Context: an optimization exercise on an open-source flow, tuned for small area. The choices shown serve that exercise and are no tape-out recipe.
Where RTL was checked, it was by simulation tests only, not by an equivalence proof against the original.
Not every run is shown, and edits may drop behaviour that the tests do not exercise.
The RTL of runs 2 and 8 was laid out without a check of its function.
Power and IR drop assume default switching activity.

==> run_1/layer_met1.png <==
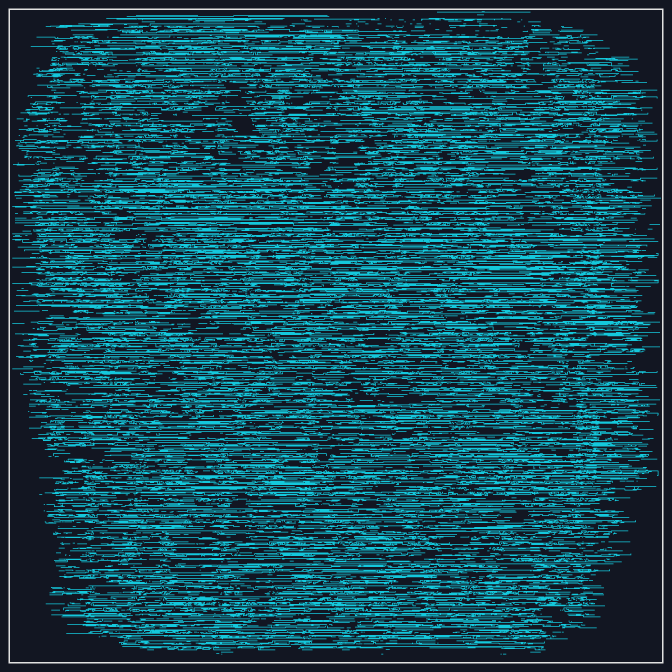
==> run_1/detail.png <==
Bar = 5 um. Window x 70 to 90, y 70 to 90 um. Cells in grey, sequential cells in the stronger grey; small squares are vias.
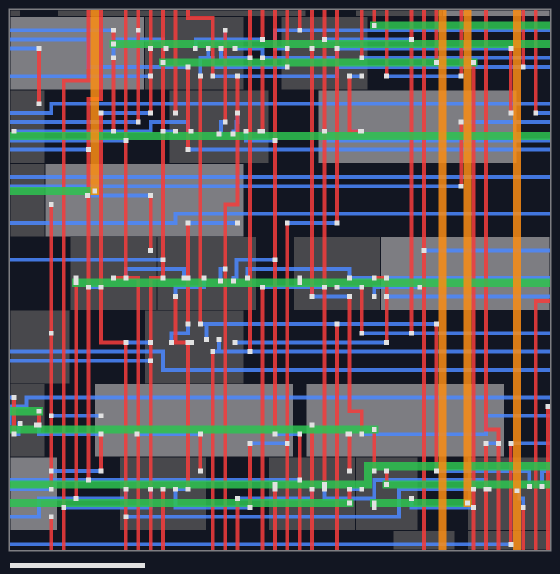
==> run_1/clocks.png <==
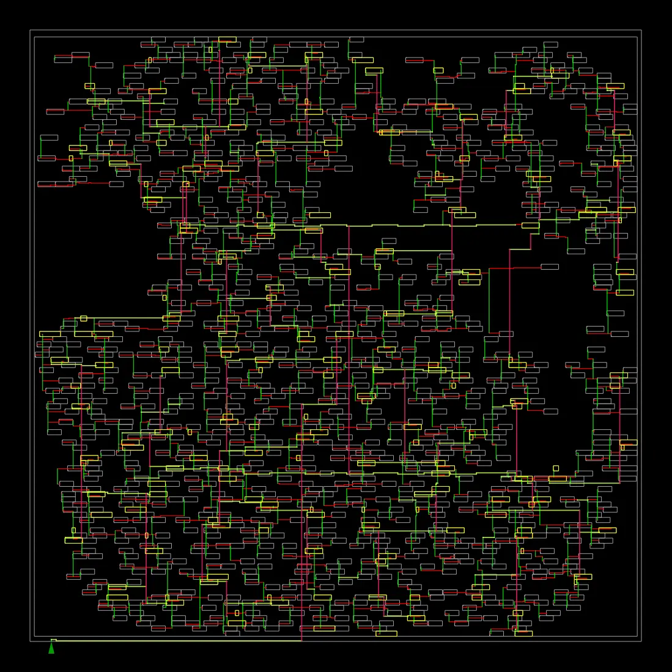
==> run_1/layer_met2.png <==
Bar = 100 um.
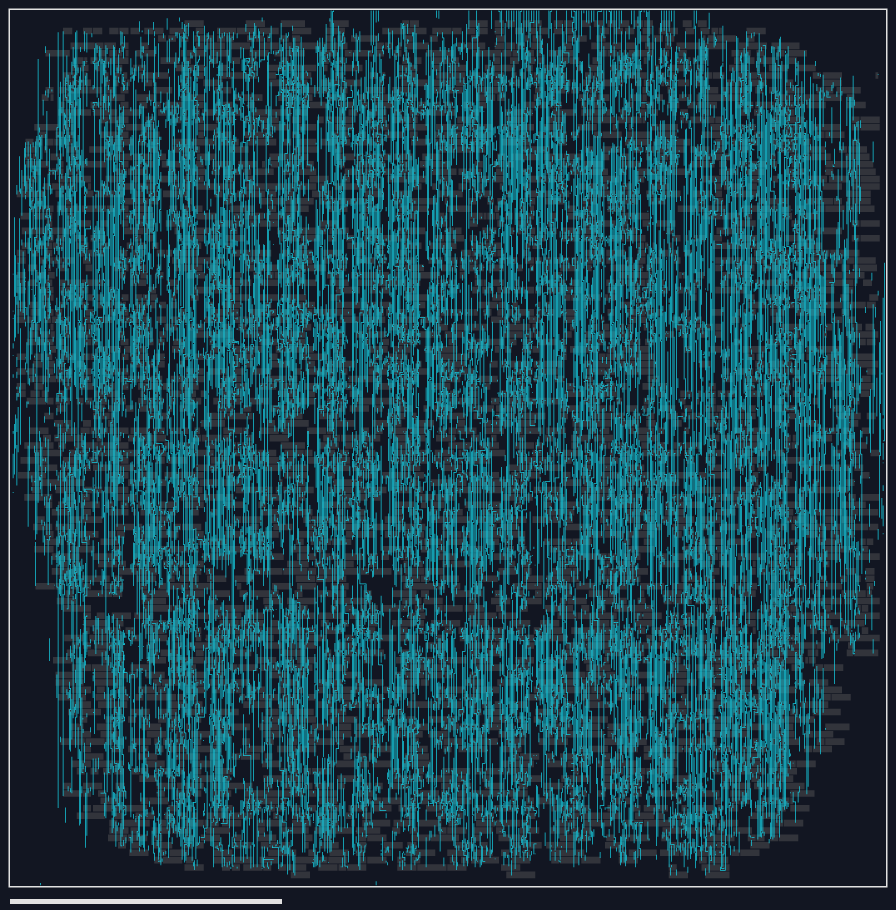
==> design/flow/design.v <==
module RegBit(
    input clk,
    input we,
    input keep,
    input wd,
    output reg q
);
always @(posedge clk)
    q <= (q & keep) | (wd & we);
endmodule
module Aoi222(input a0, s0, a1, s1, a2, s2, output y);
assign y = ~((a0 & s0) | (a1 & s1) | (a2 & s2));
endmodule
module Nand3(input a, b, c, output y);
assign y = ~(a & b & c);
endmodule
module Nand4(input a, b, c, d, output y);
assign y = ~(a & b & c & d);
endmodule
module Or3(input a, b, c, output y);
assign y = a | b | c;
endmodule
module ReadBit(
    input [31:1] sel,
    input [31:1] d,
    output y
);
wire [10:0] n;
genvar k;
generate
    for (k = 0; k < 10; k = k + 1) begin : g
        Aoi222 u(.a0(d[3*k+1]), .s0(sel[3*k+1]), .a1(d[3*k+2]), .s1(sel[3*k+2]),
                 .a2(d[3*k+3]), .s2(sel[3*k+3]), .y(n[k]));
    end
endgenerate
Nand2 u31(.a(d[31]), .b(sel[31]), .y(n[10]));
wire o0, o1, o2;
Nand4 c0(.a(n[0]), .b(n[1]), .c(n[2]), .d(n[3]), .y(o0));
Nand4 c1(.a(n[4]), .b(n[5]), .c(n[6]), .d(n[7]), .y(o1));
Nand3 c2(.a(n[8]), .b(n[9]), .c(n[10]), .y(o2));
Or3 c3(.a(o0), .b(o1), .c(o2), .y(y));
endmodule
module RegDecode(
    input clk,
    input reset,
    input regWrite,
    input [4:0] rs1,
    input [4:0] rs2,
    input [4:0] rd,
    output reg [31:1] we,
    output reg [31:1] keep,
    output reg [31:1] sel1,
    output reg [31:1] sel2
);
reg [31:1] valid;
integer i;
always @(posedge clk or posedge reset) begin
    if (reset)
        valid <= 31'b0;
    else
        valid <= valid | we;
end
always @(*) begin
    for (i = 1; i < 32; i = i + 1) begin
        we[i]   = regWrite && rd == i;
        keep[i] = !we[i];
        sel1[i] = valid[i] && rs1 == i;
        sel2[i] = valid[i] && rs2 == i;
    end
end
endmodule
module RegisterFile(
    input clk,
    input reset,
    input regWrite,
    input [4:0] rs1,
    input [4:0] rs2,
    input [4:0] rd,
    input [31:0] writeData,
    output [31:0] rd1,
    output [31:0] rd2
);
wire [31:1] we, keep, sel1, sel2;
RegDecode dec(
    .clk(clk), .reset(reset), .regWrite(regWrite),
    .rs1(rs1), .rs2(rs2), .rd(rd),
    .we(we), .keep(keep), .sel1(sel1), .sel2(sel2)
);
genvar r, b;
generate
    for (b = 0; b < 32; b = b + 1) begin : rbit
        wire [31:1] col;
        for (r = 1; r < 32; r = r + 1) begin : row
            RegBit u(.clk(clk), .we(we[r]), .keep(keep[r]), .wd(writeData[b]), .q(col[r]));
        end
        ReadBit p1(.sel(sel1), .d(col), .y(rd1[b]));
        ReadBit p2(.sel(sel2), .d(col), .y(rd2[b]));
    end
endgenerate
endmodule
module Nand2(input a, b, output y);
assign y = ~(a & b);
endmodule
module CarE(input p, g, c, output cn);
assign cn = ~((p & c) | g);
endmodule
module CarO(input pn, gn, cn, output c);
assign c = ~((pn | cn) & gn);
endmodule
module PGn(input a, b, output pn, gn);
Xnor2 x(.a(a), .b(b), .y(pn));
Nand2 n(.a(a), .b(b), .y(gn));
endmodule
module Xnor2(input a, b, output y);
assign y = ~(a ^ b);
endmodule
module BlkGP(input [3:0] p, g, output G, P);
wire g1 = g[1] | (p[1] & g[0]);
wire g2 = g[2] | (p[2] & g1);
assign G = g[3] | (p[3] & g2);
assign P = &p;
endmodule
module BlkC(input [2:0] p, g, input ci, output c1, c2, c3);
assign c1 = g[0] | (p[0] & ci);
assign c2 = g[1] | (p[1] & c1);
assign c3 = g[2] | (p[2] & c2);
endmodule
module PreGP(input Gh, Ph, Gl, Pl, output G, P);
assign G = Gh | (Ph & Gl);
assign P = Ph & Pl;
endmodule
module PreG(input Gh, Ph, Gl, output G);
assign G = Gh | (Ph & Gl);
endmodule
module Cla32(input [31:0] p, g, input cin, output [32:1] c);
wire [7:0] G, P;
wire [8:0] C;
genvar k;
assign C[0] = cin;
generate
    for (k = 1; k < 9; k = k + 1) begin : co
        assign C[k] = c[4*k];
    end
endgenerate
generate
    for (k = 0; k < 8; k = k + 1) begin : blk
        BlkGP gp(.p(p[4*k+3:4*k]), .g(g[4*k+3:4*k]), .G(G[k]), .P(P[k]));
    end
endgenerate
wire a3, a5, a7, q3, q5, q7;          
wire b6, b7, r6, r7;                  
PreG  l0 (.Gh(G[0]), .Ph(P[0]), .Gl(cin), .G(c[4]));
PreG  l1 (.Gh(G[1]), .Ph(P[1]), .Gl(c[4]), .G(c[8]));
PreGP l3 (.Gh(G[3]), .Ph(P[3]), .Gl(G[2]), .Pl(P[2]), .G(a3), .P(q3));
PreGP l5 (.Gh(G[5]), .Ph(P[5]), .Gl(G[4]), .Pl(P[4]), .G(a5), .P(q5));
PreGP l7 (.Gh(G[7]), .Ph(P[7]), .Gl(G[6]), .Pl(P[6]), .G(a7), .P(q7));
PreG  m2 (.Gh(G[2]), .Ph(P[2]), .Gl(c[8]), .G(c[12]));
PreG  m3 (.Gh(a3), .Ph(q3), .Gl(c[8]), .G(c[16]));
PreGP m6 (.Gh(G[6]), .Ph(P[6]), .Gl(a5), .Pl(q5), .G(b6), .P(r6));
PreGP m7 (.Gh(a7), .Ph(q7), .Gl(a5), .Pl(q5), .G(b7), .P(r7));
PreG  n4 (.Gh(G[4]), .Ph(P[4]), .Gl(c[16]), .G(c[20]));
PreG  n5 (.Gh(a5), .Ph(q5), .Gl(c[16]), .G(c[24]));
PreG  n6 (.Gh(b6), .Ph(r6), .Gl(c[16]), .G(c[28]));
PreG  n7 (.Gh(b7), .Ph(r7), .Gl(c[16]), .G(c[32]));
generate
    for (k = 0; k < 8; k = k + 1) begin : rin
        BlkC bc(.p(p[4*k+2:4*k]), .g(g[4*k+2:4*k]), .ci(C[k]),
                .c1(c[4*k+1]), .c2(c[4*k+2]), .c3(c[4*k+3]));
    end
endgenerate
endmodule
module CarryChain #(parameter N = 16) (
    input  [2*N-1:0] pg_p,
    input  [2*N-1:0] pg_g,
    input  cin,
    output [2*N:1] cc
);
genvar k;
generate
    for (k = 0; k < N; k = k + 1) begin : s
        if (k == 0) begin : f
            CarE e(.p(pg_p[0]), .g(pg_g[0]), .c(cin), .cn(cc[1]));
        end else begin : n
            CarE e(.p(pg_p[2*k]), .g(pg_g[2*k]), .c(cc[2*k]), .cn(cc[2*k+1]));
        end
        CarO o(.pn(pg_p[2*k+1]), .gn(pg_g[2*k+1]), .cn(cc[2*k+1]), .c(cc[2*k+2]));
    end
endgenerate
endmodule
module SingleCycleRiscV(
    input clk,
    input reset,
    output [31:0] pc,
    input  [31:0] instr,
    output [31:0] dmem_addr,
    output        dmem_re,
    output [3:0]  dmem_wmask,
    output [31:0] dmem_wdata,
    input  [31:0] dmem_rdata
);
reg [31:1] pcReg;
wire [31:0] pcFull = {pcReg, 1'b0};
assign pc = pcFull;
wire [6:0] op = instr[6:0];
wire [2:0] f3 = instr[14:12];
wire isOp     = op == 7'b0110011;
wire isOpImm  = op == 7'b0010011;
wire isLoad   = op == 7'b0000011;
wire isStore  = op == 7'b0100011;
wire isBranch = op == 7'b1100011;
wire isJal    = op == 7'b1101111;
wire isJalr   = op == 7'b1100111;
wire isAlu    = isOp | isOpImm;
wire regWrite = isAlu | isLoad | isJal | isJalr;
wire f3is000  = f3 == 3'b000;
wire f7ok     = !instr[31] && instr[29:25] == 5'b0;
wire [31:0] a, r2, writeData;
RegisterFile rf(
    .clk(clk), .reset(reset), .regWrite(regWrite),
    .rs1(instr[19:15]), .rs2(instr[24:20]), .rd(instr[11:7]),
    .writeData(writeData), .rd1(a), .rd2(r2)
);
wire s = instr[31];
wire [31:0] imm = {{21{s}}, instr[30:25], isStore ? instr[11:7] : instr[24:20]};
wire selR = isOp | isBranch;
wire sub  = isBranch | (isOp & f3is000 & instr[30]);
wire [31:0] b = selR ? (r2 ^ {32{sub}}) : imm;
genvar i;
wire [31:0] p = a ^ b;
wire [31:0] g = a & b;
wire [32:0] cc;
assign cc[0] = sub;
Cla32 aluc(.p(p), .g(g), .cin(sub), .c(cc[32:1]));
wire [31:0] sum = p ^ cc[31:0];
wire eq  = &p;
wire ltu = !cc[32];
wire lt  = p[31] ? sum[31] : g[31];
wire cnd = f3[2] ? (f3[1] ? ltu : lt) : eq;
wire taken = isBranch & (f3[2] | !f3[1]) & (cnd ^ f3[0]);
wire [31:0] pc4;
assign pc4[1:0] = pcFull[1:0];
assign pc4[31:2] = pcFull[31:2] + 30'd1;
wire [31:0] immBJ = isJal ? {{12{s}}, instr[19:12], instr[20], instr[30:21], 1'b0}
                          : {{20{s}}, instr[7], instr[30:25], instr[11:8], 1'b0};
wire [31:0] tP, tG;
wire [32:0] tc;
assign tP[1:0] = 2'b00; assign tG[1:0] = 2'b00;
generate
    for (i = 2; i < 32; i = i + 2) begin : tpe
        assign tP[i] = pcFull[i] ^ immBJ[i];
        assign tG[i] = pcFull[i] & immBJ[i];
        PGn po(.a(pcFull[i+1]), .b(immBJ[i+1]), .pn(tP[i+1]), .gn(tG[i+1]));
    end
endgenerate
wire c2 = pcFull[1] & immBJ[1];
assign tc[2] = c2;
CarryChain #(15) pcc(.pg_p(tP[31:2]), .pg_g(tG[31:2]), .cin(c2), .cc(tc[32:3]));
wire [31:0] pcImm;
assign pcImm[0] = 1'b0;
assign pcImm[1] = pcFull[1] ^ immBJ[1];
generate
    for (i = 2; i < 32; i = i + 2) begin : tsum
        assign pcImm[i] = tP[i] ^ tc[i];
        assign pcImm[i+1] = tP[i+1] ^ tc[i+1];
    end
endgenerate
wire sSum = isAlu & f3is000 & (isOpImm | f7ok);
wire sP   = isAlu & f3[2] & !f3[0];                  
wire sG   = isAlu & f3[2] & f3[1];                   
wire sLink = isJal | isJalr;
wire ldB = isLoad & f3 == 3'b000;
wire ldH = isLoad & f3 == 3'b001;
wire ldW = isLoad & f3 == 3'b010;
wire [31:0] ld = {dmem_rdata[31:16] & {16{ldW}},
                  dmem_rdata[15:8] & {8{ldW | ldH}},
                  dmem_rdata[7:0] & {8{ldW | ldH | ldB}}};
wire ext8  = ldB & dmem_rdata[7];
wire ext16 = ext8 | (ldH & dmem_rdata[15]);
wire [31:0] ext = {{16{ext16}}, {8{ext8}}, 8'b0};
assign writeData = (sum & {32{sSum}}) | (p & {32{sP}}) | (g & {32{sG}}) |
                   (pc4 & {32{sLink}}) | ld | ext;
assign dmem_addr  = sum;
assign dmem_re    = isLoad;
assign dmem_wdata = r2;
assign dmem_wmask = {{2{isStore & f3 == 3'b010}},
                     isStore & (f3 == 3'b001 | f3 == 3'b010),
                     isStore & (f3 == 3'b000 | f3 == 3'b001 | f3 == 3'b010)};
wire selImm = isJal | taken;
wire sel4   = !(isJal | isJalr | taken);
wire [31:1] pcNext = (sum[31:1] & {31{isJalr}}) | (pcImm[31:1] & {31{selImm}}) |
                     (pc4[31:1] & {31{sel4}});
always @(posedge clk or posedge reset) begin
    if (reset)
        pcReg <= 31'b0;
    else
        pcReg <= pcNext;
end
endmodule
==> design/flow/run.sh <==
#!/bin/bash
# synth_recipe.tcl (not shown) runs the flow's synth.tcl, then flattens the netlist and writes it again
# the make line also repeats each setting of config.mk as NAME=value (left out here)
make -C /OpenROAD-flow-scripts/flow DESIGN_CONFIG=/design/flow/config.mk WORK_HOME=/design/flow/orfs CLKGATE_MAP_FILE= SYNTH_SCRIPT=/design/flow/synth_recipe.tcl finish
==> design/flow/config.mk <==
export PLATFORM = sky130hd
export DESIGN_NAME = SingleCycleRiscV
export DESIGN_NICKNAME = SingleCycleRiscV
export VERILOG_FILES = /design/flow/design.v
export SDC_FILE = /design/flow/constraint.sdc
export NUM_CORES = 4
export LEC_CHECK = 0
export CAP_MARGIN = 20
export CORE_MARGIN = 2
export CORE_UTILIZATION = 45
export PLACE_DENSITY = 0.6
export SETUP_SLACK_MARGIN = 0.1
export SLEW_MARGIN = 20
export SYNTH_HIERARCHICAL = 1
==> design/flow/constraint.sdc <==
create_clock -name core_clock -period 12.0 [get_ports {clk}]
set_input_delay 2.4000 -clock core_clock [delete_from_list [all_inputs] [get_ports {clk}]]
set_output_delay 2.4000 -clock core_clock [all_outputs]
set_load 0.01 [all_outputs]
==> impl_results.md, run 1 <==
- Result of the run: complete, no violations
- Critical Path AT: 9.34 ns
- DRC marker count from the first detailed-route iteration: 11,600
- Number of warnings issued by yosys: 9
- Synthesized Nets: 4,204
- Buffers inserted by post-CTS timing repair: 0
- Final cell count without fillers: 5,863
- Number of hold violations in the final report: 0
- Final weighted congestion in routability-driven placement: 0.998
- Buffers on Ports: 165
- Remaining DRCs: 0
- Antenna violations before repair: 7
- Initial DRT Pass Iterations: 15
- Via count of the first global-routing pass: 42,800
- Startpoint class of the critical path: input pin
- Height of the die: 322 um
- Fin crit period: 11.74 ns
- Worst Setup Slack, final: 0.260 ns
- Vias/cell: 8.01
- Maximum number of pins on one net before global-route repair: 44
- Number of setup violations in the final report: 0
- Library cell used as clock root buffer: sky130_fd_sc_hd__clkbuf_16
- Max_slew headroom: 19.4%
- Routed wl met3: 33.2 mm
- Transition time at the pin with the least slew margin: 1.21 ns
- Critical path data required time: 9.60 ns
- Die X-Extent: 322 um
- Count of maximum capacitance violations: 0
- Overflow after GRT: 0
- Clock insertion delay at the later pin of the skew report: 0.72 ns
- Number of placed cells counting well taps: 5,652
- H-Tree Level Count: 3
- Fill cell total of the finished layout: 8,833
- CTS tree: done
- Multi-input combinational cell area: 23,900 sq um
- Sequential standard cell area: 21,400 sq um
- Most common library cell in the layout ignoring fill and taps: sky130_fd_sc_hd__a22o_1
- Clk slew on worst S/H paths: 0.07 ns
- Lkg Pwr: 0.0209 uW
- Die Area: 104,000 sq um
- Final ANT Viol Nets: 0
- Beginning of the worst register-to-register path: rf.dec.valid[22]
- CTS Hold Bufs: 0
- Setup slack at placement: 0.612 ns
- Max VDD drop: 0.000125 V
- Syn-to-layout area delta: 19.2%
- Length of routed wiring on met1: 87.0 mm
- TritonCTS sink count: 1,054
- Routed wire length on met2: 91.7 mm
- Register-to-register path setup slack: 4.36 ns
- Average routed wire per standard cell: 39.2 um
- Worst hold-check path type: flip-flop to flip-flop
- CTS Buf Count: 109
- End of the worst hold path: rf.dec.valid[8]
- Std-Cell Core Area: 100,000 sq um
- HPWL after detailed placement: 144 mm
- Max FO, Critical Path: 32
- P per Cell Area: 151 nW/um^2
- Min-Delay Path Depth: 1
- Wire length of the first global-routing pass: 322 mm
- RSZ-0062 raised after global routing: false
- Hold Crit Start: rf.dec.valid[8]
- Standard-cell row count: 116
- Number of cell instances on the worst register-to-register path: 24
- Worst Path Class, Setup: input pin to output pin
- Total GRT Usage: 42.5%
- Fmax: 85.2 MHz
- Final slew viol count: 0
- Total Neg Setup Slack: 0 ns
- Worst-case clock buffer depth: 3
- Starting Density: 45.4%
- Uppermost layer routed: met5
- Number of gates given a new drive strength after cts: 0
- Post-Synthesis Cell Area: 45,500 sq um
- Post-route worst hold slack: 0.472 ns
- Mean cell area of the mapped netlist: 11.1 sq um
- Share of final-layout standard cells stronger than drive strength 1: 10.7%
- Top-level I/O count: 167
- Gate count after technology mapping: 4,088
- Net count, final: 4,585
- Destination of the worst register-to-register timing path: pcReg[17]
- Most frequent cells in the layout: sky130_fd_sc_hd__a22o_1, sky130_fd_sc_hd__dfxtp_1, sky130_fd_sc_hd__a222oi_1
- Nature of the critical path endpoint: output pin
- Part of the cycle the worst path needs: 97.8%
Notes on layer_met1.png above:
The wires run mostly horizontal. The layer carries 87.0 mm of wire. The layer holds 38% of the routed length.
via count: 47,000
global routing met1 resource utilization: 55.8%
final WL: 230 mm

Notes on detail.png above:
Key: green = metal 3; blue = metal 1; red = metal 2; orange = metal 4
Sequential cells in the window: 6. 17 logic cells have their middle in the window. Netlist names of flops here include rf.rbit.row.u.q (6). Most frequent: dfxtp_1 (6), a222oi_1 (5), a22o_1 (5).

Notes on clocks.png above:
Fin Clk Skew: 0.0351 ns
Clock group: 3760 uW

Notes on layer_met2.png above:
The layer holds 40% of the routed length. The wires run mostly vertical. The longest straight run is 117 um. The layer carries 91.7 mm of wire.
met2 routing resource usage after global routing: 59.2%

-- run 1: how the worst max path moves through the flow --
stage / start / slack, ns / endpoint / depth (start not counted)
3_5_place_dp: instr[20] / 0.61 / dmem_addr[31] / 20
5_1_grt: instr[20] / 0.11 / dmem_addr[31] / 20
6_report: instr[20] / 0.26 / dmem_addr[31] / 19
4_1_cts: instr[20] / 0.60 / dmem_addr[31] / 20
2_1_floorplan: instr[16] / 1.85 / dmem_addr[31] / 15
3_3_place_gp: instr[20] / 0.72 / dmem_addr[31] / 21
-- run 1: report_power, final --
group          switching, uW  internal (uW)
registers                109           3560
clock network           1530           2230
logic                    444            329
total                   2090           6120
-- run 1: worst max-delay path, stage by stage --
cell and delay, ns:
sky130_fd_sc_hd__clkdlybuf4s50_1 0.58, sky130_fd_sc_hd__nor2b_1 0.59, sky130_fd_sc_hd__and3_2 1.02, sky130_fd_sc_hd__a222oi_1 0.26
sky130_fd_sc_hd__nand4_1 0.35, sky130_fd_sc_hd__or3_1 0.22, sky130_fd_sc_hd__xor2_1 0.15, sky130_fd_sc_hd__nor2_1 0.05
sky130_fd_sc_hd__a21oi_1 0.17, sky130_fd_sc_hd__ha_1 0.32, sky130_fd_sc_hd__and4_1 0.24, sky130_fd_sc_hd__a21o_1 0.24
sky130_fd_sc_hd__a21o_1 0.28, sky130_fd_sc_hd__a21o_1 0.38, sky130_fd_sc_hd__a21o_1 0.28, sky130_fd_sc_hd__a21o_1 0.22
sky130_fd_sc_hd__a31o_1 0.34, sky130_fd_sc_hd__fa_1 0.65, sky130_fd_sc_hd__clkdlybuf4s50_1 0.57
-- run 1: area by class of cell --
cell class,instances,share of cell area [%]
Antenna cell,4,0.0185
Multi-Input combinational cell,2934,44.2
Clock buffer,158,6.01
Clock inverter,45,1.30
Inverter,23,0.159
Sequential cell,1054,39.5
Timing Repair Buffer,347,5.82
Tap cell,1298,3.00
-- run 1: stage by stage --
stage          instance area (sq um)  power (uW)  utilization, %
2_1_floorplan                  45500        4160               -
4_1_cts                        54100        8190            54.0
3_3_place_gp                   50100        4480            50.0
5_1_grt                        54200        8400            54.1
6_report                       54200        8200            54.1
3_5_place_dp                   50100        4490            50.1
-- run 1: flip-flops by register name (all words and copies together) (netlist names) --
name / flops
pcReg: 31
rf.dec.valid: 31
rf.rbit.row.u.q: 992
-- run 1: routing by layer --
metal	up-vias	GRT usage (%)
met3	840	13.6
met2	4190	59.2
li1	18900	-
met5	-	1.75
met4	12	27.7
met1	23000	55.8
==> run_1/flops_by_reg.png <==
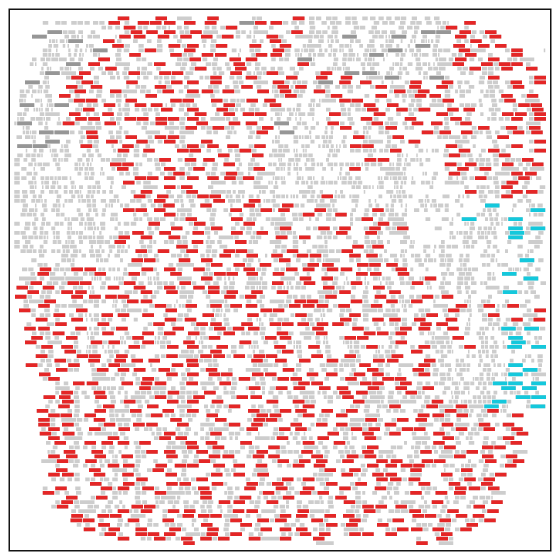

## Run 2: what changed since run 1
--- a/design/flow/design.v
+++ b/design/flow/design.v
@@ -113,2 +113,6 @@
 endmodule
+module Ha(input a, b, output s, c);
+assign s = a ^ b;
+assign c = a & b;
+endmodule
 module Xnor2(input a, b, output y);
@@ -240,4 +244,12 @@
 wire [31:0] pc4;
+wire [31:3] c4;
 assign pc4[1:0] = pcFull[1:0];
-assign pc4[31:2] = pcFull[31:2] + 30'd1;
+assign pc4[2] = !pcFull[2];
+assign c4[3] = pcFull[2];
+generate
+    for (i = 3; i < 31; i = i + 1) begin : inc
+        Ha h(.a(pcFull[i]), .b(c4[i]), .s(pc4[i]), .c(c4[i+1]));
+    end
+endgenerate
+assign pc4[31] = pcFull[31] ^ c4[31];
 wire [31:0] immBJ = isJal ? {{12{s}}, instr[19:12], instr[20], instr[30:21], 1'b0}
==> design/flow/flow/run.sh (new file) <==
#!/bin/bash
# The standard layout (standard.sh, unchanged synthesis and steps) with two
# settings passed through the environment:
#  - port buffers are buf_1 cells instead of the default clkdlybuf4s50_1
#  - clock tree synthesis without dummy loads and with larger sink clusters
# make's full output goes to standard.log in the work folder; the tools' own
# logs stay under orfs/logs.
set -euo pipefail
export BUFFER_PORTS_ARGS="-buffer_cell sky130_fd_sc_hd__buf_1"
export CTS_ARGS="-sink_clustering_enable -repair_clock_nets -dont_use_dummy_load -buf_list sky130_fd_sc_hd__clkbuf_8 -sink_clustering_size 12 -sink_clustering_max_diameter 80"
bash standard.sh > standard.log 2>&1
==> design/flow/standard.sh (new file) <==
#!/bin/bash
# synth_recipe.tcl (not shown) runs the flow's synth.tcl, then flattens the netlist and writes it again
# the make line also repeats each setting of config.mk as NAME=value (left out here)
make -C /OpenROAD-flow-scripts/flow DESIGN_CONFIG=/design/flow/config.mk WORK_HOME=/design/flow/orfs CLKGATE_MAP_FILE= SYNTH_SCRIPT=/design/flow/synth_recipe.tcl "${@:-finish}"
--- a/design/flow/config.mk
+++ b/design/flow/config.mk
@@ -9,4 +9,4 @@
 export CORE_MARGIN = 2
-export CORE_UTILIZATION = 45
-export PLACE_DENSITY = 0.6
+export CORE_UTILIZATION = 40
+export PLACE_DENSITY = 0.5
 export SETUP_SLACK_MARGIN = 0.1
removed: design/flow/run.sh
==> run_2/flops_by_reg.png <==
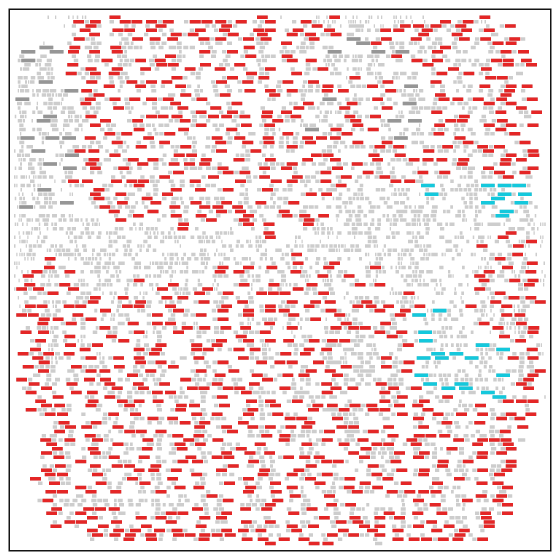
Key: cyan = rf.dec.valid [flops 31]; red = rf.rbit.row.u.q [flops 992, where all over the die]
Another 31 sequential cells are not coloured.
sequential standard cell area: 21,400 sq um
utilization after layout: 45.0%
P_seq: 3630 uW

==> run_2/layer_met2.png <==
Bar = 100 um.
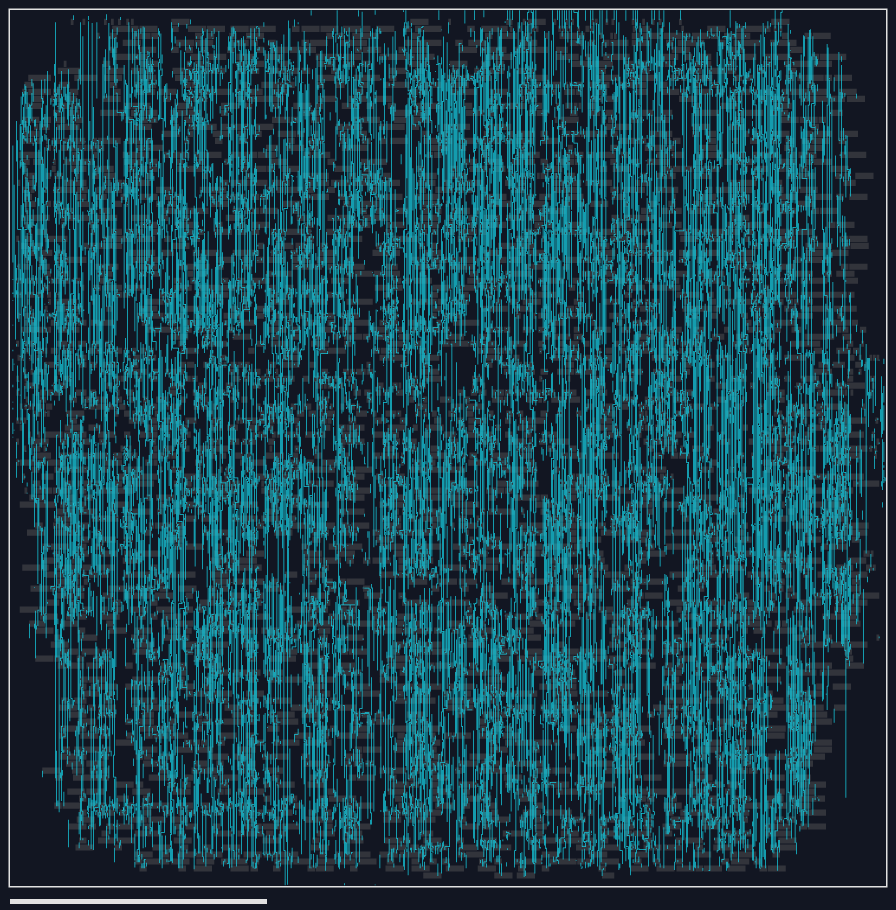
3,861 nets have wire on it. The longest straight run is 146 um. The layer carries 96.8 mm of wire. The layer holds 41% of the routed length.
final WL: 238 mm
met2 routing resource usage after global routing: 55.2%
via count: 45,700

==> impl_results.md, run 2 <==
- Fill cell total of the finished layout: 10,700 (+22%)
- Final slew viol count: 0 (unchanged)
- TritonCTS sink count: 1,054 (unchanged)
- Share of final-layout standard cells stronger than drive strength 1: 9.57% (-1.2 points)
- Starting Density: 40.3% (-5.1 points)
- Mean cell area of the mapped netlist: 11.2 sq um (+1.1%)
- Most frequent cells in the layout: sky130_fd_sc_hd__a22o_1, sky130_fd_sc_hd__dfxtp_1, sky130_fd_sc_hd__a222oi_1
- Library cell used as clock root buffer: sky130_fd_sc_hd__clkbuf_8
- Synthesized Nets: 4,172 (-0.76%)
- Wire length of the first global-routing pass: 331 mm (+2.7%)
- Result of the run: complete, no violations
- Maximum cell stage delay along the critical path: 1.02 ns (about the same)
- Syn-to-layout area delta: 11.7%
- RSZ-0062 raised after global routing: false
- Die X-Extent: 341 um (+5.8%)
- Std-Cell Core Area: 112,000 sq um (+12%)
- Clk slew on worst S/H paths: 0.06 ns (about the same)
- Cell Chain, Critical Path: buf_1 > nor3b_1 > and3_2 > a222oi_1 > nand4_1 > or3_1 > xnor2_1 > nor2_1 > a21oi_1 > ha_1 > a21oi_1 > o21ai_1 > a21o_1 > a21o_1 > a21o_1 > a21o_1 > a21o_1 > a31o_1 > fa_1 > buf_1
- Part of the cycle the worst path needs: 90.7% (-7.1 points)
- CTS Hold Bufs: 0 (unchanged)
- Startpoint class of the critical path: input pin
- Worst Path Class, Setup: input pin to output pin
- Net count, final: 4,515 (-1.5%)
- Cell type of the slowest stage on the worst timing path: sky130_fd_sc_hd__and3_2
- Average routed wire per standard cell: 40.5 um (+3.4%)
- Top-level I/O count: 167 (unchanged)
- Overall power: 6330 uW (-23%)
- Height of the die: 341 um (+5.8%)
- Max VDD drop: 0.0000847 V (-32%)
- Number of warnings issued by yosys: 9 (unchanged)
- P per Cell Area: 125 nW/um^2 (-17%)
- DRC marker count from the first detailed-route iteration: 10,500 (-9.2%)
- Total GRT Usage: 39.1% (-3.3 points)
- Max FO, Critical Path: 32 (unchanged)
- HPWL after detailed placement: 152 mm (+6.1%)
- Initial DRT Pass Iterations: 14 (-1)
- Number of hold violations in the final report: 0 (unchanged)
- Worst-case clock buffer depth: 3 (unchanged)
- Via count of the first global-routing pass: 41,600 (-2.6%)
- Lkg Pwr: 0.0193 uW (-7.8%)
- Worst hold-check path type: flip-flop to flip-flop
- Remaining DRCs: 0 (unchanged)
- Maximum number of pins on one net before global-route repair: 60 (+36%)
- Dominant cell type by count on the critical path: sky130_fd_sc_hd__a21o_1
- Final ANT Viol Nets: 0 (unchanged)
- CTS tree: done
- Fmax: 91.9 MHz (+7.9%)
- Die Area: 116,000 sq um (+12%)
- Gate count after technology mapping: 4,029 (-1.4%)
- Top register by number of flip-flops: rf.rbit.row.u.q
- Critical path data required time: 9.60 ns (about the same)
- Transition time at the pin with the least slew margin: 1.29 ns (+0.0888 ns)
- Largest register FFs: 992 (unchanged)
- Antenna violations before repair: 14 (+7)
- Fin crit period: 10.89 ns (-0.855 ns)
- Final weighted congestion in routability-driven placement: 1.01 (+0.74%)
- Critical Path AT: 8.49 ns (-0.85 ns)
- Buffers inserted by post-CTS timing repair: 0 (unchanged)
- Overflow after GRT: 0 (unchanged)
- Buffers on Ports: 165 (unchanged)
- Registers with the most flip-flops: rf.rbit.row.u.q: 992 flops, pcReg: 31 flops, rf.dec.valid: 31 flops
-- run 2: power by group --
group	leakage, uW	internal, uW	switching (uW)
logic	0.00974	267	449
clock network	0.000712	732	1250
registers	0.00880	3550	77.0
total	0.0193	4550	1780
-- run 2: final timing paths --
kind,from,end,slack (ns),cells past startpoint
max,instr[22],dmem_addr[31],1.11,20
min,rf.dec.valid[7],rf.dec.valid[7],0.47,1
max reg2reg,pcReg[2],rf.rbit[30].row[31].u.q,3.91,32
min reg2reg,rf.dec.valid[7],rf.dec.valid[7],0.47,1
max in group asynchronous,reset,pcReg[31],9.73,3
min in group asynchronous,reset,rf.dec.valid[13],1.77,3
-- run 2: worst max-delay path: cells and delay by family --
family | cells | cell delay [ns]
compound gates | 10 | 2.24
xor+xnor | 1 | 0.13
fa+ha+maj | 2 | 0.92
buf+inv | 2 | 0.61
simple gates | 5 | 2.16
-- run 2: area by class of cell --
cell class | instances | area share (%)
clock buffers | 99 | 2.69
multi-input cells | 2885 | 47.3
diodes | 5 | 0.0247
repair buffers | 325 | 3.91
inverters | 7 | 0.0519
flip-flops and latches | 1054 | 42.3
well taps | 1500 | 3.71
-- run 2: metrics by stage --
step                      setup slack [ns]  utilization [%]  hold WS, ns  std cells  instance area, sq um
after floorplan                       1.92                -        0.433       4029                 45300
final                                 1.11             45.0        0.465       5875                 50600
after detailed placement              1.38             43.7        0.450       5769                 49100
after global routing                  1.07             45.0        0.483       5872                 50600
after global placement                1.45             43.6        0.457       5760                 48900
after CTS                             1.36             45.0        0.470       5868                 50500
-- run 2: layer usage --
| layer | GRT usage, % | wire (um) | share of wire, % |
|---|---|---|---|
| met3 | 10.7 | 30900 | 13 |
| met2 | 55.2 | 96800 | 41 |
| met1 | 53.4 | 94700 | 40 |
| met4 | 22.7 | 15600 | 6.6 |
| met5 | 0 | 70 | 0.029 |
==> run_2/clocks.png <==
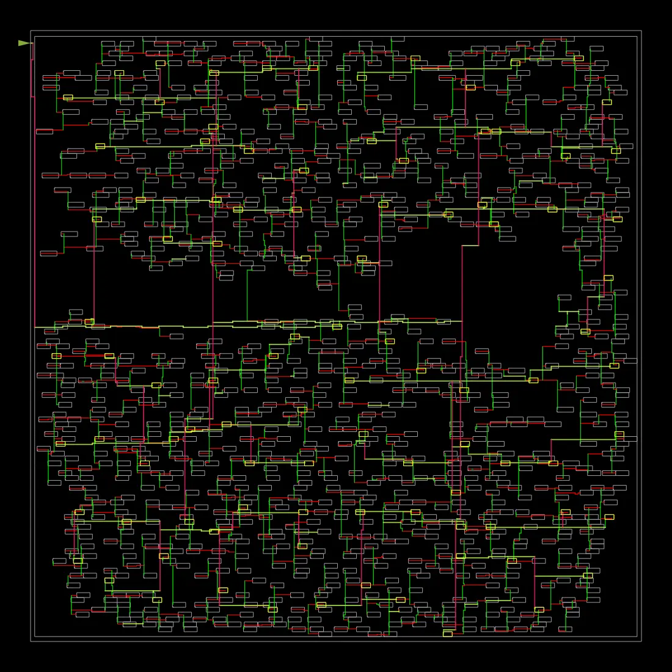

## Run 3: what changed since run 2
--- a/design/flow/design.v
+++ b/design/flow/design.v
@@ -230,3 +230,4 @@
 wire sub  = isBranch | (isOp & f3is000 & instr[30]);
-wire [31:0] b = selR ? (r2 ^ {32{sub}}) : imm;
+wire [31:0] k = selR ? {32{sub}} : imm;
+wire [31:0] b = (r2 & {32{selR}}) ^ k;
 genvar i;
==> run_3/clocks.png <==
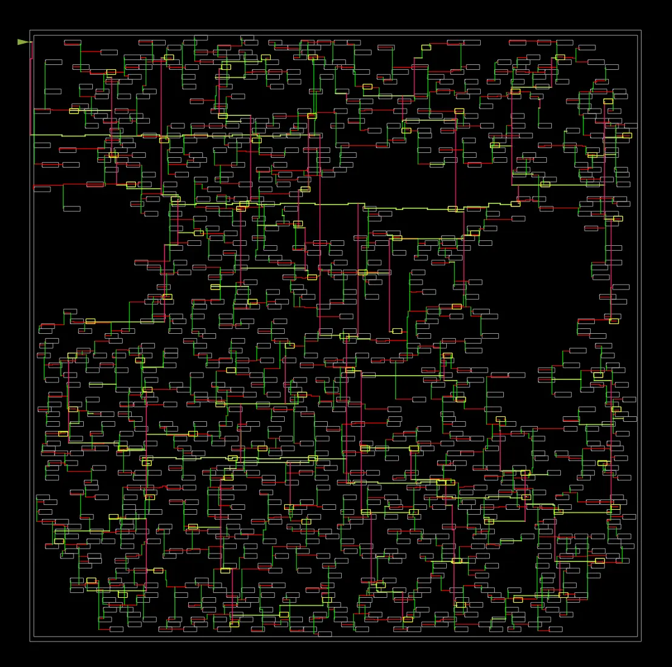
CTS Buf Count: 98
clock insertion delay at the later pin of the skew report: 0.82 ns

==> run_3/layer_met2.png <==
Bar = 100 um.
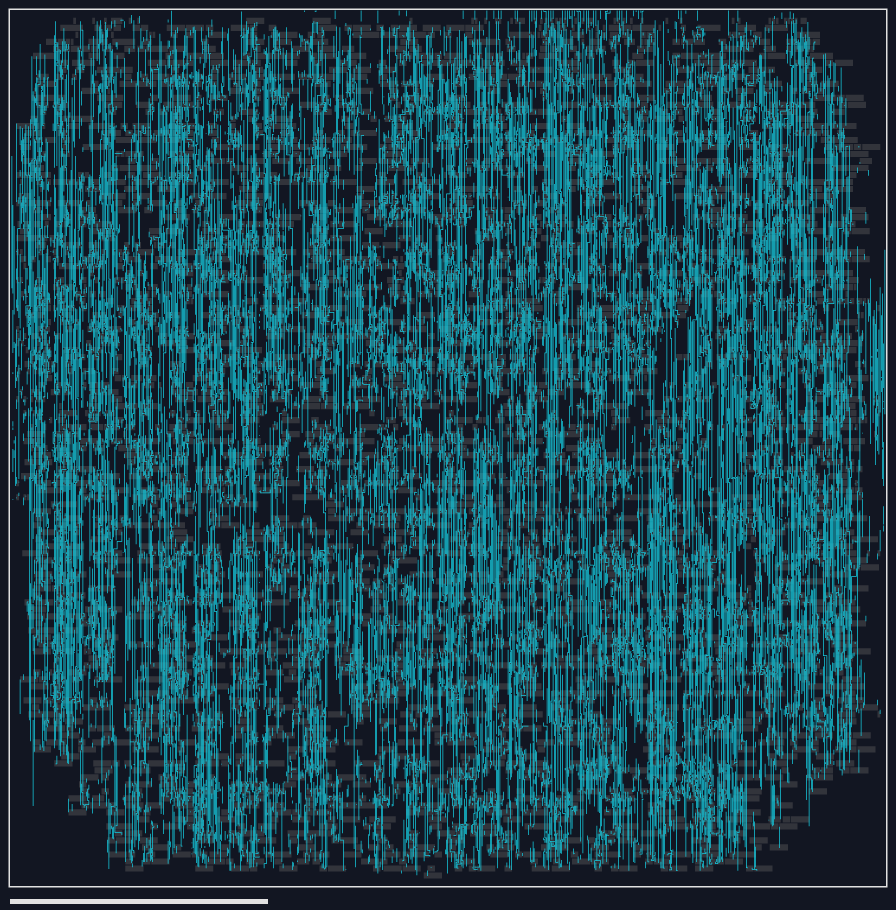
The layer carries 101 mm of wire. The longest straight run is 114 um.
via count: 45,800
met2 routing resource usage after global routing: 58.6%

==> impl_results.md, run 3 <==
- Final ANT Viol Nets: 0 (unchanged)
- Part of the cycle the worst path needs: 93.8% (+3.0 points)
- HPWL after detailed placement: 156 mm (+2.2%)
- Mean cell area of the mapped netlist: 11.2 sq um (about the same)
- Synthesized Nets: 4,161 (-0.26%)
- Total GRT Usage: 40.3% (+1.1 points)
- Number of cell instances on the worst register-to-register path: 23 (-28%)
- Setup slack at placement: 0.950 ns (-0.432 ns)
- Net count, final: 4,481 (-0.75%)
- RSZ-0062 raised after global routing: false
- Library cell used as clock root buffer: sky130_fd_sc_hd__clkbuf_8
- Initial DRT Pass Iterations: 14 (unchanged)
- Max_slew headroom: 14.8%
- Fin crit period: 11.25 ns (+0.366 ns)
- Beginning of the worst register-to-register path: rf.dec.valid[9]
- Total Neg Setup Slack: 0 ns
- Post-Synthesis Cell Area: 45,200 sq um
- Startpoint of the most critical setup path: instr[24]
- Top-level I/O count: 167 (unchanged)
- Share of final-layout standard cells stronger than drive strength 1: 9.13% (-0.43 points)
- DRC marker count from the first detailed-route iteration: 11,000 (+4.8%)
- P per Cell Area: 124 nW/um^2 (-0.99%)
- Post-route cell area: 50,300 sq um (-0.62%)
- Nature of the critical path endpoint: output pin
- Height of the die: 340 um (-0.11%)
- Worst hold-check path type: flip-flop to flip-flop
- Fmax: 88.9 MHz (-3.2%)
- CTS Hold Bufs: 0 (unchanged)
- Die X-Extent: 340 um (-0.11%)
- Gate count after technology mapping: 4,018 (-0.27%)
- Result of the run: complete, no violations
- Final WL: 245 mm (+2.7%)
- Largest register FFs: 992 (unchanged)
- Buffers on Ports: 165 (unchanged)
- Vias/cell: 7.84
- Number of hold violations in the final report: 0 (unchanged)
- Transition time at the pin with the least slew margin: 1.28 ns (-0.0167 ns)
- Top register by number of flip-flops: rf.rbit.row.u.q
- Startpoint class of the critical path: input pin
- H-Tree Level Count: 3
- Std-Cell Core Area: 112,000 sq um (unchanged)
- Number of setup violations in the final report: 0
- Max FO, Critical Path: 32 (unchanged)
- Final slew viol count: 0 (unchanged)
- Via count of the first global-routing pass: 42,200 (+1.3%)
- Registers with the most flip-flops: rf.rbit.row.u.q: 992 flops, pcReg: 31 flops, rf.dec.valid: 31 flops
- Final weighted congestion in routability-driven placement: 0.987 (-1.8%)
- Number of warnings issued by yosys: 9 (unchanged)
- Wire length of the first global-routing pass: 338 mm (+2.1%)
- Worst Path Class, Setup: input pin to output pin
- Cell area reported after detailed placement: 48,800 sq um (-0.64%)
- Final cell count without fillers: 5,846 (-0.49%)
- Overflow after GRT: 0 (unchanged)
- Remaining DRCs: 0 (unchanged)
- TritonCTS sink count: 1,054 (unchanged)
- Maximum number of pins on one net before global-route repair: 38 (-37%)
- Critical Path AT: 8.85 ns (+0.36 ns)
- Number of gates given a new drive strength after cts: 0
- Max VDD drop: 0.0000873 V (+3.0%)
- Destination of the worst register-to-register timing path: pcReg[23]
- Starting Density: 40.2% (-0.091 points)
- CTS tree: done
- Average routed wire per standard cell: 41.8 um (+3.2%)
- Register-to-register path setup slack: 3.70 ns (-0.21 ns)
- Lkg Pwr: 0.0192 uW (-0.51%)
- Buffers inserted by post-CTS timing repair: 0 (unchanged)
- CP endpoint: dmem_addr[31]
- Antenna violations before repair: 19 (+5)
- Die Area: 116,000 sq um (-0.23%)
- Critical path data required time: 9.60 ns (about the same)
- Fin Clk Skew: 0.0824 ns
- Number of placed cells counting well taps: 5,734 (-0.61%)
- Worst-case clock buffer depth: 3 (unchanged)
- Standard-cell row count: 123
- Clk slew on worst S/H paths: 0.09 ns (+0.03 ns)
- Most frequent cells in the layout: sky130_fd_sc_hd__a22o_1, sky130_fd_sc_hd__dfxtp_1, sky130_fd_sc_hd__a222oi_1
- Worst Setup Slack, final: 0.749 ns (-0.366 ns)
- Count of maximum capacitance violations: 0
- Syn-to-layout area delta: 11.2%
run 3: worst max-delay path, cell delays in order:
cell	delay, ns
sky130_fd_sc_hd__buf_1	0.36
sky130_fd_sc_hd__and3b_1	0.32
sky130_fd_sc_hd__and3_2	0.64
sky130_fd_sc_hd__a222oi_1	0.59
sky130_fd_sc_hd__nand4_1	0.33
sky130_fd_sc_hd__or3_1	0.52
sky130_fd_sc_hd__mux2_2	0.29
sky130_fd_sc_hd__o21ai_1	0.13
sky130_fd_sc_hd__ha_1	0.36
sky130_fd_sc_hd__and4_1	0.24
sky130_fd_sc_hd__a21o_1	0.26
sky130_fd_sc_hd__a21o_1	0.31
sky130_fd_sc_hd__a21o_1	0.37
sky130_fd_sc_hd__a21o_1	0.27
sky130_fd_sc_hd__a21o_1	0.22
sky130_fd_sc_hd__a31o_1	0.25
sky130_fd_sc_hd__fa_1	0.76
sky130_fd_sc_hd__buf_1	0.20
run 3: worst min path at each step:
| stage | startpoint | endpoint | slack [ns] | cells past startpoint |
|---|---|---|---|---|
| 2_1_floorplan | rf.dec.valid[10] | rf.dec.valid[10] | 0.43 | 1 |
| 3_3_place_gp | rf.dec.valid[13] | rf.dec.valid[13] | 0.45 | 1 |
| 3_5_place_dp | rf.dec.valid[30] | rf.dec.valid[30] | 0.45 | 1 |
| 4_1_cts | rf.dec.valid[30] | rf.dec.valid[30] | 0.48 | 1 |
| 5_1_grt | rf.dec.valid[13] | rf.dec.valid[13] | 0.49 | 1 |
| 6_report | rf.dec.valid[30] | rf.dec.valid[30] | 0.48 | 1 |
run 3: cell type report:
class                   instances  area, sq um
diodes                         10         25.0
fillers                     10800        62100
clock buffers                  98         1350
flip-flops and latches       1054        21400
well taps                    1500         1880
inverters                      15         56.3
multi-input cells            2873        23800
repair buffers                296         1730
run 3: metal layers:
metal	part of all wire [%]	wire length (um)	global-route usage, %	up-vias
met5	0.041	100	0	-
met4	6.8	16700	22.8	12
met3	12	29900	9.75	742
met2	41	101000	58.6	3713
met1	40	97000	54.4	22900
li1	-	-	-	18500
run 3: per-stage QoR:
step	power (uW)	util, %	hold slack [ns]
finish	6230	44.8	0.479
global route	6410	44.7	0.492
CTS	6230	44.7	0.475
detailed placement	4310	43.5	0.455
global placement	4310	43.4	0.453
floorplan	4050	-	0.433
run 3: power breakdown:
part           switching (uW)  internal [uW]  leakage (uW)
combinational             407            224       0.00965
sequential               66.8           3550       0.00880
clock                    1260            725      0.000705
total                    1730           4500        0.0192
==> run_3/detail.png <==
Bar = 5 um. Window x 75 to 95, y 75 to 95 um. Cells in grey, sequential cells in the stronger grey; small squares are vias.
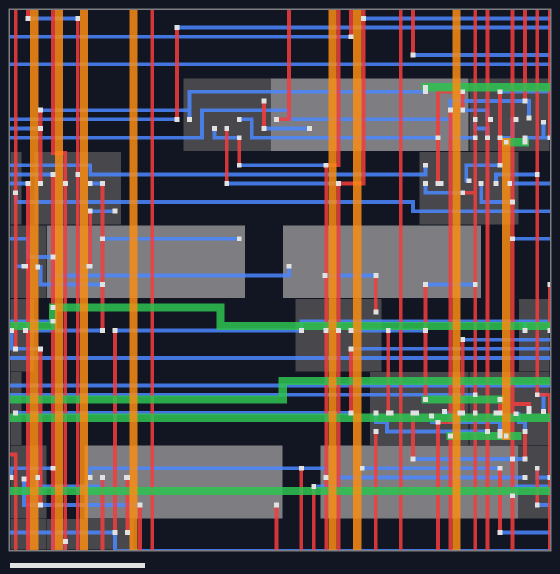

## Run 4: what changed since run 3
--- a/design/flow/flow/run.sh
+++ b/design/flow/flow/run.sh
@@ -9,3 +9,3 @@
 export BUFFER_PORTS_ARGS="-buffer_cell sky130_fd_sc_hd__buf_1"
-export CTS_ARGS="-sink_clustering_enable -repair_clock_nets -dont_use_dummy_load -buf_list sky130_fd_sc_hd__clkbuf_8 -sink_clustering_size 12 -sink_clustering_max_diameter 80"
+export CTS_ARGS="-sink_clustering_enable -repair_clock_nets -dont_use_dummy_load -buf_list sky130_fd_sc_hd__clkbuf_8 -sink_clustering_size 13 -sink_clustering_max_diameter 80"
 bash standard.sh > standard.log 2>&1
--- a/design/flow/config.mk
+++ b/design/flow/config.mk
@@ -7,8 +7,8 @@
 export LEC_CHECK = 0
-export CAP_MARGIN = 20
+export CAP_MARGIN = 10
 export CORE_MARGIN = 2
-export CORE_UTILIZATION = 40
-export PLACE_DENSITY = 0.5
+export CORE_UTILIZATION = 45
+export PLACE_DENSITY = 0.65
 export SETUP_SLACK_MARGIN = 0.1
-export SLEW_MARGIN = 20
+export SLEW_MARGIN = 10
 export SYNTH_HIERARCHICAL = 1
==> run_4/detail.png <==
Bar = 5 um. Window x 70 to 90, y 70 to 90 um. Cells in grey, sequential cells in the stronger grey; small squares are vias.
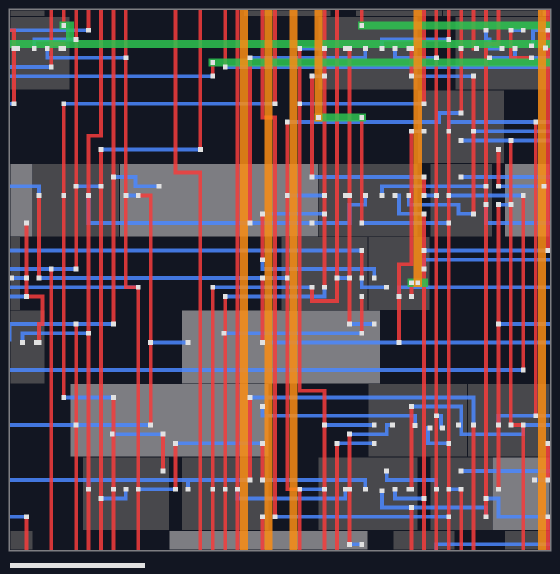
Key: red = metal 2; green = metal 3; orange = metal 4; blue = metal 1
Sequential cells in the window: 3. Most frequent: a222oi_1 (6), a22o_1 (6). 18 logic cells have their middle in the window. Netlist names of flops here include rf.rbit.row.u.q (3).

==> impl_results.md, run 4 <==
- Number of warnings issued by yosys: 9 (unchanged)
- Most frequent cells in the layout: sky130_fd_sc_hd__a22o_1, sky130_fd_sc_hd__dfxtp_1, sky130_fd_sc_hd__a222oi_1
- Die Area: 103,000 sq um (-11%)
- Syn-to-layout area delta: 10.1%
- Nature of the critical path endpoint: output pin
- Gate family responsible for the most delay along the worst path: simple AND/OR/NAND/NOR gates
- Post-Synthesis Cell Area: 45,200 sq um (unchanged)
- Cell area reported after detailed placement: 48,400 sq um (-0.80%)
- Part of the cycle the worst path needs: 95.3% (+1.6 points)
- Net count, final: 4,479 (-0.045%)
- Share of power burned in combinational logic: 10.1% (about the same)
- Total GRT Usage: 41.5% (+1.2 points)
- Wire length of the first global-routing pass: 314 mm (-6.9%)
- Registers with the most flip-flops: rf.rbit.row.u.q: 992 flops, pcReg: 31 flops, rf.dec.valid: 31 flops
- Number of hold violations in the final report: 0 (unchanged)
- DRC marker count from the first detailed-route iteration: 11,400 (+3.5%)
- Top-level I/O count: 167 (unchanged)
- Count of maximum capacitance violations: 0 (unchanged)
- Average routed wire per standard cell: 39.7 um (-5.2%)
- Maximum cell stage delay along the critical path: 1.07 ns (+0.31 ns)
- Register-to-register path setup slack: 3.90 ns (+0.20 ns)
- Maximum number of pins on one net before global-route repair: 39 (+2.6%)
- Critical path data required time: 9.60 ns (about the same)
- Worst-case clock buffer depth: 3 (unchanged)
- Die X-Extent: 321 um (-5.7%)
- Min-Delay Path Depth: 1 (unchanged)
- Switching portion of total power: 27.5% (-0.32 points)
- Standard-cell row count: 116 (-5.7%)
- Final cell count without fillers: 5,644 (-3.5%)
- Utilization after layout: 49.8% (+5.1 points)
- Initial DRT Pass Iterations: 13 (-1)
- Library cell used as clock root buffer: sky130_fd_sc_hd__clkbuf_8
- CTS Hold Bufs: 0 (unchanged)
- Largest register FFs: 992 (unchanged)
- Height of the die: 321 um (-5.7%)
- Total Neg Setup Slack: 0 ns (unchanged)
- Worst hold-check path type: flip-flop to flip-flop
- Gate count after technology mapping: 4,018 (unchanged)
- Net Switching: 1690 uW (-2.2%)
- Global routing met1 resource utilization: 54.0% (-0.39 points)
- Hold Crit Start: rf.dec.valid[23]
- Antenna violations before repair: 14 (-5)
- Max FO, Critical Path: 17 (-47%)
- Gr busiest metal: met2
- Synthesized Nets: 4,161 (unchanged)
- Final slew viol count: 0 (unchanged)
- HPWL after detailed placement: 140 mm (-9.8%)
- Buffers on Ports: 165 (unchanged)
- TritonCTS sink count: 1,054 (unchanged)
- Overall power: 6160 uW (-1.1%)
- Destination of the worst register-to-register timing path: pcReg[5]
- Overflow after GRT: 0 (unchanged)
- Mean cell area of the mapped netlist: 11.2 sq um (unchanged)
- Number of setup violations in the final report: 0 (unchanged)
- H-Tree Level Count: 3 (unchanged)
- CTS Buf Count: 94 (-4.1%)
- End of the worst hold path: rf.dec.valid[23]
- Internal power component: 4470 uW (-0.64%)
- Critical Path AT: 9.04 ns (+0.19 ns)
- Beginning of the worst register-to-register path: rf.dec.valid[7]
- P per Cell Area: 124 nW/um^2 (about the same)
- Via count of the first global-routing pass: 41,800 (-0.92%)
- Cell type of the slowest stage on the worst timing path: sky130_fd_sc_hd__and3_1
- Remaining DRCs: 0 (unchanged)
- WP buf/inv: 3 (+1)
- Lkg Pwr: 0.0190 uW (-0.60%)
- Met2 routing resource usage after global routing: 58.2% (-0.42 points)
- Vias/cell: 8.17 (+4.2%)
- Cell Chain, Critical Path: buf_1 > nor2b_1 > and3_1 > buf_4 > a222oi_1 > nand4_1 > or3_1 > mux2_2 > o21ai_1 > ha_1 > and4_1 > a21o_1 > a21o_1 > a21o_1 > a21o_1 > a21o_1 > a31o_1 > fa_1 > buf_1
- Number of gates given a new drive strength after cts: 0 (unchanged)
- Sequential power share: 58.8% (+0.8 points)
- Fill cell total of the finished layout: 9,186 (-15%)
- Startpoint class of the critical path: input pin
- Starting Density: 45.3% (+5.0 points)
- Transition time at the pin with the least slew margin: 1.40 ns (+0.119 ns)
- Max VDD drop: 0.0000795 V (-8.9%)
- Top register by number of flip-flops: rf.rbit.row.u.q
- Part of the power in the clock network: 31.0% (-0.8 points)
- Number of placed cells counting well taps: 5,537 (-3.4%)
- Fin crit period: 11.44 ns (+0.190 ns)
- Result of the run: complete, no violations
- Fmax: 87.4 MHz (-1.7%)
- Final weighted congestion in routability-driven placement: 1.04 (+5.3%)
- Worst Path Class, Setup: input pin to output pin
- Clk slew on worst S/H paths: 0.10 ns (about the same)
- Met3 usage in global routing: 14.4% (+4.6 points)
- Buffers inserted by post-CTS timing repair: 0 (unchanged)
- CTS tree: done
- Number of cell instances on the worst register-to-register path: 23 (unchanged)
- Clock insertion delay at the later pin of the skew report: 0.83 ns (about the same)
- Std-Cell Core Area: 99,900 sq um (-11%)
- Fin Clk Skew: 0.0973 ns (+0.0149 ns)
- Max_slew headroom: 6.66% (-8.1 points)
- Post-route cell area: 49,800 sq um (-0.99%)
- Share of final-layout standard cells stronger than drive strength 1: 8.28% (-0.85 points)
- Final ANT Viol Nets: 0 (unchanged)
- RSZ-0062 raised after global routing: false
- Dominant cell type by count on the critical path: sky130_fd_sc_hd__a21o_1
==> run_4/layer_met2.png <==
Bar = 100 um.
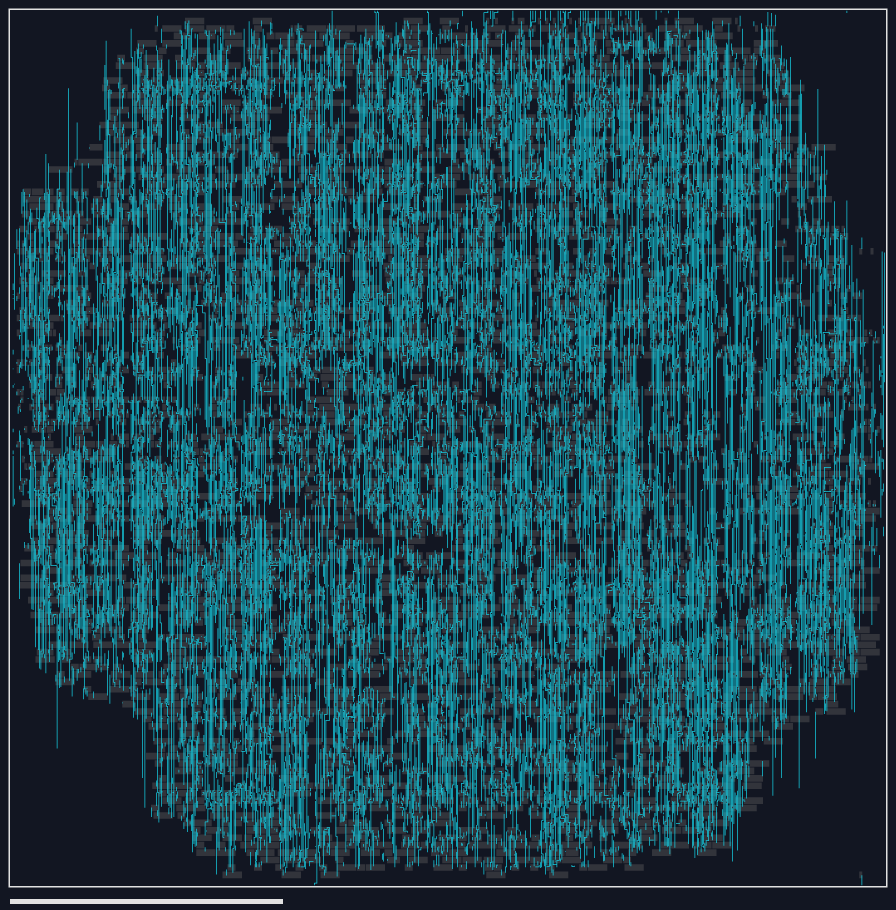
3,954 nets have wire on it. The longest straight run is 152 um. The layer carries 90.1 mm of wire. The wires run mostly vertical.
final WL: 224 mm
via count: 46,100

-- run 4: changes by cell type in the layout (fill, tap and decap cells not counted), sizes merged --
cell | before | now
clkbuf | 99 | 95
diode | 10 | 12
buf | 295 | 297
-- run 4: worst max-delay path by stage --
stage	from	end	slack [ns]	depth (start not counted)
after floorplan	instr[16]	dmem_addr[31]	1.84	15
after global placement	instr[24]	dmem_addr[31]	0.97	19
after detailed placement	instr[24]	dmem_addr[31]	0.89	19
after CTS	instr[24]	dmem_addr[31]	0.87	19
after global routing	instr[20]	dmem_addr[31]	0.47	19
final	instr[20]	dmem_addr[31]	0.56	19
-- run 4: layout make-up --
class                      count  area [sq um]  share of cell area [%]
antenna                       12          30.0                  0.0603
timing repair buffer         298          1630                    3.28
inverter                      15          56.3                   0.113
tap                         1298          1620                    3.26
clock buffer                  94          1290                    2.60
multi-input combinational   2873         23700                    47.7
sequential                  1054         21400                    43.0
-- run 4: routing by layer --
metal / routed length (um) / part of all wire, % / vias up
li1: - / - / 18500
met1: 83600 / 37 / 22600
met2: 90100 / 40 / 4170
met3: 33200 / 15 / 794
met4: 16600 / 7.4 / 16
met5: 368 / 0.16 / -
-- run 4: stage by stage --
step,setup slack [ns],hold slack (ns)
after floorplan,1.84,0.433
after global placement,0.971,0.449
after detailed placement,0.885,0.450
after CTS,0.865,0.468
after global routing,0.469,0.488
final,0.559,0.473
-- run 4: power groups by stage --
| stage | clock [uW] | sequential, uW | combinational (uW) |
|---|---|---|---|
| 2_1_floorplan | 0 | 3690 | 359 |
| 3_3_place_gp | 0 | 3700 | 593 |
| 3_5_place_dp | 0 | 3700 | 599 |
| 4_1_cts | 1920 | 3620 | 603 |
| 5_1_grt | 2040 | 3630 | 654 |
| 6_report | 1910 | 3620 | 623 |
==> run_4/flops_by_reg.png <==
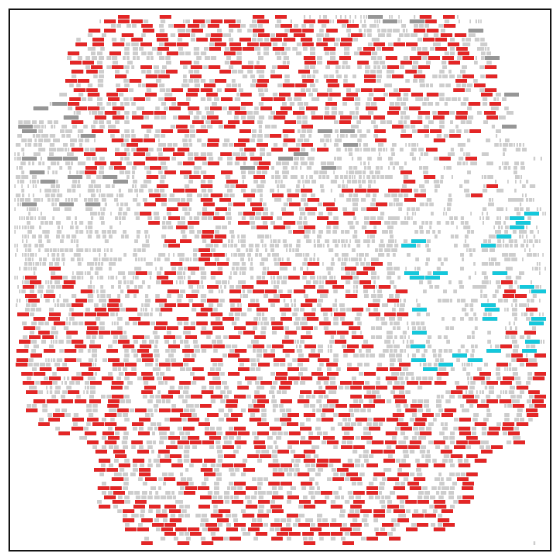

## Run 5: what changed since run 4
--- a/design/flow/design.v
+++ b/design/flow/design.v
@@ -127,5 +127,5 @@
 module BlkC(input [2:0] p, g, input ci, output c1, c2, c3);
-assign c1 = g[0] | (p[0] & ci);
-assign c2 = g[1] | (p[1] & c1);
-assign c3 = g[2] | (p[2] & c2);
+PreG u1(.Gh(g[0]), .Ph(p[0]), .Gl(ci), .G(c1));
+PreG u2(.Gh(g[1]), .Ph(p[1]), .Gl(c1), .G(c2));
+PreG u3(.Gh(g[2]), .Ph(p[2]), .Gl(c2), .G(c3));
 endmodule
==> run_5/flops_by_reg.png <==
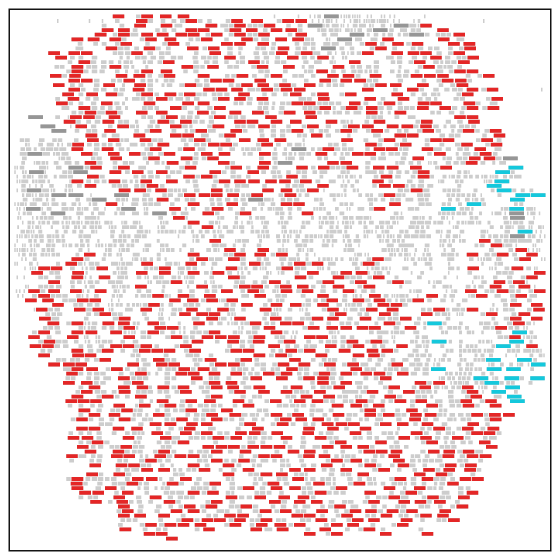
Key: red = rf.rbit.row.u.q [flops 992, where all over the die]; cyan = rf.dec.valid [flops 31]
fraction of area in registers: 43.1%
utilization after layout: 49.8%

==> run_5/layer_met2.png <==
Bar = 100 um.
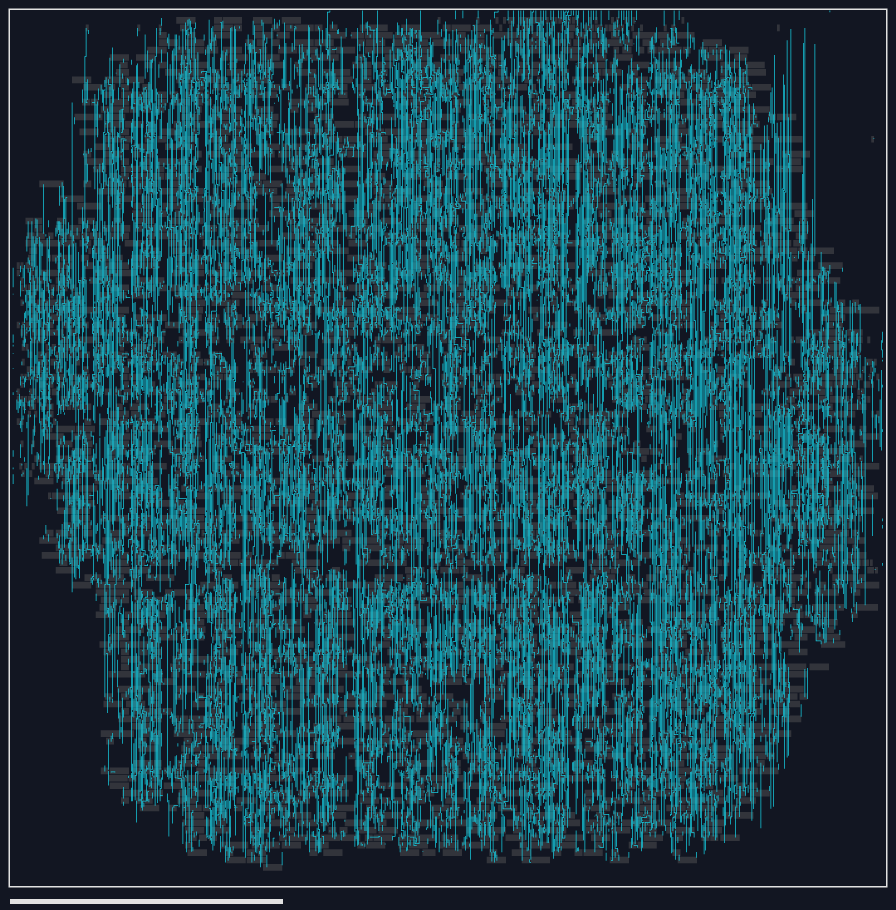
The layer holds 39% of the routed length. The layer carries 85.2 mm of wire. The longest straight run is 141 um.
via count: 46,200
met2 routing resource usage after global routing: 55.4%
final WL: 219 mm

==> impl_results.md, run 5 <==
- Result of the run: complete, no violations
- Number of hold violations in the final report: 0 (unchanged)
- Number of warnings issued by yosys: 9 (unchanged)
- Top register by number of flip-flops: rf.rbit.row.u.q
- Number of gates given a new drive strength after cts: 0 (unchanged)
- P per Cell Area: 124 nW/um^2 (+0.36%)
- Antenna violations before repair: 9 (-5)
- Overflow after GRT: 0 (unchanged)
- HPWL after detailed placement: 134 mm (-4.4%)
- RSZ-0062 raised after global routing: false
- Count of maximum capacitance violations: 0 (unchanged)
- CTS tree: done
- CTS Buf Count: 91 (-3.2%)
- Top-level I/O count: 167 (unchanged)
- Worst-case clock buffer depth: 3 (unchanged)
- Critical Path AT: 8.82 ns (-0.22 ns)
- Largest register FFs: 992 (unchanged)
- Maximum number of pins on one net before global-route repair: 39 (unchanged)
- Clk slew on worst S/H paths: 0.09 ns (about the same)
- Cell area reported after detailed placement: 48,300 sq um (-0.23%)
- Fill cell total of the finished layout: 9,022 (-1.8%)
- Register-to-register path setup slack: 4.01 ns (+0.11 ns)
- Worst hold-check path type: flip-flop to flip-flop
- Registers with the most flip-flops: rf.rbit.row.u.q: 992 flops, pcReg: 31 flops, rf.dec.valid: 31 flops
- Synthesized Nets: 4,153 (-0.19%)
- Remaining DRCs: 0 (unchanged)
- Total GRT Usage: 40.7% (-0.81 points)
- Max_slew headroom: 5.99% (-0.67 points)
- Clock insertion delay at the later pin of the skew report: 0.81 ns (-0.02 ns)
- Mean cell area of the mapped netlist: 11.3 sq um (about the same)
- Nature of the critical path endpoint: output pin
- Most frequent cells in the layout: sky130_fd_sc_hd__a22o_1, sky130_fd_sc_hd__dfxtp_1, sky130_fd_sc_hd__a222oi_1
- Initial DRT Pass Iterations: 14 (+1)
- Height of the die: 321 um (about the same)
- Wire length of the first global-routing pass: 309 mm (-1.8%)
- Worst Path Class, Setup: input pin to output pin
- Transition time at the pin with the least slew margin: 1.41 ns (+0.0101 ns)
- Lkg Pwr: 0.0190 uW (-0.28%)
- Max VDD drop: 0.0000756 V (-4.9%)
- Gate count after technology mapping: 4,010 (-0.20%)
- DRC marker count from the first detailed-route iteration: 13,000 (+14%)
- Buffers on Ports: 165 (unchanged)
- Part of the cycle the worst path needs: 93.5% (-1.8 points)
- CTS Hold Bufs: 0 (unchanged)
- Fmax: 89.1 MHz (+2.0%)
- Final slew viol count: 0 (unchanged)
- Standard-cell row count: 116 (unchanged)
- Buffers inserted by post-CTS timing repair: 0 (unchanged)
- Critical path data required time: 9.60 ns (about the same)
- Via count of the first global-routing pass: 41,600 (-0.41%)
- Library cell used as clock root buffer: sky130_fd_sc_hd__clkbuf_8
- Average routed wire per standard cell: 38.9 um (-2.0%)
- Total Neg Setup Slack: 0 ns (unchanged)
- Startpoint class of the critical path: input pin
- Std-Cell Core Area: 99,700 sq um (-0.15%)
- Net count, final: 4,469 (-0.22%)
- Number of setup violations in the final report: 0 (unchanged)
- Starting Density: 45.3% (about the same)
- Vias/cell: 8.21 (+0.52%)
- Fin crit period: 11.22 ns (-0.221 ns)
[run 5: worst paths after layout]
path,depth (start not counted),endpoint,startpoint
max in group asynchronous,3,pcReg[29],reset
setup / recovery,19,dmem_addr[31],instr[24]
hold reg to reg,1,rf.dec.valid[15],rf.dec.valid[15]
setup reg to reg,22,pcReg[31],rf.dec.valid[9]
hold / removal,1,rf.dec.valid[15],rf.dec.valid[15]
min in group asynchronous,2,pcReg[2],reset
[run 5: metrics by stage]
stage / power [uW] / worst slack [ns] / util (%) / cells / hold WS [ns]
finish: 6170 / 0.779 / 49.8 / 5629 / 0.475
CTS: 6110 / 1.19 / 49.7 / 5618 / 0.478
global route: 6320 / 0.743 / 49.8 / 5624 / 0.498
detailed placement: 4310 / 1.21 / 48.5 / 5527 / 0.455
global placement: 4300 / 1.30 / 48.5 / 5527 / 0.447
floorplan: 4050 / 1.74 / - / 4010 / 0.433
[run 5: area by class of cell]
| type | count | area share, % |
|---|---|---|
| antenna | 7 | 0.0353 |
| sequential | 1054 | 43.1 |
| timing repair buffer | 299 | 3.37 |
| tap | 1298 | 3.27 |
| inverter | 15 | 0.113 |
| multi-input combinational | 2865 | 47.6 |
| clock buffer | 91 | 2.52 |
[run 5: where the power goes]
group	leakage (uW)	total [uW]	internal (uW)	switching [uW]
logic	0.00953	652	227	425
registers	0.00880	3630	3550	77.0
clock network	0.000654	1890	676	1220
total	0.0190	6170	4450	1720
[run 5: metal layers]
| metal | up-vias | GRT usage, % | routed length [um] | share of wire [%] |
|---|---|---|---|---|
| li1 | 18400 | - | - | - |
| met1 | 22500 | 54.3 | 81600 | 37 |
| met2 | 4453 | 55.4 | 85200 | 39 |
| met3 | 812 | 14.6 | 35100 | 16 |
| met4 | 17 | 24.8 | 16800 | 7.7 |
| met5 | - | 1.18 | 223 | 0.10 |
[run 5: worst max-delay path, cell delays in order]
cell and delay, ns:
sky130_fd_sc_hd__buf_1 0.36, sky130_fd_sc_hd__and3b_1 0.32, sky130_fd_sc_hd__and3_2 0.66, sky130_fd_sc_hd__a222oi_1 0.59, sky130_fd_sc_hd__nand4_1 0.37, sky130_fd_sc_hd__or3_1 0.50, sky130_fd_sc_hd__mux2_2 0.27, sky130_fd_sc_hd__o21ai_0 0.20
sky130_fd_sc_hd__ha_1 0.38, sky130_fd_sc_hd__and4_1 0.22, sky130_fd_sc_hd__a21o_1 0.23, sky130_fd_sc_hd__a21o_1 0.26, sky130_fd_sc_hd__a21o_1 0.34, sky130_fd_sc_hd__a21o_1 0.27, sky130_fd_sc_hd__a21o_1 0.22, sky130_fd_sc_hd__a21o_1 0.21
sky130_fd_sc_hd__a21o_1 0.19, sky130_fd_sc_hd__fa_1 0.58, sky130_fd_sc_hd__buf_1 0.22
==> run_5/layer_met1.png <==
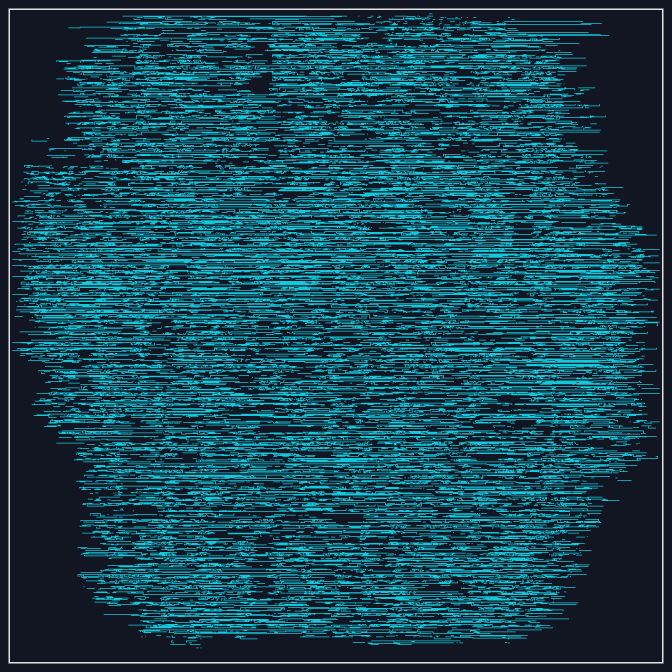

## Run 6: what changed since run 5
--- a/design/flow/flow/run.sh
+++ b/design/flow/flow/run.sh
@@ -9,3 +9,3 @@
 export BUFFER_PORTS_ARGS="-buffer_cell sky130_fd_sc_hd__buf_1"
-export CTS_ARGS="-sink_clustering_enable -repair_clock_nets -dont_use_dummy_load -buf_list sky130_fd_sc_hd__clkbuf_8 -sink_clustering_size 13 -sink_clustering_max_diameter 80"
+export CTS_ARGS="-sink_clustering_enable -repair_clock_nets -dont_use_dummy_load -buf_list sky130_fd_sc_hd__clkbuf_8 -sink_clustering_size 14 -sink_clustering_max_diameter 80"
 bash standard.sh > standard.log 2>&1
--- a/design/flow/config.mk
+++ b/design/flow/config.mk
@@ -9,4 +9,4 @@
 export CORE_MARGIN = 2
-export CORE_UTILIZATION = 45
-export PLACE_DENSITY = 0.65
+export CORE_UTILIZATION = 50
+export PLACE_DENSITY = 0.7
 export SETUP_SLACK_MARGIN = 0.1
==> run_6/layer_met1.png <==
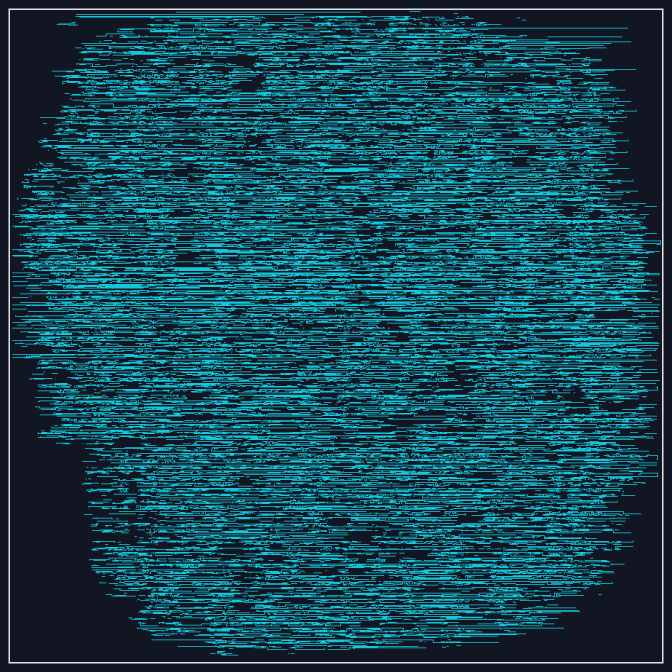
The wires run mostly horizontal. 4,298 nets have wire on it. The layer carries 77.8 mm of wire. The longest straight run is 113 um.
final WL: 213 mm
via count: 46,600

==> run_6/clocks.png <==
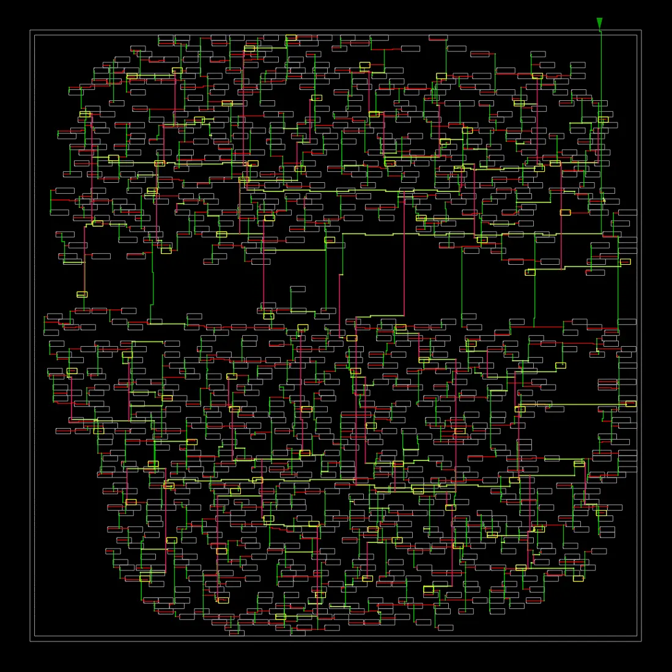
number of flip-flops and latches: 1,054
CTS Buf Count: 86
Layout clock buffers: 86
TritonCTS sink count: 1,054

==> impl_results.md, run 6 <==
- Lkg Pwr: 0.0190 uW (+0.14%)
- Largest register FFs: 992 (unchanged)
- Die X-Extent: 304 um
- Total GRT Usage: 43.6% (+2.9 points)
- Fin Clk Skew: 0.0956 ns
- Syn-to-layout area delta: 9.58%
- HPWL after detailed placement: 131 mm (-2.4%)
- Overflow after GRT: 0 (unchanged)
- Transition time at the pin with the least slew margin: 1.41 ns (+0.00682 ns)
- Internal power component: 4420 uW (-0.81%)
- Part of the power in the clock network: 30.1% (-0.6 points)
- Antenna violations before repair: 14 (+5)
- Vias/cell: 8.46 (+3.0%)
- Std-Cell Core Area: 89,700 sq um (-10%)
- H-Tree Level Count: 3
- Startpoint class of the critical path: input pin
- Result of the run: complete, no violations
- Final ANT Viol Nets: 0
- Most frequent cells in the layout: sky130_fd_sc_hd__a22o_1, sky130_fd_sc_hd__dfxtp_1, sky130_fd_sc_hd__a222oi_1
- Switching portion of total power: 27.9% (+0.050 points)
- Net Switching: 1710 uW (-0.57%)
- Total Neg Setup Slack: 0 ns (unchanged)
- Critical path data required time: 9.60 ns (about the same)
- Via count of the first global-routing pass: 42,200 (+1.5%)
- DRC marker count from the first detailed-route iteration: 13,200 (+1.7%)
- Remaining DRCs: 0 (unchanged)
- Final weighted congestion in routability-driven placement: 1.07
- CTS Hold Bufs: 0 (unchanged)
- Net count, final: 4,473 (+0.090%)
- Part of the cycle the worst path needs: 95.7% (+2.2 points)
- Clk slew on worst S/H paths: 0.10 ns (about the same)
- CTS tree: done
- Max VDD drop: 0.0000777 V (+2.8%)
- Sequential power share: 59.3% (+0.5 points)
- Number of gates given a new drive strength after cts: 0 (unchanged)
- Number of setup violations in the final report: 0 (unchanged)
- P per Cell Area: 124 nW/um^2 (-0.33%)
- Final cell count without fillers: 5,512 (-2.1%)
- Worst Path Class, Setup: input pin to output pin
- Clock insertion delay at the later pin of the skew report: 0.82 ns (about the same)
- Post-Synthesis Cell Area: 45,100 sq um
- Registers with the most flip-flops: rf.rbit.row.u.q: 992 flops, pcReg: 31 flops, rf.dec.valid: 31 flops
- Library cell used as clock root buffer: sky130_fd_sc_hd__clkbuf_8
- Top-level I/O count: 167 (unchanged)
- Max_slew headroom: 5.53% (-0.46 points)
- Buffers inserted by post-CTS timing repair: 0 (unchanged)
- Fmax: 87.1 MHz (-2.3%)
- Starting Density: 50.3% (+5.0 points)
- Average routed wire per standard cell: 38.6 um (-0.64%)
- Gate count after technology mapping: 4,010 (unchanged)
- Mean cell area of the mapped netlist: 11.3 sq um (unchanged)
- Buffers on Ports: 165 (unchanged)
- RSZ-0062 raised after global routing: false
- Wire length of the first global-routing pass: 303 mm (-2.0%)
- Worst hold-check path type: flip-flop to flip-flop
- Fin crit period: 11.48 ns (+0.260 ns)
- Fill cell total of the finished layout: 7,959 (-12%)
- Synthesized Nets: 4,153 (unchanged)
- Critical Path AT: 9.08 ns (+0.26 ns)
- Number of hold violations in the final report: 0 (unchanged)
- Worst-case clock buffer depth: 3 (unchanged)
- Final slew viol count: 0 (unchanged)
- Maximum number of pins on one net before global-route repair: 39 (unchanged)
- Nature of the critical path endpoint: output pin
- Standard-cell row count: 110 (-5.2%)
- Max FO, Critical Path: 17
- Number of warnings issued by yosys: 9 (unchanged)
- Initial DRT Pass Iterations: 17 (+3)
- Height of the die: 304 um (-5.1%)
- Top register by number of flip-flops: rf.rbit.row.u.q
- Number of placed cells counting well taps: 5,416 (-2.0%)
- Count of maximum capacitance violations: 0 (unchanged)
- Share of final-layout standard cells stronger than drive strength 1: 7.65%
- Share of power burned in combinational logic: 10.6% (about the same)
- Die Area: 92,700 sq um
-- run 6: final timing paths --
check | from | to | slack, ns | cells past startpoint
setup / recovery | instr[20] | dmem_addr[31] | 0.52 | 19
max in group asynchronous | reset | pcReg[19] | 9.77 | 3
hold / removal | rf.dec.valid[5] | rf.dec.valid[5] | 0.48 | 1
setup reg to reg | rf.dec.valid[15] | pcReg[2] | 3.50 | 25
min in group asynchronous | reset | rf.dec.valid[14] | 1.74 | 3
hold reg to reg | rf.dec.valid[5] | rf.dec.valid[5] | 0.48 | 1
-- run 6: cell type report --
cell class | instances | area (sq um) | area share [%]
flip-flops and latches | 1054 | 21400 | 43.3
diodes | 8 | 20.0 | 0.0405
inverters | 15 | 56.3 | 0.114
repair buffers | 308 | 1730 | 3.49
clock buffers | 86 | 1180 | 2.39
multi-input cells | 2865 | 23600 | 47.7
well taps | 1176 | 1470 | 2.98
-- run 6: through the flow --
stage / util, % / hold slack, ns / worst slack (ns) / total power (uW) / instance area [sq um]
after floorplan: - / 0.433 / 1.74 / 4050 / 45100
final: 55.1 / 0.484 / 0.519 / 6120 / 49500
after global routing: 55.1 / 0.503 / 0.553 / 6250 / 49400
after CTS: 55.0 / 0.481 / 1.05 / 6040 / 49400
after global placement: 53.7 / 0.452 / 1.21 / 4290 / 48200
after detailed placement: 53.7 / 0.461 / 1.08 / 4300 / 48200
-- run 6: routing by layer --
layer | wire length, um | global-route usage [%]
met1 | 77800 | 58.2
met2 | 81400 | 58.1
met3 | 36100 | 16.3
met4 | 17500 | 29.0
met5 | 163 | 1.24
-- run 6: power by group through the flow --
stage,clock network (uW),logic (uW),registers [uW]
2_1_floorplan,0,359,3690
3_3_place_gp,0,584,3700
3_5_place_dp,0,592,3700
4_1_cts,1820,595,3620
5_1_grt,1950,672,3640
6_report,1840,649,3630
-- run 6: worst max-delay path, cell delays in order --
cell,delay (ns)
sky130_fd_sc_hd__buf_1,0.20
sky130_fd_sc_hd__nor2b_1,0.70
sky130_fd_sc_hd__and3_1,1.19
sky130_fd_sc_hd__buf_4,0.44
sky130_fd_sc_hd__a222oi_1,0.15
sky130_fd_sc_hd__nand4_1,0.29
sky130_fd_sc_hd__or3_1,0.20
sky130_fd_sc_hd__nor2_1,0.06
sky130_fd_sc_hd__a221o_1,0.29
sky130_fd_sc_hd__ha_1,0.44
sky130_fd_sc_hd__and4_1,0.24
sky130_fd_sc_hd__a21o_1,0.26
sky130_fd_sc_hd__a21o_1,0.34
sky130_fd_sc_hd__a21o_1,0.27
sky130_fd_sc_hd__a21o_1,0.22
sky130_fd_sc_hd__a21o_1,0.21
sky130_fd_sc_hd__a21o_1,0.23
sky130_fd_sc_hd__fa_1,0.69
sky130_fd_sc_hd__buf_1,0.23
==> run_6/detail.png <==
Bar = 5 um. Window x 66 to 86, y 66 to 86 um. Cells in grey, sequential cells in the stronger grey; small squares are vias.
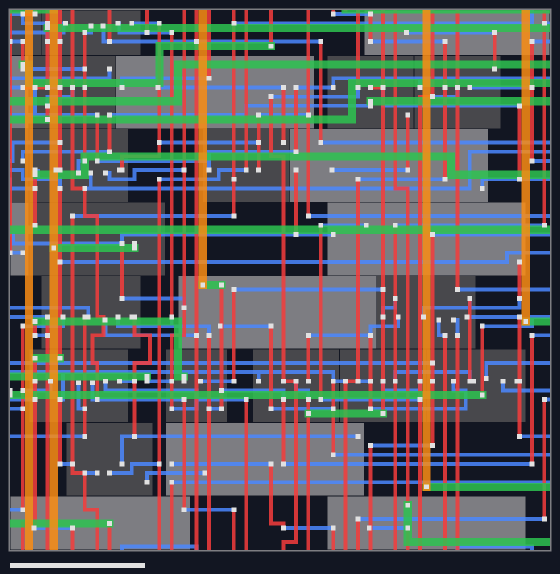

## Run 7: what changed since run 6
--- a/design/flow/flow/run.sh
+++ b/design/flow/flow/run.sh
@@ -9,3 +9,3 @@
 export BUFFER_PORTS_ARGS="-buffer_cell sky130_fd_sc_hd__buf_1"
-export CTS_ARGS="-sink_clustering_enable -repair_clock_nets -dont_use_dummy_load -buf_list sky130_fd_sc_hd__clkbuf_8 -sink_clustering_size 14 -sink_clustering_max_diameter 80"
+export CTS_ARGS="-sink_clustering_enable -repair_clock_nets -dont_use_dummy_load -buf_list sky130_fd_sc_hd__clkbuf_8 -sink_clustering_size 16 -sink_clustering_max_diameter 80"
 bash standard.sh > standard.log 2>&1
==> run_7/detail.png <==
Bar = 5 um. Window x 66 to 86, y 66 to 86 um. Cells in grey, sequential cells in the stronger grey; small squares are vias.
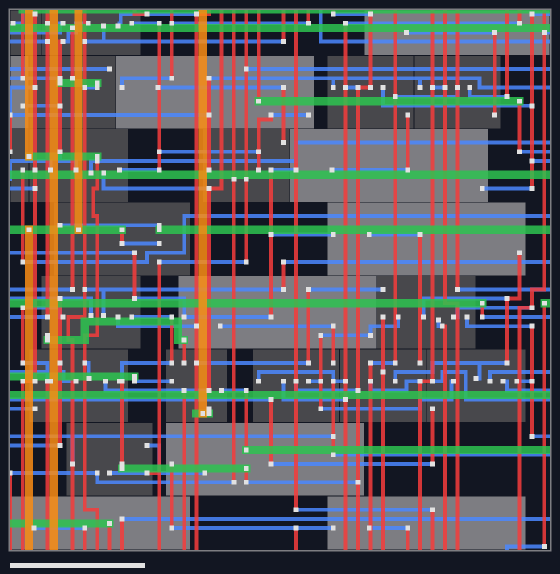
Key: blue = metal 1; green = metal 3; orange = metal 4; red = metal 2
Sequential cells in the window: 8. 24 logic cells have their middle in the window. Most frequent: dfxtp_1 (8), a22o_1 (7), a222oi_1 (6). Netlist names of flops here include rf.rbit.row.u.q (8).

==> run_7/layer_met1.png <==
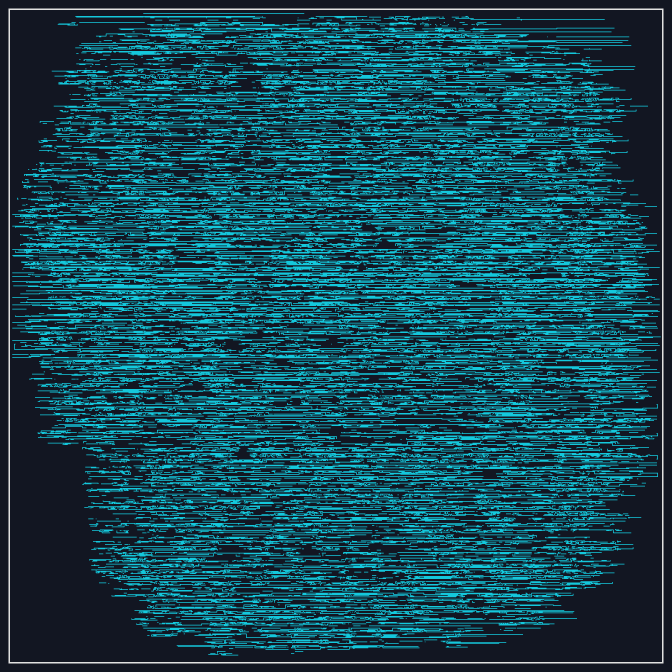
The layer holds 36% of the routed length. 4,295 nets have wire on it. The longest straight run is 83.7 um. The layer carries 77.5 mm of wire.
global routing met1 resource utilization: 58.5%
via count: 46,700

==> impl_results.md, run 7 <==
- Top-level I/O count: 167 (unchanged)
- Overall power: 6040 uW (-1.4%)
- Std-Cell Core Area: 89,700 sq um (unchanged)
- Top register by number of flip-flops: rf.rbit.row.u.q
- P per Cell Area: 122 nW/um^2 (-1.1%)
- Syn-to-layout area delta: 9.32%
- Total Neg Setup Slack: 0 ns (unchanged)
- Total GRT Usage: 43.7% (about the same)
- Library cell used as clock root buffer: sky130_fd_sc_hd__clkbuf_8
- Lkg Pwr: 0.0189 uW (-0.34%)
- Number of warnings issued by yosys: 9 (unchanged)
- Final weighted congestion in routability-driven placement: 1.07 (unchanged)
- Max FO, Critical Path: 17 (unchanged)
- Wire length of the first global-routing pass: 303 mm (about the same)
- CTS Buf Count: 77 (-10%)
- Buffers on Ports: 165 (unchanged)
- Cell area reported after detailed placement: 48,200 sq um (unchanged)
- Internal power component: 4350 uW (-1.4%)
- Nature of the critical path endpoint: output pin
- Clk slew on worst S/H paths: 0.07 ns (-0.03 ns)
- Standard-cell row count: 110 (unchanged)
- Part of the power in the clock network: 29.0% (-1.1 points)
- Share of power burned in combinational logic: 10.9% (+0.3 points)
- Share of final-layout standard cells stronger than drive strength 1: 7.46% (-0.19 points)
- Switching portion of total power: 27.9% (about the same)
- Starting Density: 50.3% (unchanged)
- Worst-case clock buffer depth: 3 (unchanged)
- Maximum number of pins on one net before global-route repair: 39 (unchanged)
- Net Switching: 1690 uW (-1.3%)
- Register-to-register path setup slack: 3.04 ns (-0.46 ns)
- Most frequent cells in the layout: sky130_fd_sc_hd__a22o_1, sky130_fd_sc_hd__dfxtp_1, sky130_fd_sc_hd__a222oi_1
- Dominant cell type by count on the critical path: sky130_fd_sc_hd__a21o_1
- Gate count after technology mapping: 4,010 (unchanged)
- DRC marker count from the first detailed-route iteration: 13,800 (+4.7%)
- Maximum cell stage delay along the critical path: 1.05 ns (-0.14 ns)
- CTS Hold Bufs: 0 (unchanged)
- Cell type of the slowest stage on the worst timing path: sky130_fd_sc_hd__and3_1
- Vias/cell: 8.48 (+0.32%)
- Max_slew headroom: 4.89% (-0.64 points)
- Part of the cycle the worst path needs: 95.7% (about the same)
- Final slew viol count: 0 (unchanged)
- Overflow after GRT: 0 (unchanged)
- Critical Path AT: 9.08 ns (about the same)
- Number of gates given a new drive strength after cts: 0 (unchanged)
- Final ANT Viol Nets: 0 (unchanged)
- Number of setup violations in the final report: 0 (unchanged)
- Fin crit period: 11.48 ns (+0.00397 ns)
- Post-route cell area: 49,300 sq um (-0.25%)
- Count of maximum capacitance violations: 0 (unchanged)
- Synthesized Nets: 4,153 (unchanged)
- Largest register FFs: 992 (unchanged)
- Startpoint class of the critical path: input pin
- RSZ-0062 raised after global routing: false
- Critical path data required time: 9.60 ns (about the same)
- Sequential power share: 60.1% (+0.8 points)
- Remaining DRCs: 0 (unchanged)
- Height of the die: 304 um (unchanged)
- Initial DRT Pass Iterations: 17 (unchanged)
- Max VDD drop: 0.0000782 V (+0.60%)
- Clock insertion delay at the later pin of the skew report: 0.80 ns (-0.02 ns)
- Number of hold violations in the final report: 0 (unchanged)
- Cell Chain, Critical Path: buf_1 > nor2b_1 > and3_1 > buf_4 > a222oi_1 > nand4_1 > or3_1 > nor2_1 > a221o_1 > ha_1 > and4_1 > a21o_1 > a21o_1 > a21o_1 > a21o_1 > a21o_1 > a21o_1 > fa_1 > buf_1
- Net count, final: 4,464 (-0.20%)
- Average routed wire per standard cell: 38.8 um (+0.36%)
- Transition time at the pin with the least slew margin: 1.42 ns (+0.00963 ns)
- Registers with the most flip-flops: rf.rbit.row.u.q: 992 flops, pcReg: 31 flops, rf.dec.valid: 31 flops
- Die X-Extent: 304 um (unchanged)
- H-Tree Level Count: 3 (unchanged)
- Die Area: 92,700 sq um (unchanged)
- Via count of the first global-routing pass: 42,000 (-0.57%)
- Mean cell area of the mapped netlist: 11.3 sq um (unchanged)
- Buffers inserted by post-CTS timing repair: 0 (unchanged)
- Post-Synthesis Cell Area: 45,100 sq um (unchanged)
- Fin Clk Skew: 0.0918 ns (-0.00378 ns)
- CTS tree: done
- Fmax: 87.1 MHz (about the same)
- Result of the run: complete, no violations
- Antenna violations before repair: 19 (+5)
- Final WL: 213 mm (+0.22%)
- HPWL after detailed placement: 131 mm (unchanged)
- Worst hold-check path type: flip-flop to flip-flop
- TritonCTS sink count: 1,054 (unchanged)
- Worst Path Class, Setup: input pin to output pin
==> run 7: stage by stage <==
stage / utilization, % / std cells / setup slack (ns) / hold slack, ns
2_1_floorplan: - / 4010 / 1.74 / 0.433
3_3_place_gp: 53.7 / 5416 / 1.21 / 0.452
3_5_place_dp: 53.7 / 5416 / 1.08 / 0.461
4_1_cts: 54.9 / 5493 / 1.06 / 0.482
5_1_grt: 55.0 / 5497 / 0.599 / 0.498
6_report: 55.0 / 5504 / 0.515 / 0.486
==> run 7: layout make-up <==
| cell class | instances | area [sq um] |
|---|---|---|
| antenna | 9 | 22.5 |
| clock buffer | 77 | 1060 |
| fill | 7956 | 40400 |
| inverter | 15 | 56.3 |
| multi-input combinational | 2865 | 23600 |
| sequential | 1054 | 21400 |
| tap | 1176 | 1470 |
| timing repair buffer | 308 | 1730 |
==> run 7: path summary, 6_finish.rpt <==
| path | depth (start not counted) | endpoint | start |
|---|---|---|---|
| worst max-delay path | 19 | dmem_addr[31] | instr[20] |
| worst min-delay path | 1 | rf.dec.valid[12] | rf.dec.valid[12] |
| worst max register to register | 25 | pcReg[2] | rf.dec.valid[15] |
| worst min register to register | 1 | rf.dec.valid[12] | rf.dec.valid[12] |
| max in group asynchronous | 3 | pcReg[28] | reset |
| min in group asynchronous | 3 | rf.dec.valid[14] | reset |
==> run 7: power groups by stage <==
stage / clock (uW) / sequential, uW / combinational, uW
after CTS: 1730 / 3620 / 595
after global routing: 1850 / 3630 / 680
after detailed placement: 0 / 3700 / 592
after global placement: 0 / 3700 / 584
after floorplan: 0 / 3690 / 359
final: 1750 / 3630 / 657
==> run 7: metal layers <==
metal,up-vias,track usage (%),wire length [um]
li1,18400,-,-
met1,22500,58.5,77500
met2,4852,58.7,82200
met3,909,16.6,36600
met4,10,27.0,17000
met5,-,0.362,64
==> run 7: critical path, delay by kind of cell <==
family	cells	cell delay [ns]
AO/OA/AOI/OAI	8	1.99
adder cells (fa/ha/maj)	2	1.12
buffers and inverters	3	0.86
AND/OR/NAND/NOR	6	2.65
==> run_7/layer_met2.png <==
Bar = 100 um.
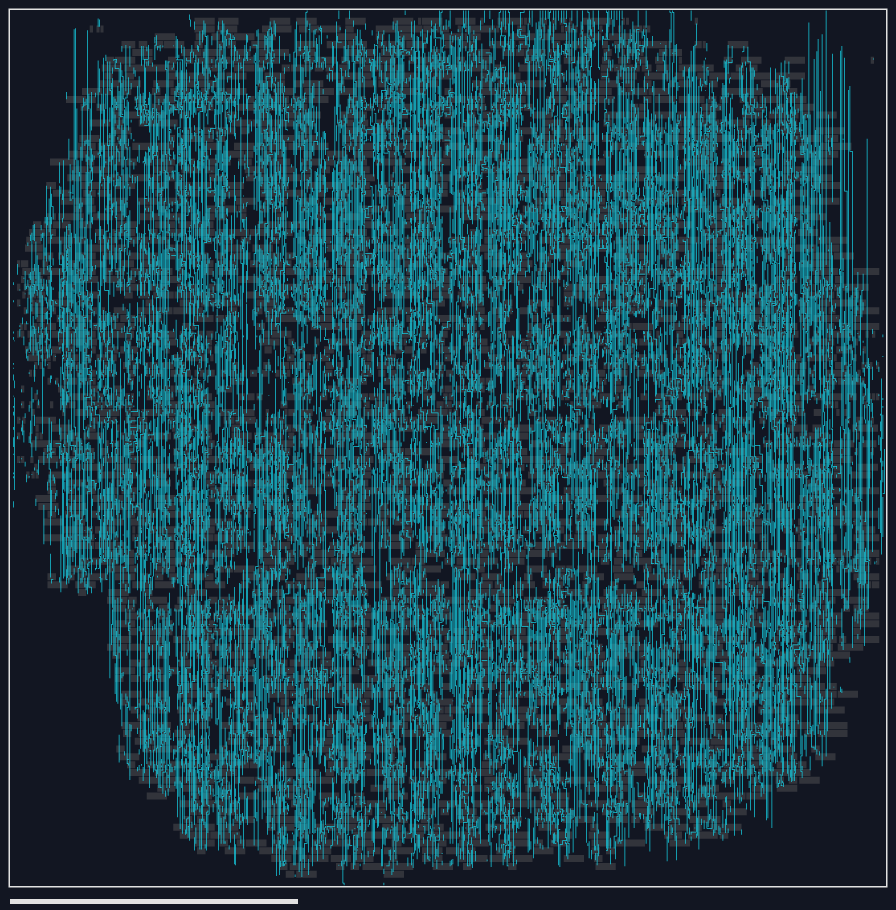

--- run 8 (changed files replaced; the others as in run 7) ---
removed: design/flow/flow/run.sh
removed: design/flow/standard.sh
==> design/flow/design.v <==
module ControlUnit(
    input [6:0] opcode,
    input [2:0] funct3,
    input [6:0] funct7,
    output reg regWrite,
    output reg aluSrc,
    output reg memWrite,
    output reg memRead,
    output reg memToReg,
    output reg branch,
    output reg jump,
    output reg jumpback,
    output reg [3:0] aluControl
);
always @(*) begin
    regWrite = 0; aluSrc = 0; memWrite = 0; memRead = 0; memToReg = 0; branch = 0; jump = 0; jumpback = 0; aluControl = 4'b1111;
    case (opcode)
        7'b0110011: begin  
            regWrite = 1; aluSrc = 0; memWrite = 0; memRead = 0; memToReg = 0; branch = 0; jump = 0;
            case (funct3)
                3'b000: aluControl = (funct7 == 7'b0000000) ? 4'b0000 :  
                                      (funct7 == 7'b0100000) ? 4'b0001 :  
                                      4'b1111;  
                3'b111: aluControl = 4'b0010;  
                3'b110: aluControl = 4'b0011;  
                3'b100: aluControl = 4'b0100;  
                default: aluControl = 4'b1111;  
            endcase
        end
         7'b0000011: begin  
             aluControl=4'b0000; regWrite = 1; aluSrc = 1; memWrite = 0; memRead = 1; memToReg = 1; branch = 0; jump = 0;
            end
        7'b0100011: begin  
            aluControl = 4'b0000; regWrite = 0; aluSrc = 1; memWrite = 1; memRead = 0; memToReg = 0; branch = 0; jump = 0;jumpback=0;
            end
        7'b0010011: begin  
            regWrite = 1; aluSrc = 1; memWrite = 0; memRead = 0; memToReg = 0; branch = 0; jump = 0;
            case (funct3)
                3'b000: aluControl = 4'b0000;  
                3'b111: aluControl = 4'b0010;  
                3'b110: aluControl = 4'b0011;  
                3'b100: aluControl = 4'b0100;  
                default: aluControl = 4'b1111;  
            endcase
        end
        7'b1100011: begin  
            aluSrc = 0; regWrite = 0; memWrite = 0; memRead = 0; memToReg = 0; branch = 1; jump = 0;
            case (funct3)
                3'b000: aluControl = 4'b0101;  
                3'b001: aluControl = 4'b0110;  
                3'b100: aluControl = 4'b0111;  
                3'b101: aluControl = 4'b1000;  
                3'b110: aluControl = 4'b1001;  
                3'b111: aluControl = 4'b1010;  
                default: aluControl = 4'b1111;  
            endcase
        end
        7'b1101111: begin  
            aluControl = 4'b0000; regWrite = 1; aluSrc = 1; memWrite = 0; memRead = 0; memToReg = 0; branch = 0; jump = 1;
        end
         7'b1100111: begin  
            aluControl = 4'b0000; regWrite = 1; aluSrc = 1; memWrite = 0; memRead = 0; memToReg = 0; branch = 0; jump = 0;jumpback=1;
        end
        default: begin
            aluControl=4'b1111;regWrite = 0; aluSrc = 0; memWrite = 0; memRead = 0; memToReg = 0; branch = 0; jump = 0;jumpback=0;
        end
    endcase
end
endmodule
module ImmediateExtender(
    input [31:0] instruction,
    output reg [31:0] immExt
);
wire [6:0] opcode = instruction[6:0];
always @(*) begin
    case (opcode)
        7'b0010011: immExt = {{20{instruction[31]}}, instruction[31:20]};  
        7'b0000011: immExt = {{20{instruction[31]}}, instruction[31:20]};  
        7'b0100011: immExt = {{20{instruction[31]}}, instruction[31:25], instruction[11:7]};  
        7'b1100011: immExt = {{20{instruction[31]}}, instruction[7], instruction[30:25], instruction[11:8], 1'b0};  
        7'b1101111: immExt = {{12{instruction[31]}}, instruction[19:12], instruction[20], instruction[30:21], 1'b0};  
        7'b1100111: immExt = {{20{instruction[31]}}, instruction[31:20]};  
        default: immExt = 32'b0;
    endcase
end
endmodule
module RegisterFile(
    input clk,
    input reset,
    input regWrite,
    input [4:0] rs1,
    input [4:0] rs2,
    input [4:0] rd,
    input [31:0] writeData,
    output [31:0] rd1,
    output [31:0] rd2
);
integer i;
reg [31:0] regFile [1:31];
always @(posedge clk or posedge reset) begin
    if (reset) begin
          for ( i = 1; i < 32; i = i + 1)
            regFile[i] <= 32'b0;
    end else if (regWrite && rd != 5'd0)
        regFile[rd] <= writeData;
end
assign rd1 = (rs1 == 5'd0) ? 32'b0 : regFile[rs1];
assign rd2 = (rs2 == 5'd0) ? 32'b0 : regFile[rs2];
endmodule
module ID(
    input clk,
    input reset,
    input [31:0] instruction,
    input [31:0] writeData,
    output regWrite,
    output [4:0] rd,
    output [4:0] rs1,
    output [4:0] rs2,
    output [31:0] rd1,
    output [31:0] rd2,
    output aluSrc,
    output memWrite,
    output memRead,
    output memToReg,
    output branch,
    output jump,
    output jumpback,
    output [3:0] aluControl
);
assign rd = instruction[11:7];
assign rs1 = instruction[19:15];
assign rs2 = instruction[24:20];
wire [6:0] opcode = instruction[6:0];
wire [2:0] funct3 = instruction[14:12];
wire [6:0] funct7 = instruction[31:25];
ControlUnit control_unit(
    .opcode(opcode),
    .funct3(funct3),
    .funct7(funct7),
    .regWrite(regWrite),
    .aluSrc(aluSrc),
    .memWrite(memWrite),
    .memRead(memRead),
    .memToReg(memToReg),
    .branch(branch),
    .jump(jump),
    .jumpback(jumpback),
    .aluControl(aluControl)
);
RegisterFile register_file(
    .clk(clk),
    .reset(reset),
    .regWrite(regWrite),
    .rs1(rs1),
    .rs2(rs2),
    .rd(rd),
    .writeData(writeData),
    .rd1(rd1),
    .rd2(rd2)
);
endmodule
module EX(
    input [31:0] rd1,
    input [31:0] rd2,
    input [31:0] immExt,
    input aluSrc,
    input [3:0] aluControl,
    output reg [31:0] aluResult,
    output reg zero
);
always @(*) begin
    case (aluControl)
        4'b0000: aluResult = rd1 + (aluSrc ? immExt : rd2);  
        4'b0001: aluResult = rd1 - (aluSrc ? immExt : rd2);  
        4'b0010: aluResult = rd1 & (aluSrc ? immExt : rd2);  
        4'b0011: aluResult = rd1 | (aluSrc ? immExt : rd2);  
        4'b0100: aluResult = rd1 ^ (aluSrc ? immExt : rd2);  
        4'b0101: aluResult = (rd1 == rd2) ? 32'b1 : 32'b0;  
        4'b0110: aluResult = (rd1 != rd2) ? 32'b1 : 32'b0;  
        4'b0111: aluResult = ($signed(rd1) < $signed(rd2)) ? 32'b1 : 32'b0;  
        4'b1000: aluResult = ($signed(rd1) >= $signed(rd2)) ? 32'b1 : 32'b0;  
        4'b1001: aluResult = (rd1 < rd2) ? 32'b1 : 32'b0;  
        4'b1010: aluResult = (rd1 >= rd2) ? 32'b1 : 32'b0;  
        default: aluResult = 32'b0;
    endcase
    zero = (aluResult == 32'b0)?1'b1:1'b0;
end
endmodule
module MEM(
    input [31:0]instruction,
    input memWrite,
    input memRead,
    input [31:0] aluResult,
    input [31:0] rd2,
    output reg [31:0] memReadData,
    output [31:0] dmem_addr,
    output        dmem_re,
    output reg [3:0] dmem_wmask,
    output [31:0] dmem_wdata,
    input  [31:0] dmem_rdata
);
wire [2:0]func3;
assign func3=instruction[14:12];
assign dmem_addr  = aluResult;    
assign dmem_re    = memRead;
assign dmem_wdata = rd2;
always @(*) begin
    dmem_wmask = 4'b0000;
    if (memWrite) begin
        case (func3)
            3'b000: dmem_wmask = 4'b0001;  
            3'b001: dmem_wmask = 4'b0011;  
            3'b010: dmem_wmask = 4'b1111;  
            default: dmem_wmask = 4'b0000;
        endcase
    end
end
always @(*) begin
    memReadData = 32'b0;
    if (memRead) begin
        case (func3)
            3'b000: memReadData = {{24{dmem_rdata[7]}}, dmem_rdata[7:0]};  
            3'b001: memReadData = {{16{dmem_rdata[15]}}, dmem_rdata[15:0]};  
            3'b010: memReadData = dmem_rdata;  
            default: memReadData = 32'b0;
        endcase
    end
end
endmodule
module WB(
    input [31:0] aluResult,
    input [31:0] caller_reg,
    input [31:0] memReadData,
    input memToReg,
    input branch,
    input jump,
    output reg [31:0] writeData
);
always @(*) begin
    if (branch | jump) 
        writeData = caller_reg;   
    else
        writeData = memToReg ? memReadData : aluResult;
end
endmodule
module SingleCycleRiscV(
    input clk,
    input reset,
    output [31:0] pc,
    input  [31:0] instr,
    output [31:0] dmem_addr,
    output        dmem_re,
    output [3:0]  dmem_wmask,
    output [31:0] dmem_wdata,
    input  [31:0] dmem_rdata
);
reg [31:0] pcNext,caller_reg;
reg [31:0] pcReg;
wire [31:0]immExt,memReadData,rd1,rd2, writeData,instruction,aluResult;
wire [4:0] rd, rs1, rs2;
wire regWrite, aluSrc, memWrite, memRead, memToReg, jump,jumpback;
wire [3:0] aluControl;
wire zero,branch;
assign pc = pcReg;
assign instruction = instr;
always @(posedge clk or posedge reset) begin
    if (reset)
        pcReg <= 0;
    else
        pcReg<= pcNext;
end
ImmediateExtender imm_ext(
    .instruction(instruction),
    .immExt(immExt)
);
ID id_stage(
    .clk(clk),
    .reset(reset),
    .instruction(instruction),
    .writeData(writeData),
    .regWrite(regWrite),
    .rd(rd),
    .rs1(rs1),
    .rs2(rs2),
    .rd1(rd1),
    .rd2(rd2),
    .aluSrc(aluSrc),
    .memWrite(memWrite),
    .memRead(memRead),
    .memToReg(memToReg),
    .branch(branch),
    .jump(jump),
    .jumpback(jumpback),
    .aluControl(aluControl)
);
EX ex_stage(
    .rd1(rd1),
    .rd2(rd2),
    .immExt(immExt),
    .aluSrc(aluSrc),
    .aluControl(aluControl),
    .aluResult(aluResult),
    .zero(zero)
);
MEM mem_stage(
    .instruction(instruction),
    .memWrite(memWrite),
    .memRead(memRead),
    .aluResult(aluResult),
    .rd2(rd2),
    .memReadData(memReadData),
    .dmem_addr(dmem_addr),
    .dmem_re(dmem_re),
    .dmem_wmask(dmem_wmask),
    .dmem_wdata(dmem_wdata),
    .dmem_rdata(dmem_rdata)
);
WB wb_stage(
    .aluResult(aluResult),
    .caller_reg(caller_reg),
    .memReadData(memReadData),
    .memToReg(memToReg),
    .branch(branch),
    .jump(jump | jumpback),
    .writeData(writeData)
);
always @(*) begin
    caller_reg=pcReg+4;
    if (branch && !zero)begin
        pcNext = pcReg + immExt;  
        end
    else if (jump)begin
        pcNext = pcReg + immExt;  
        end
    else if (jumpback)begin
        pcNext = {aluResult[31:1], 1'b0};
        end
    else
        pcNext = pcReg + 4;  
end
endmodule
==> design/flow/run.sh <==
#!/bin/bash
# synth_recipe.tcl (not shown) runs the flow's synth.tcl, then flattens the netlist and writes it again
# the make line also repeats each setting of config.mk as NAME=value (left out here)
make -C /OpenROAD-flow-scripts/flow DESIGN_CONFIG=/design/flow/config.mk WORK_HOME=/design/flow/orfs CLKGATE_MAP_FILE= SYNTH_SCRIPT=/design/flow/synth_recipe.tcl finish
==> design/flow/config.mk <==
export PLATFORM = sky130hd
export DESIGN_NAME = SingleCycleRiscV
export DESIGN_NICKNAME = SingleCycleRiscV
export VERILOG_FILES = /design/flow/design.v
export SDC_FILE = /design/flow/constraint.sdc
export NUM_CORES = 4
export LEC_CHECK = 0
export CAP_MARGIN = 20
export CORE_MARGIN = 2
export CORE_UTILIZATION = 30
export PLACE_DENSITY = 0.45
export SETUP_SLACK_MARGIN = 0.3
export SLEW_MARGIN = 20
==> run_8/layer_met2.png <==
Bar = 100 um.
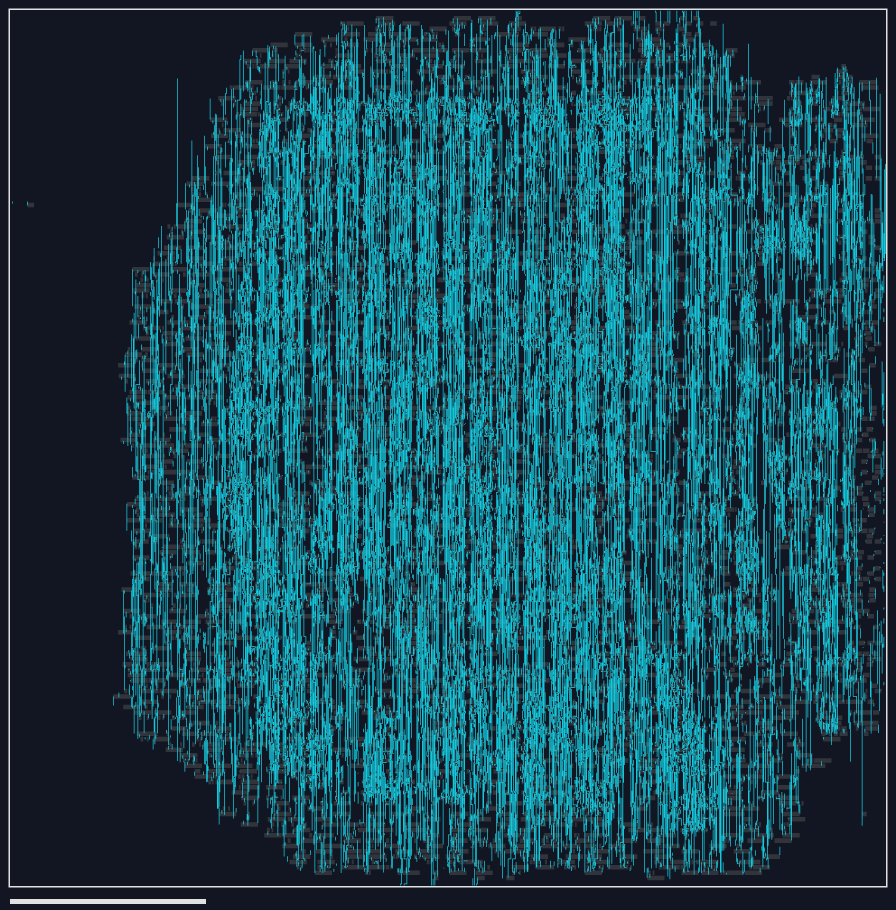
The layer carries 149 mm of wire. 5,446 nets have wire on it.
met2 routing resource usage after global routing: 51.4%
final WL: 356 mm

==> impl_results.md, run 8 <==
- Transition time at the pin with the least slew margin: 1.20 ns (-0.223 ns)
- Remaining DRCs: 0 (unchanged)
- Wire length of the first global-routing pass: 486 mm (+61%)
- Final slew viol count: 0 (unchanged)
- Vias/cell: 6.35 (-25%)
- Starting Density: 30.1% (-20 points)
- Worst-case clock buffer depth: 3 (unchanged)
- Number of setup violations in the final report: 0 (unchanged)
- Top register by number of flip-flops: id_stage.register_file.regFile
- Clk slew on worst S/H paths: 0.06 ns (about the same)
- Nature of the critical path endpoint: output pin
- Max_slew headroom: 19.5% (+15 points)
- CTS Buf Count: 116 (+51%)
- Number of warnings issued by yosys: 8 (-1)
- HPWL after detailed placement: 239 mm (+83%)
- Average routed wire per standard cell: 36.9 um (-4.9%)
- CTS tree: done
- Final ANT Viol Nets: 0 (unchanged)
- Final weighted congestion in routability-driven placement: 1.00 (-6.5%)
- Via count: 61,300 (+31%)
- Syn-to-layout area delta: 19.3%
- Fill cell total of the finished layout: 20,100 (+150%)
- Overflow after GRT: 0 (unchanged)
- TritonCTS sink count: 1,024 (-2.8%)
- Worst hold-check path type: flip-flop to flip-flop
- Std-Cell Core Area: 195,000 sq um (+120%)
- Antenna violations before repair: 28 (+9)
- Post-Synthesis Cell Area: 58,700 sq um (+30%)
- Fmax: 86.2 MHz (-1.0%)
- Most frequent cells in the layout: sky130_fd_sc_hd__nand2_1, sky130_fd_sc_hd__o21ai_0, sky130_fd_sc_hd__dfrtp_1
- Most frequent cell after synthesis: sky130_fd_sc_hd__nand2_1
- Die X-Extent: 446 um (+47%)
- Gate count after technology mapping: 6,892 (+72%)
- Max FO, Critical Path: 21 (+4)
- Critical path data required time: 9.60 ns (about the same)
- H-Tree Level Count: 3 (unchanged)
- Net count, final: 7,223 (+62%)
- Mean cell area of the mapped netlist: 8.51 sq um (-24%)
- Worst Path Class, Setup: input pin to output pin
- Final cell count without fillers: 9,653 (+75%)
- Die Area: 199,000 sq um (+110%)
- Share of final-layout standard cells stronger than drive strength 1: 12.6% (+5.1 points)
- Part of the power in the clock network: 44.0% (+15 points)
- Post-route cell area: 70,000 sq um (+42%)
- RSZ-0062 raised after global routing: false
- Largest register FFs: 992 (unchanged)
- Total GRT Usage: 34.9% (-8.8 points)
- Internal power component: 6060 uW (+39%)
- Post-route worst hold slack: 0.504 ns (+0.0173 ns)
- Switching portion of total power: 29.3% (+1.4 points)
- Clock insertion delay at the later pin of the skew report: 0.81 ns (about the same)
- Result of the run: complete, no violations
- Number of placed cells counting well taps: 9,379 (+73%)
- Fin crit period: 11.61 ns (+0.121 ns)
- Count of maximum capacitance violations: 0 (unchanged)
- Critical Path AT: 9.21 ns (+0.13 ns)
- Lkg Pwr: 0.0310 uW (+64%)
- DRC marker count from the first detailed-route iteration: 9,619 (-30%)
- Startpoint class of the critical path: input pin
- Initial DRT Pass Iterations: 10 (-7)
- Cell area reported after detailed placement: 65,300 sq um (+36%)
- Number of hold violations in the final report: 0 (unchanged)
- Max VDD drop: 0.000123 V (+57%)
- Library cell used as clock root buffer: sky130_fd_sc_hd__clkbuf_16
- Part of the cycle the worst path needs: 96.7% (+1.0 points)
- Sequential power share: 42.1% (-18 points)
- Registers with the most flip-flops: id_stage.register_file.regFile: 992 flops, pcReg: 32 flops
==> run_8/detail.png <==
Bar = 5 um. Window x 102 to 122, y 102 to 122 um. Cells in grey, sequential cells in the stronger grey; small squares are vias.
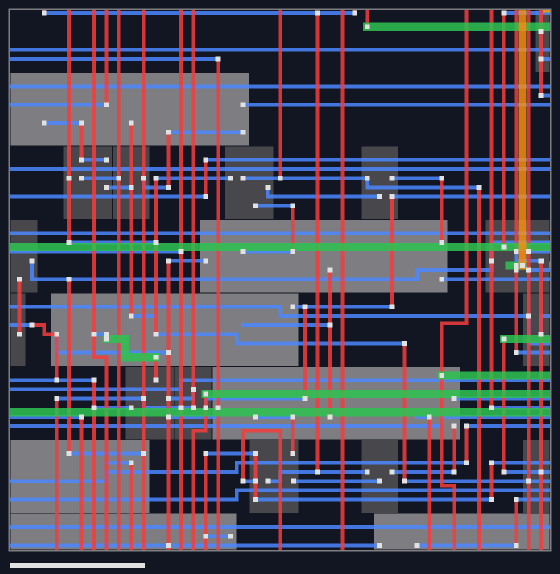
Key: orange = metal 4; green = metal 3; blue = metal 1; red = metal 2
Sequential cells in the window: 7. 18 logic cells have their middle in the window. Netlist names of flops here include id_stage.register_file.regFile (7). Most frequent: dfrtp_1 (7), nand2_1 (5), o21ai_0 (5).

[run 8: stage by stage]
stage	setup slack, ns	util (%)	TNS (ns)
after global placement	0.0412	33.6	0
after CTS	0.297	35.6	0
after detailed placement	0.159	33.6	0
final	0.395	36.0	0
after floorplan	-4.51	-	-4622.27
after global routing	0.296	35.9	0
[run 8: final cells by class]
class | count | share of cell area (%)
clock buffers | 175 | 4.93
clock inverters | 35 | 0.679
inverters | 155 | 0.837
flip-flops and latches | 1024 | 36.6
well taps | 2542 | 4.55
repair buffers | 626 | 7.99
multi-input cells | 5072 | 44.3
diodes | 24 | 0.0858
[run 8: cells by family after synthesis]
family,count (synthesis)
AOI/OAI and AO/OA,2440
xor gates and xnor gates,115
adders and majority gates,162
buffers and inverters,796
DFF,1024
muxes,27
and+or+nand+nor,2328
[run 8: final timing paths]
kind,endpoint,from,cells past startpoint,slack [ns]
worst max-delay path,dmem_addr[25],instr[24],27,0.39
min in group asynchronous,pcReg[3],reset,3,2.14
max in group asynchronous,id_stage.register_file.regFile[15][24],reset,5,7.62
worst min register to register,id_stage.register_file.regFile[25][5],id_stage.register_file.regFile[25][5],2,0.50
worst min-delay path,id_stage.register_file.regFile[25][5],id_stage.register_file.regFile[25][5],2,0.50
worst max register to register,id_stage.register_file.regFile[4][25],id_stage.register_file.regFile[3][9],28,4.58
[run 8: per-layer routing]
metal	global-route usage [%]	part of all wire (%)	vias up
met1	45.3	39	30100
li1	-	-	25300
met3	9.85	12	1285
met4	20.3	7.1	22
met2	51.4	42	4570
met5	0.537	0.071	-
[run 8: power groups by stage]
| stage | Clock (uW) | Combinational (uW) | Sequential (uW) |
|---|---|---|---|
| finish | 3770 | 1190 | 3610 |
| global route | 3930 | 1260 | 3610 |
| CTS | 3800 | 1150 | 3610 |
| detailed placement | 0 | 1150 | 3670 |
| global placement | 0 | 1140 | 3670 |
| floorplan | 0 | 602 | 3660 |
[run 8: critical path, stage by stage]
cell and delay, ns:
sky130_fd_sc_hd__clkbuf_4 0.28, sky130_fd_sc_hd__buf_6 0.30, sky130_fd_sc_hd__or3_1 0.38, sky130_fd_sc_hd__o32ai_1 0.18, sky130_fd_sc_hd__buf_4 0.18, sky130_fd_sc_hd__a221oi_1 0.47, sky130_fd_sc_hd__and4_1 0.31, sky130_fd_sc_hd__a21oi_1 0.17
sky130_fd_sc_hd__mux2i_2 0.29, sky130_fd_sc_hd__inv_2 0.09, sky130_fd_sc_hd__or4_4 0.47, sky130_fd_sc_hd__nor2_4 0.23, sky130_fd_sc_hd__a21oi_1 0.11, sky130_fd_sc_hd__xnor2_1 0.14, sky130_fd_sc_hd__ha_1 0.37, sky130_fd_sc_hd__o21a_1 0.13
sky130_fd_sc_hd__a21oi_1 0.21, sky130_fd_sc_hd__a31oi_1 0.13, sky130_fd_sc_hd__o22a_1 0.19, sky130_fd_sc_hd__o211ai_1 0.21, sky130_fd_sc_hd__a21boi_0 0.19, sky130_fd_sc_hd__o21ai_1 0.30, sky130_fd_sc_hd__a21oi_1 0.14, sky130_fd_sc_hd__o21a_1 0.20
sky130_fd_sc_hd__o31ai_1 0.37, sky130_fd_sc_hd__buf_4 0.19, sky130_fd_sc_hd__clkdlybuf4s50_1 0.52
[run 8: timing repair]
item,in CTS,in global routing
buffers inserted,1,38
endpoints found under the setup margin,3,13
pin swaps,1,14
endpoints found under the hold margin,0,0
resized for setup,5,63
cloned,0,1

==> gallery <==
Sequential cells coloured by netlist name.
picture 1
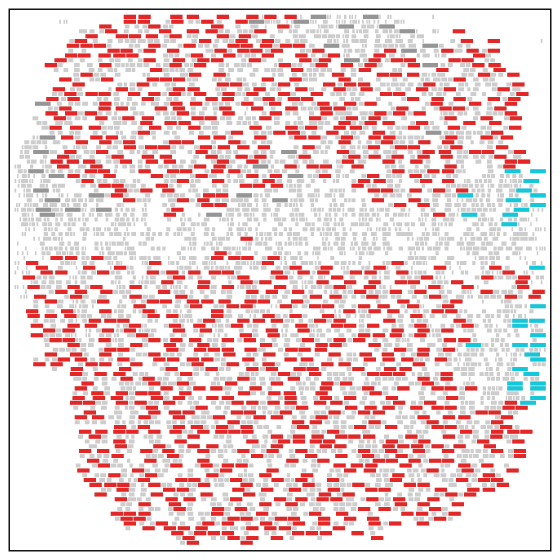
picture 2
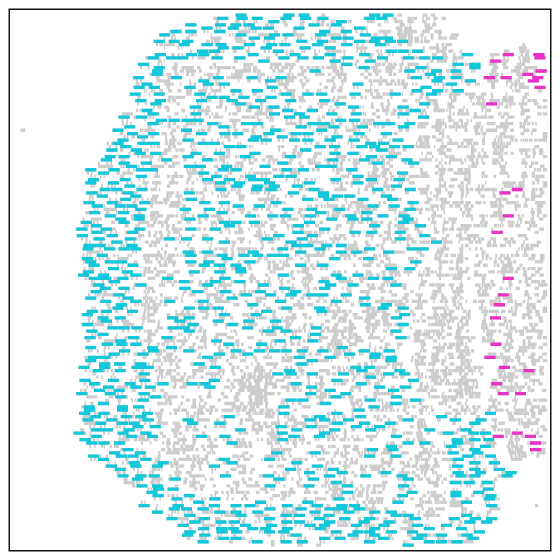
picture 3
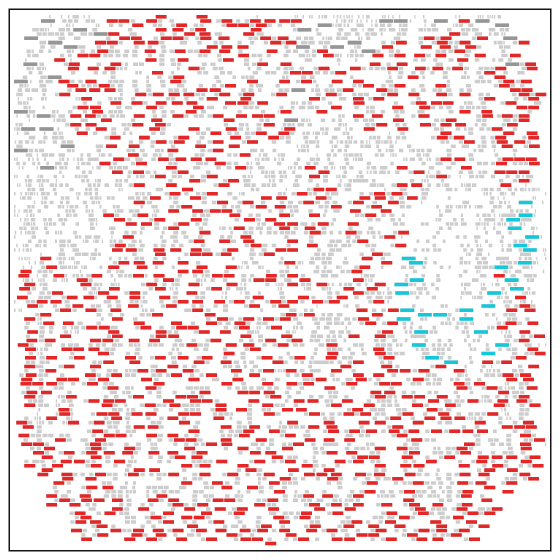
- most cells: picture 2
picture 2: run 8
picture 3: run 3
picture 1: run 7


## Gallery

Signal wires on met1.
panel A
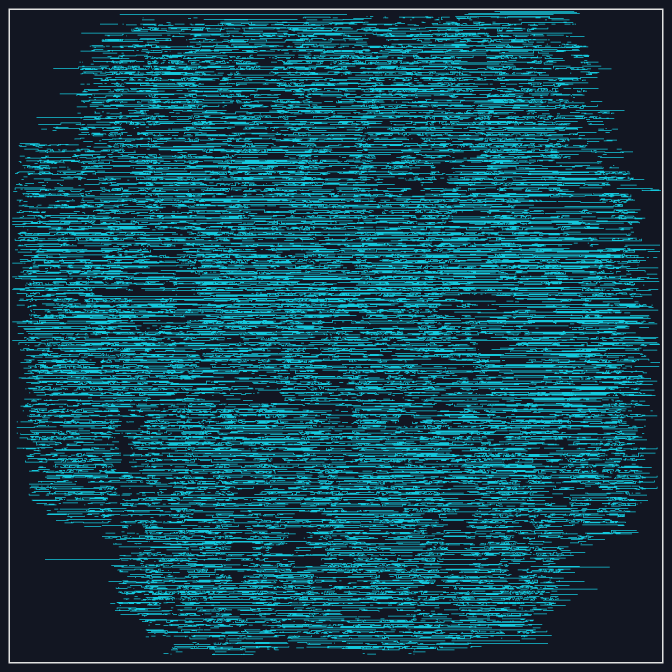
panel B
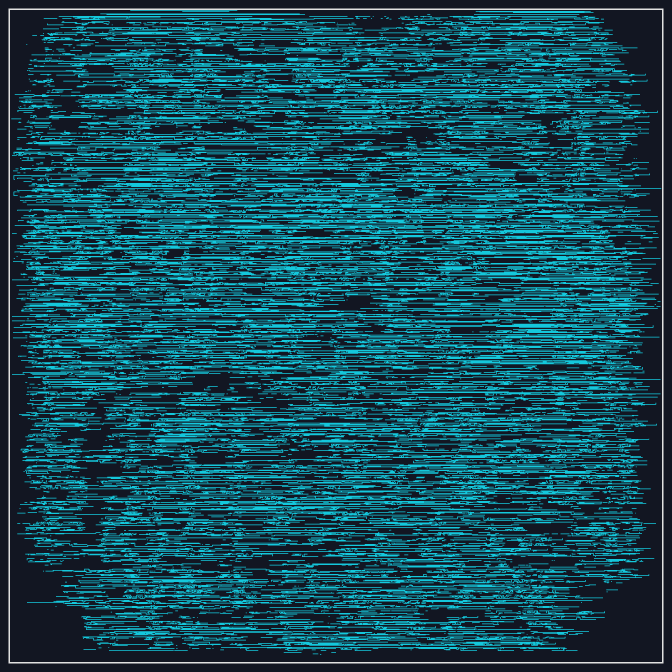
panel C
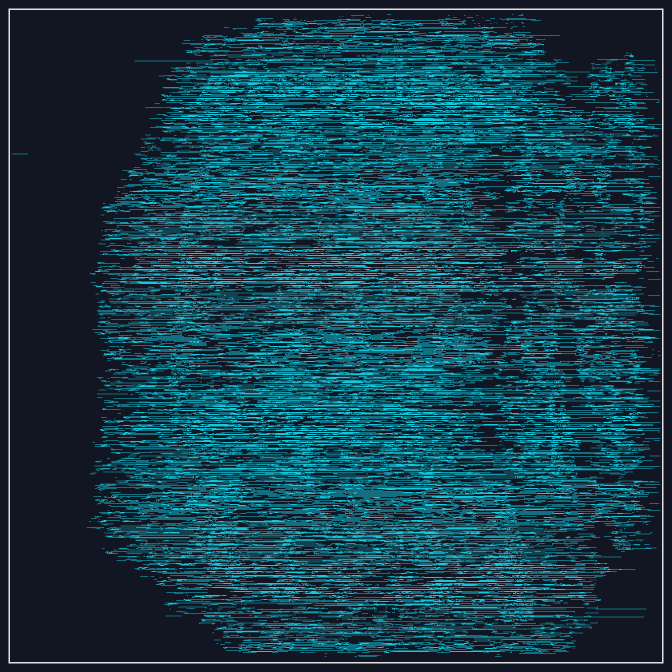
panel D
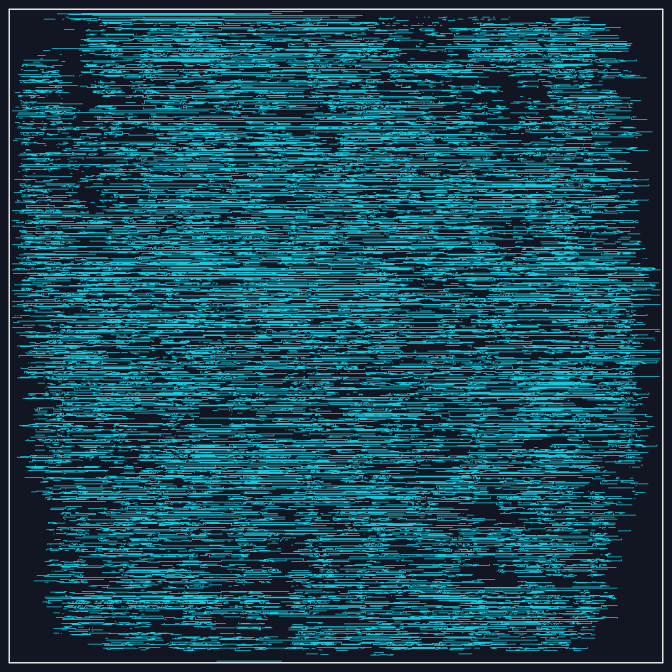
panel D -> run 2
panel A -> run 4
panel B -> run 3
panel C -> run 8

Key to panel D:
The longest straight run is 179 um. 4,311 nets have wire on it.

## static timing again, ports no longer ideal
In the flow no input, the clock included, has a driving cell. The finished layouts below were timed again as built, in two steps. Step 1, drivers: a clkbuf_16 drives clk and a buf_2 each remaining input, both assumed. Step 2, shift: input delay + t, output delay - t, t = (earliest + latest rising clock arrival at the registers) / 2. This alone moves slack from input paths to output paths. Slacks: ideal / step 1 / step 2; pairs: ideal / step 1.
| run | t, ns | slack for setup (ns) | pins driven straight from the clock port |
|---|---|---|---|
| run 1 | 0.774 | 0.260 / 0.227 / 0.227 | 1 |
| run 2 | 0.863 | 1.114 / 1.053 / 1.053 | 1 |
| run 3 | 0.853 | 0.749 / 0.679 / 0.679 | 1 |
| run 4 | 0.855 | 0.559 / 0.521 / 0.521 | 1 |
| run 5 | 0.846 | 0.779 / 0.753 / 0.753 | 1 |
| run 6 | 0.840 | 0.519 / 0.472 / 0.472 | 1 |
| run 7 | 0.819 | 0.515 / 0.468 / 0.319 | 1 |
| run 8 | 0.873 | 0.395 / 0.331 / 0.331 | 1 |
After both steps every run listed still meets setup and hold. For run 7, which loses most, drivers alone change the setup slack by -0.047 ns; drivers and shift together by -0.196 ns.
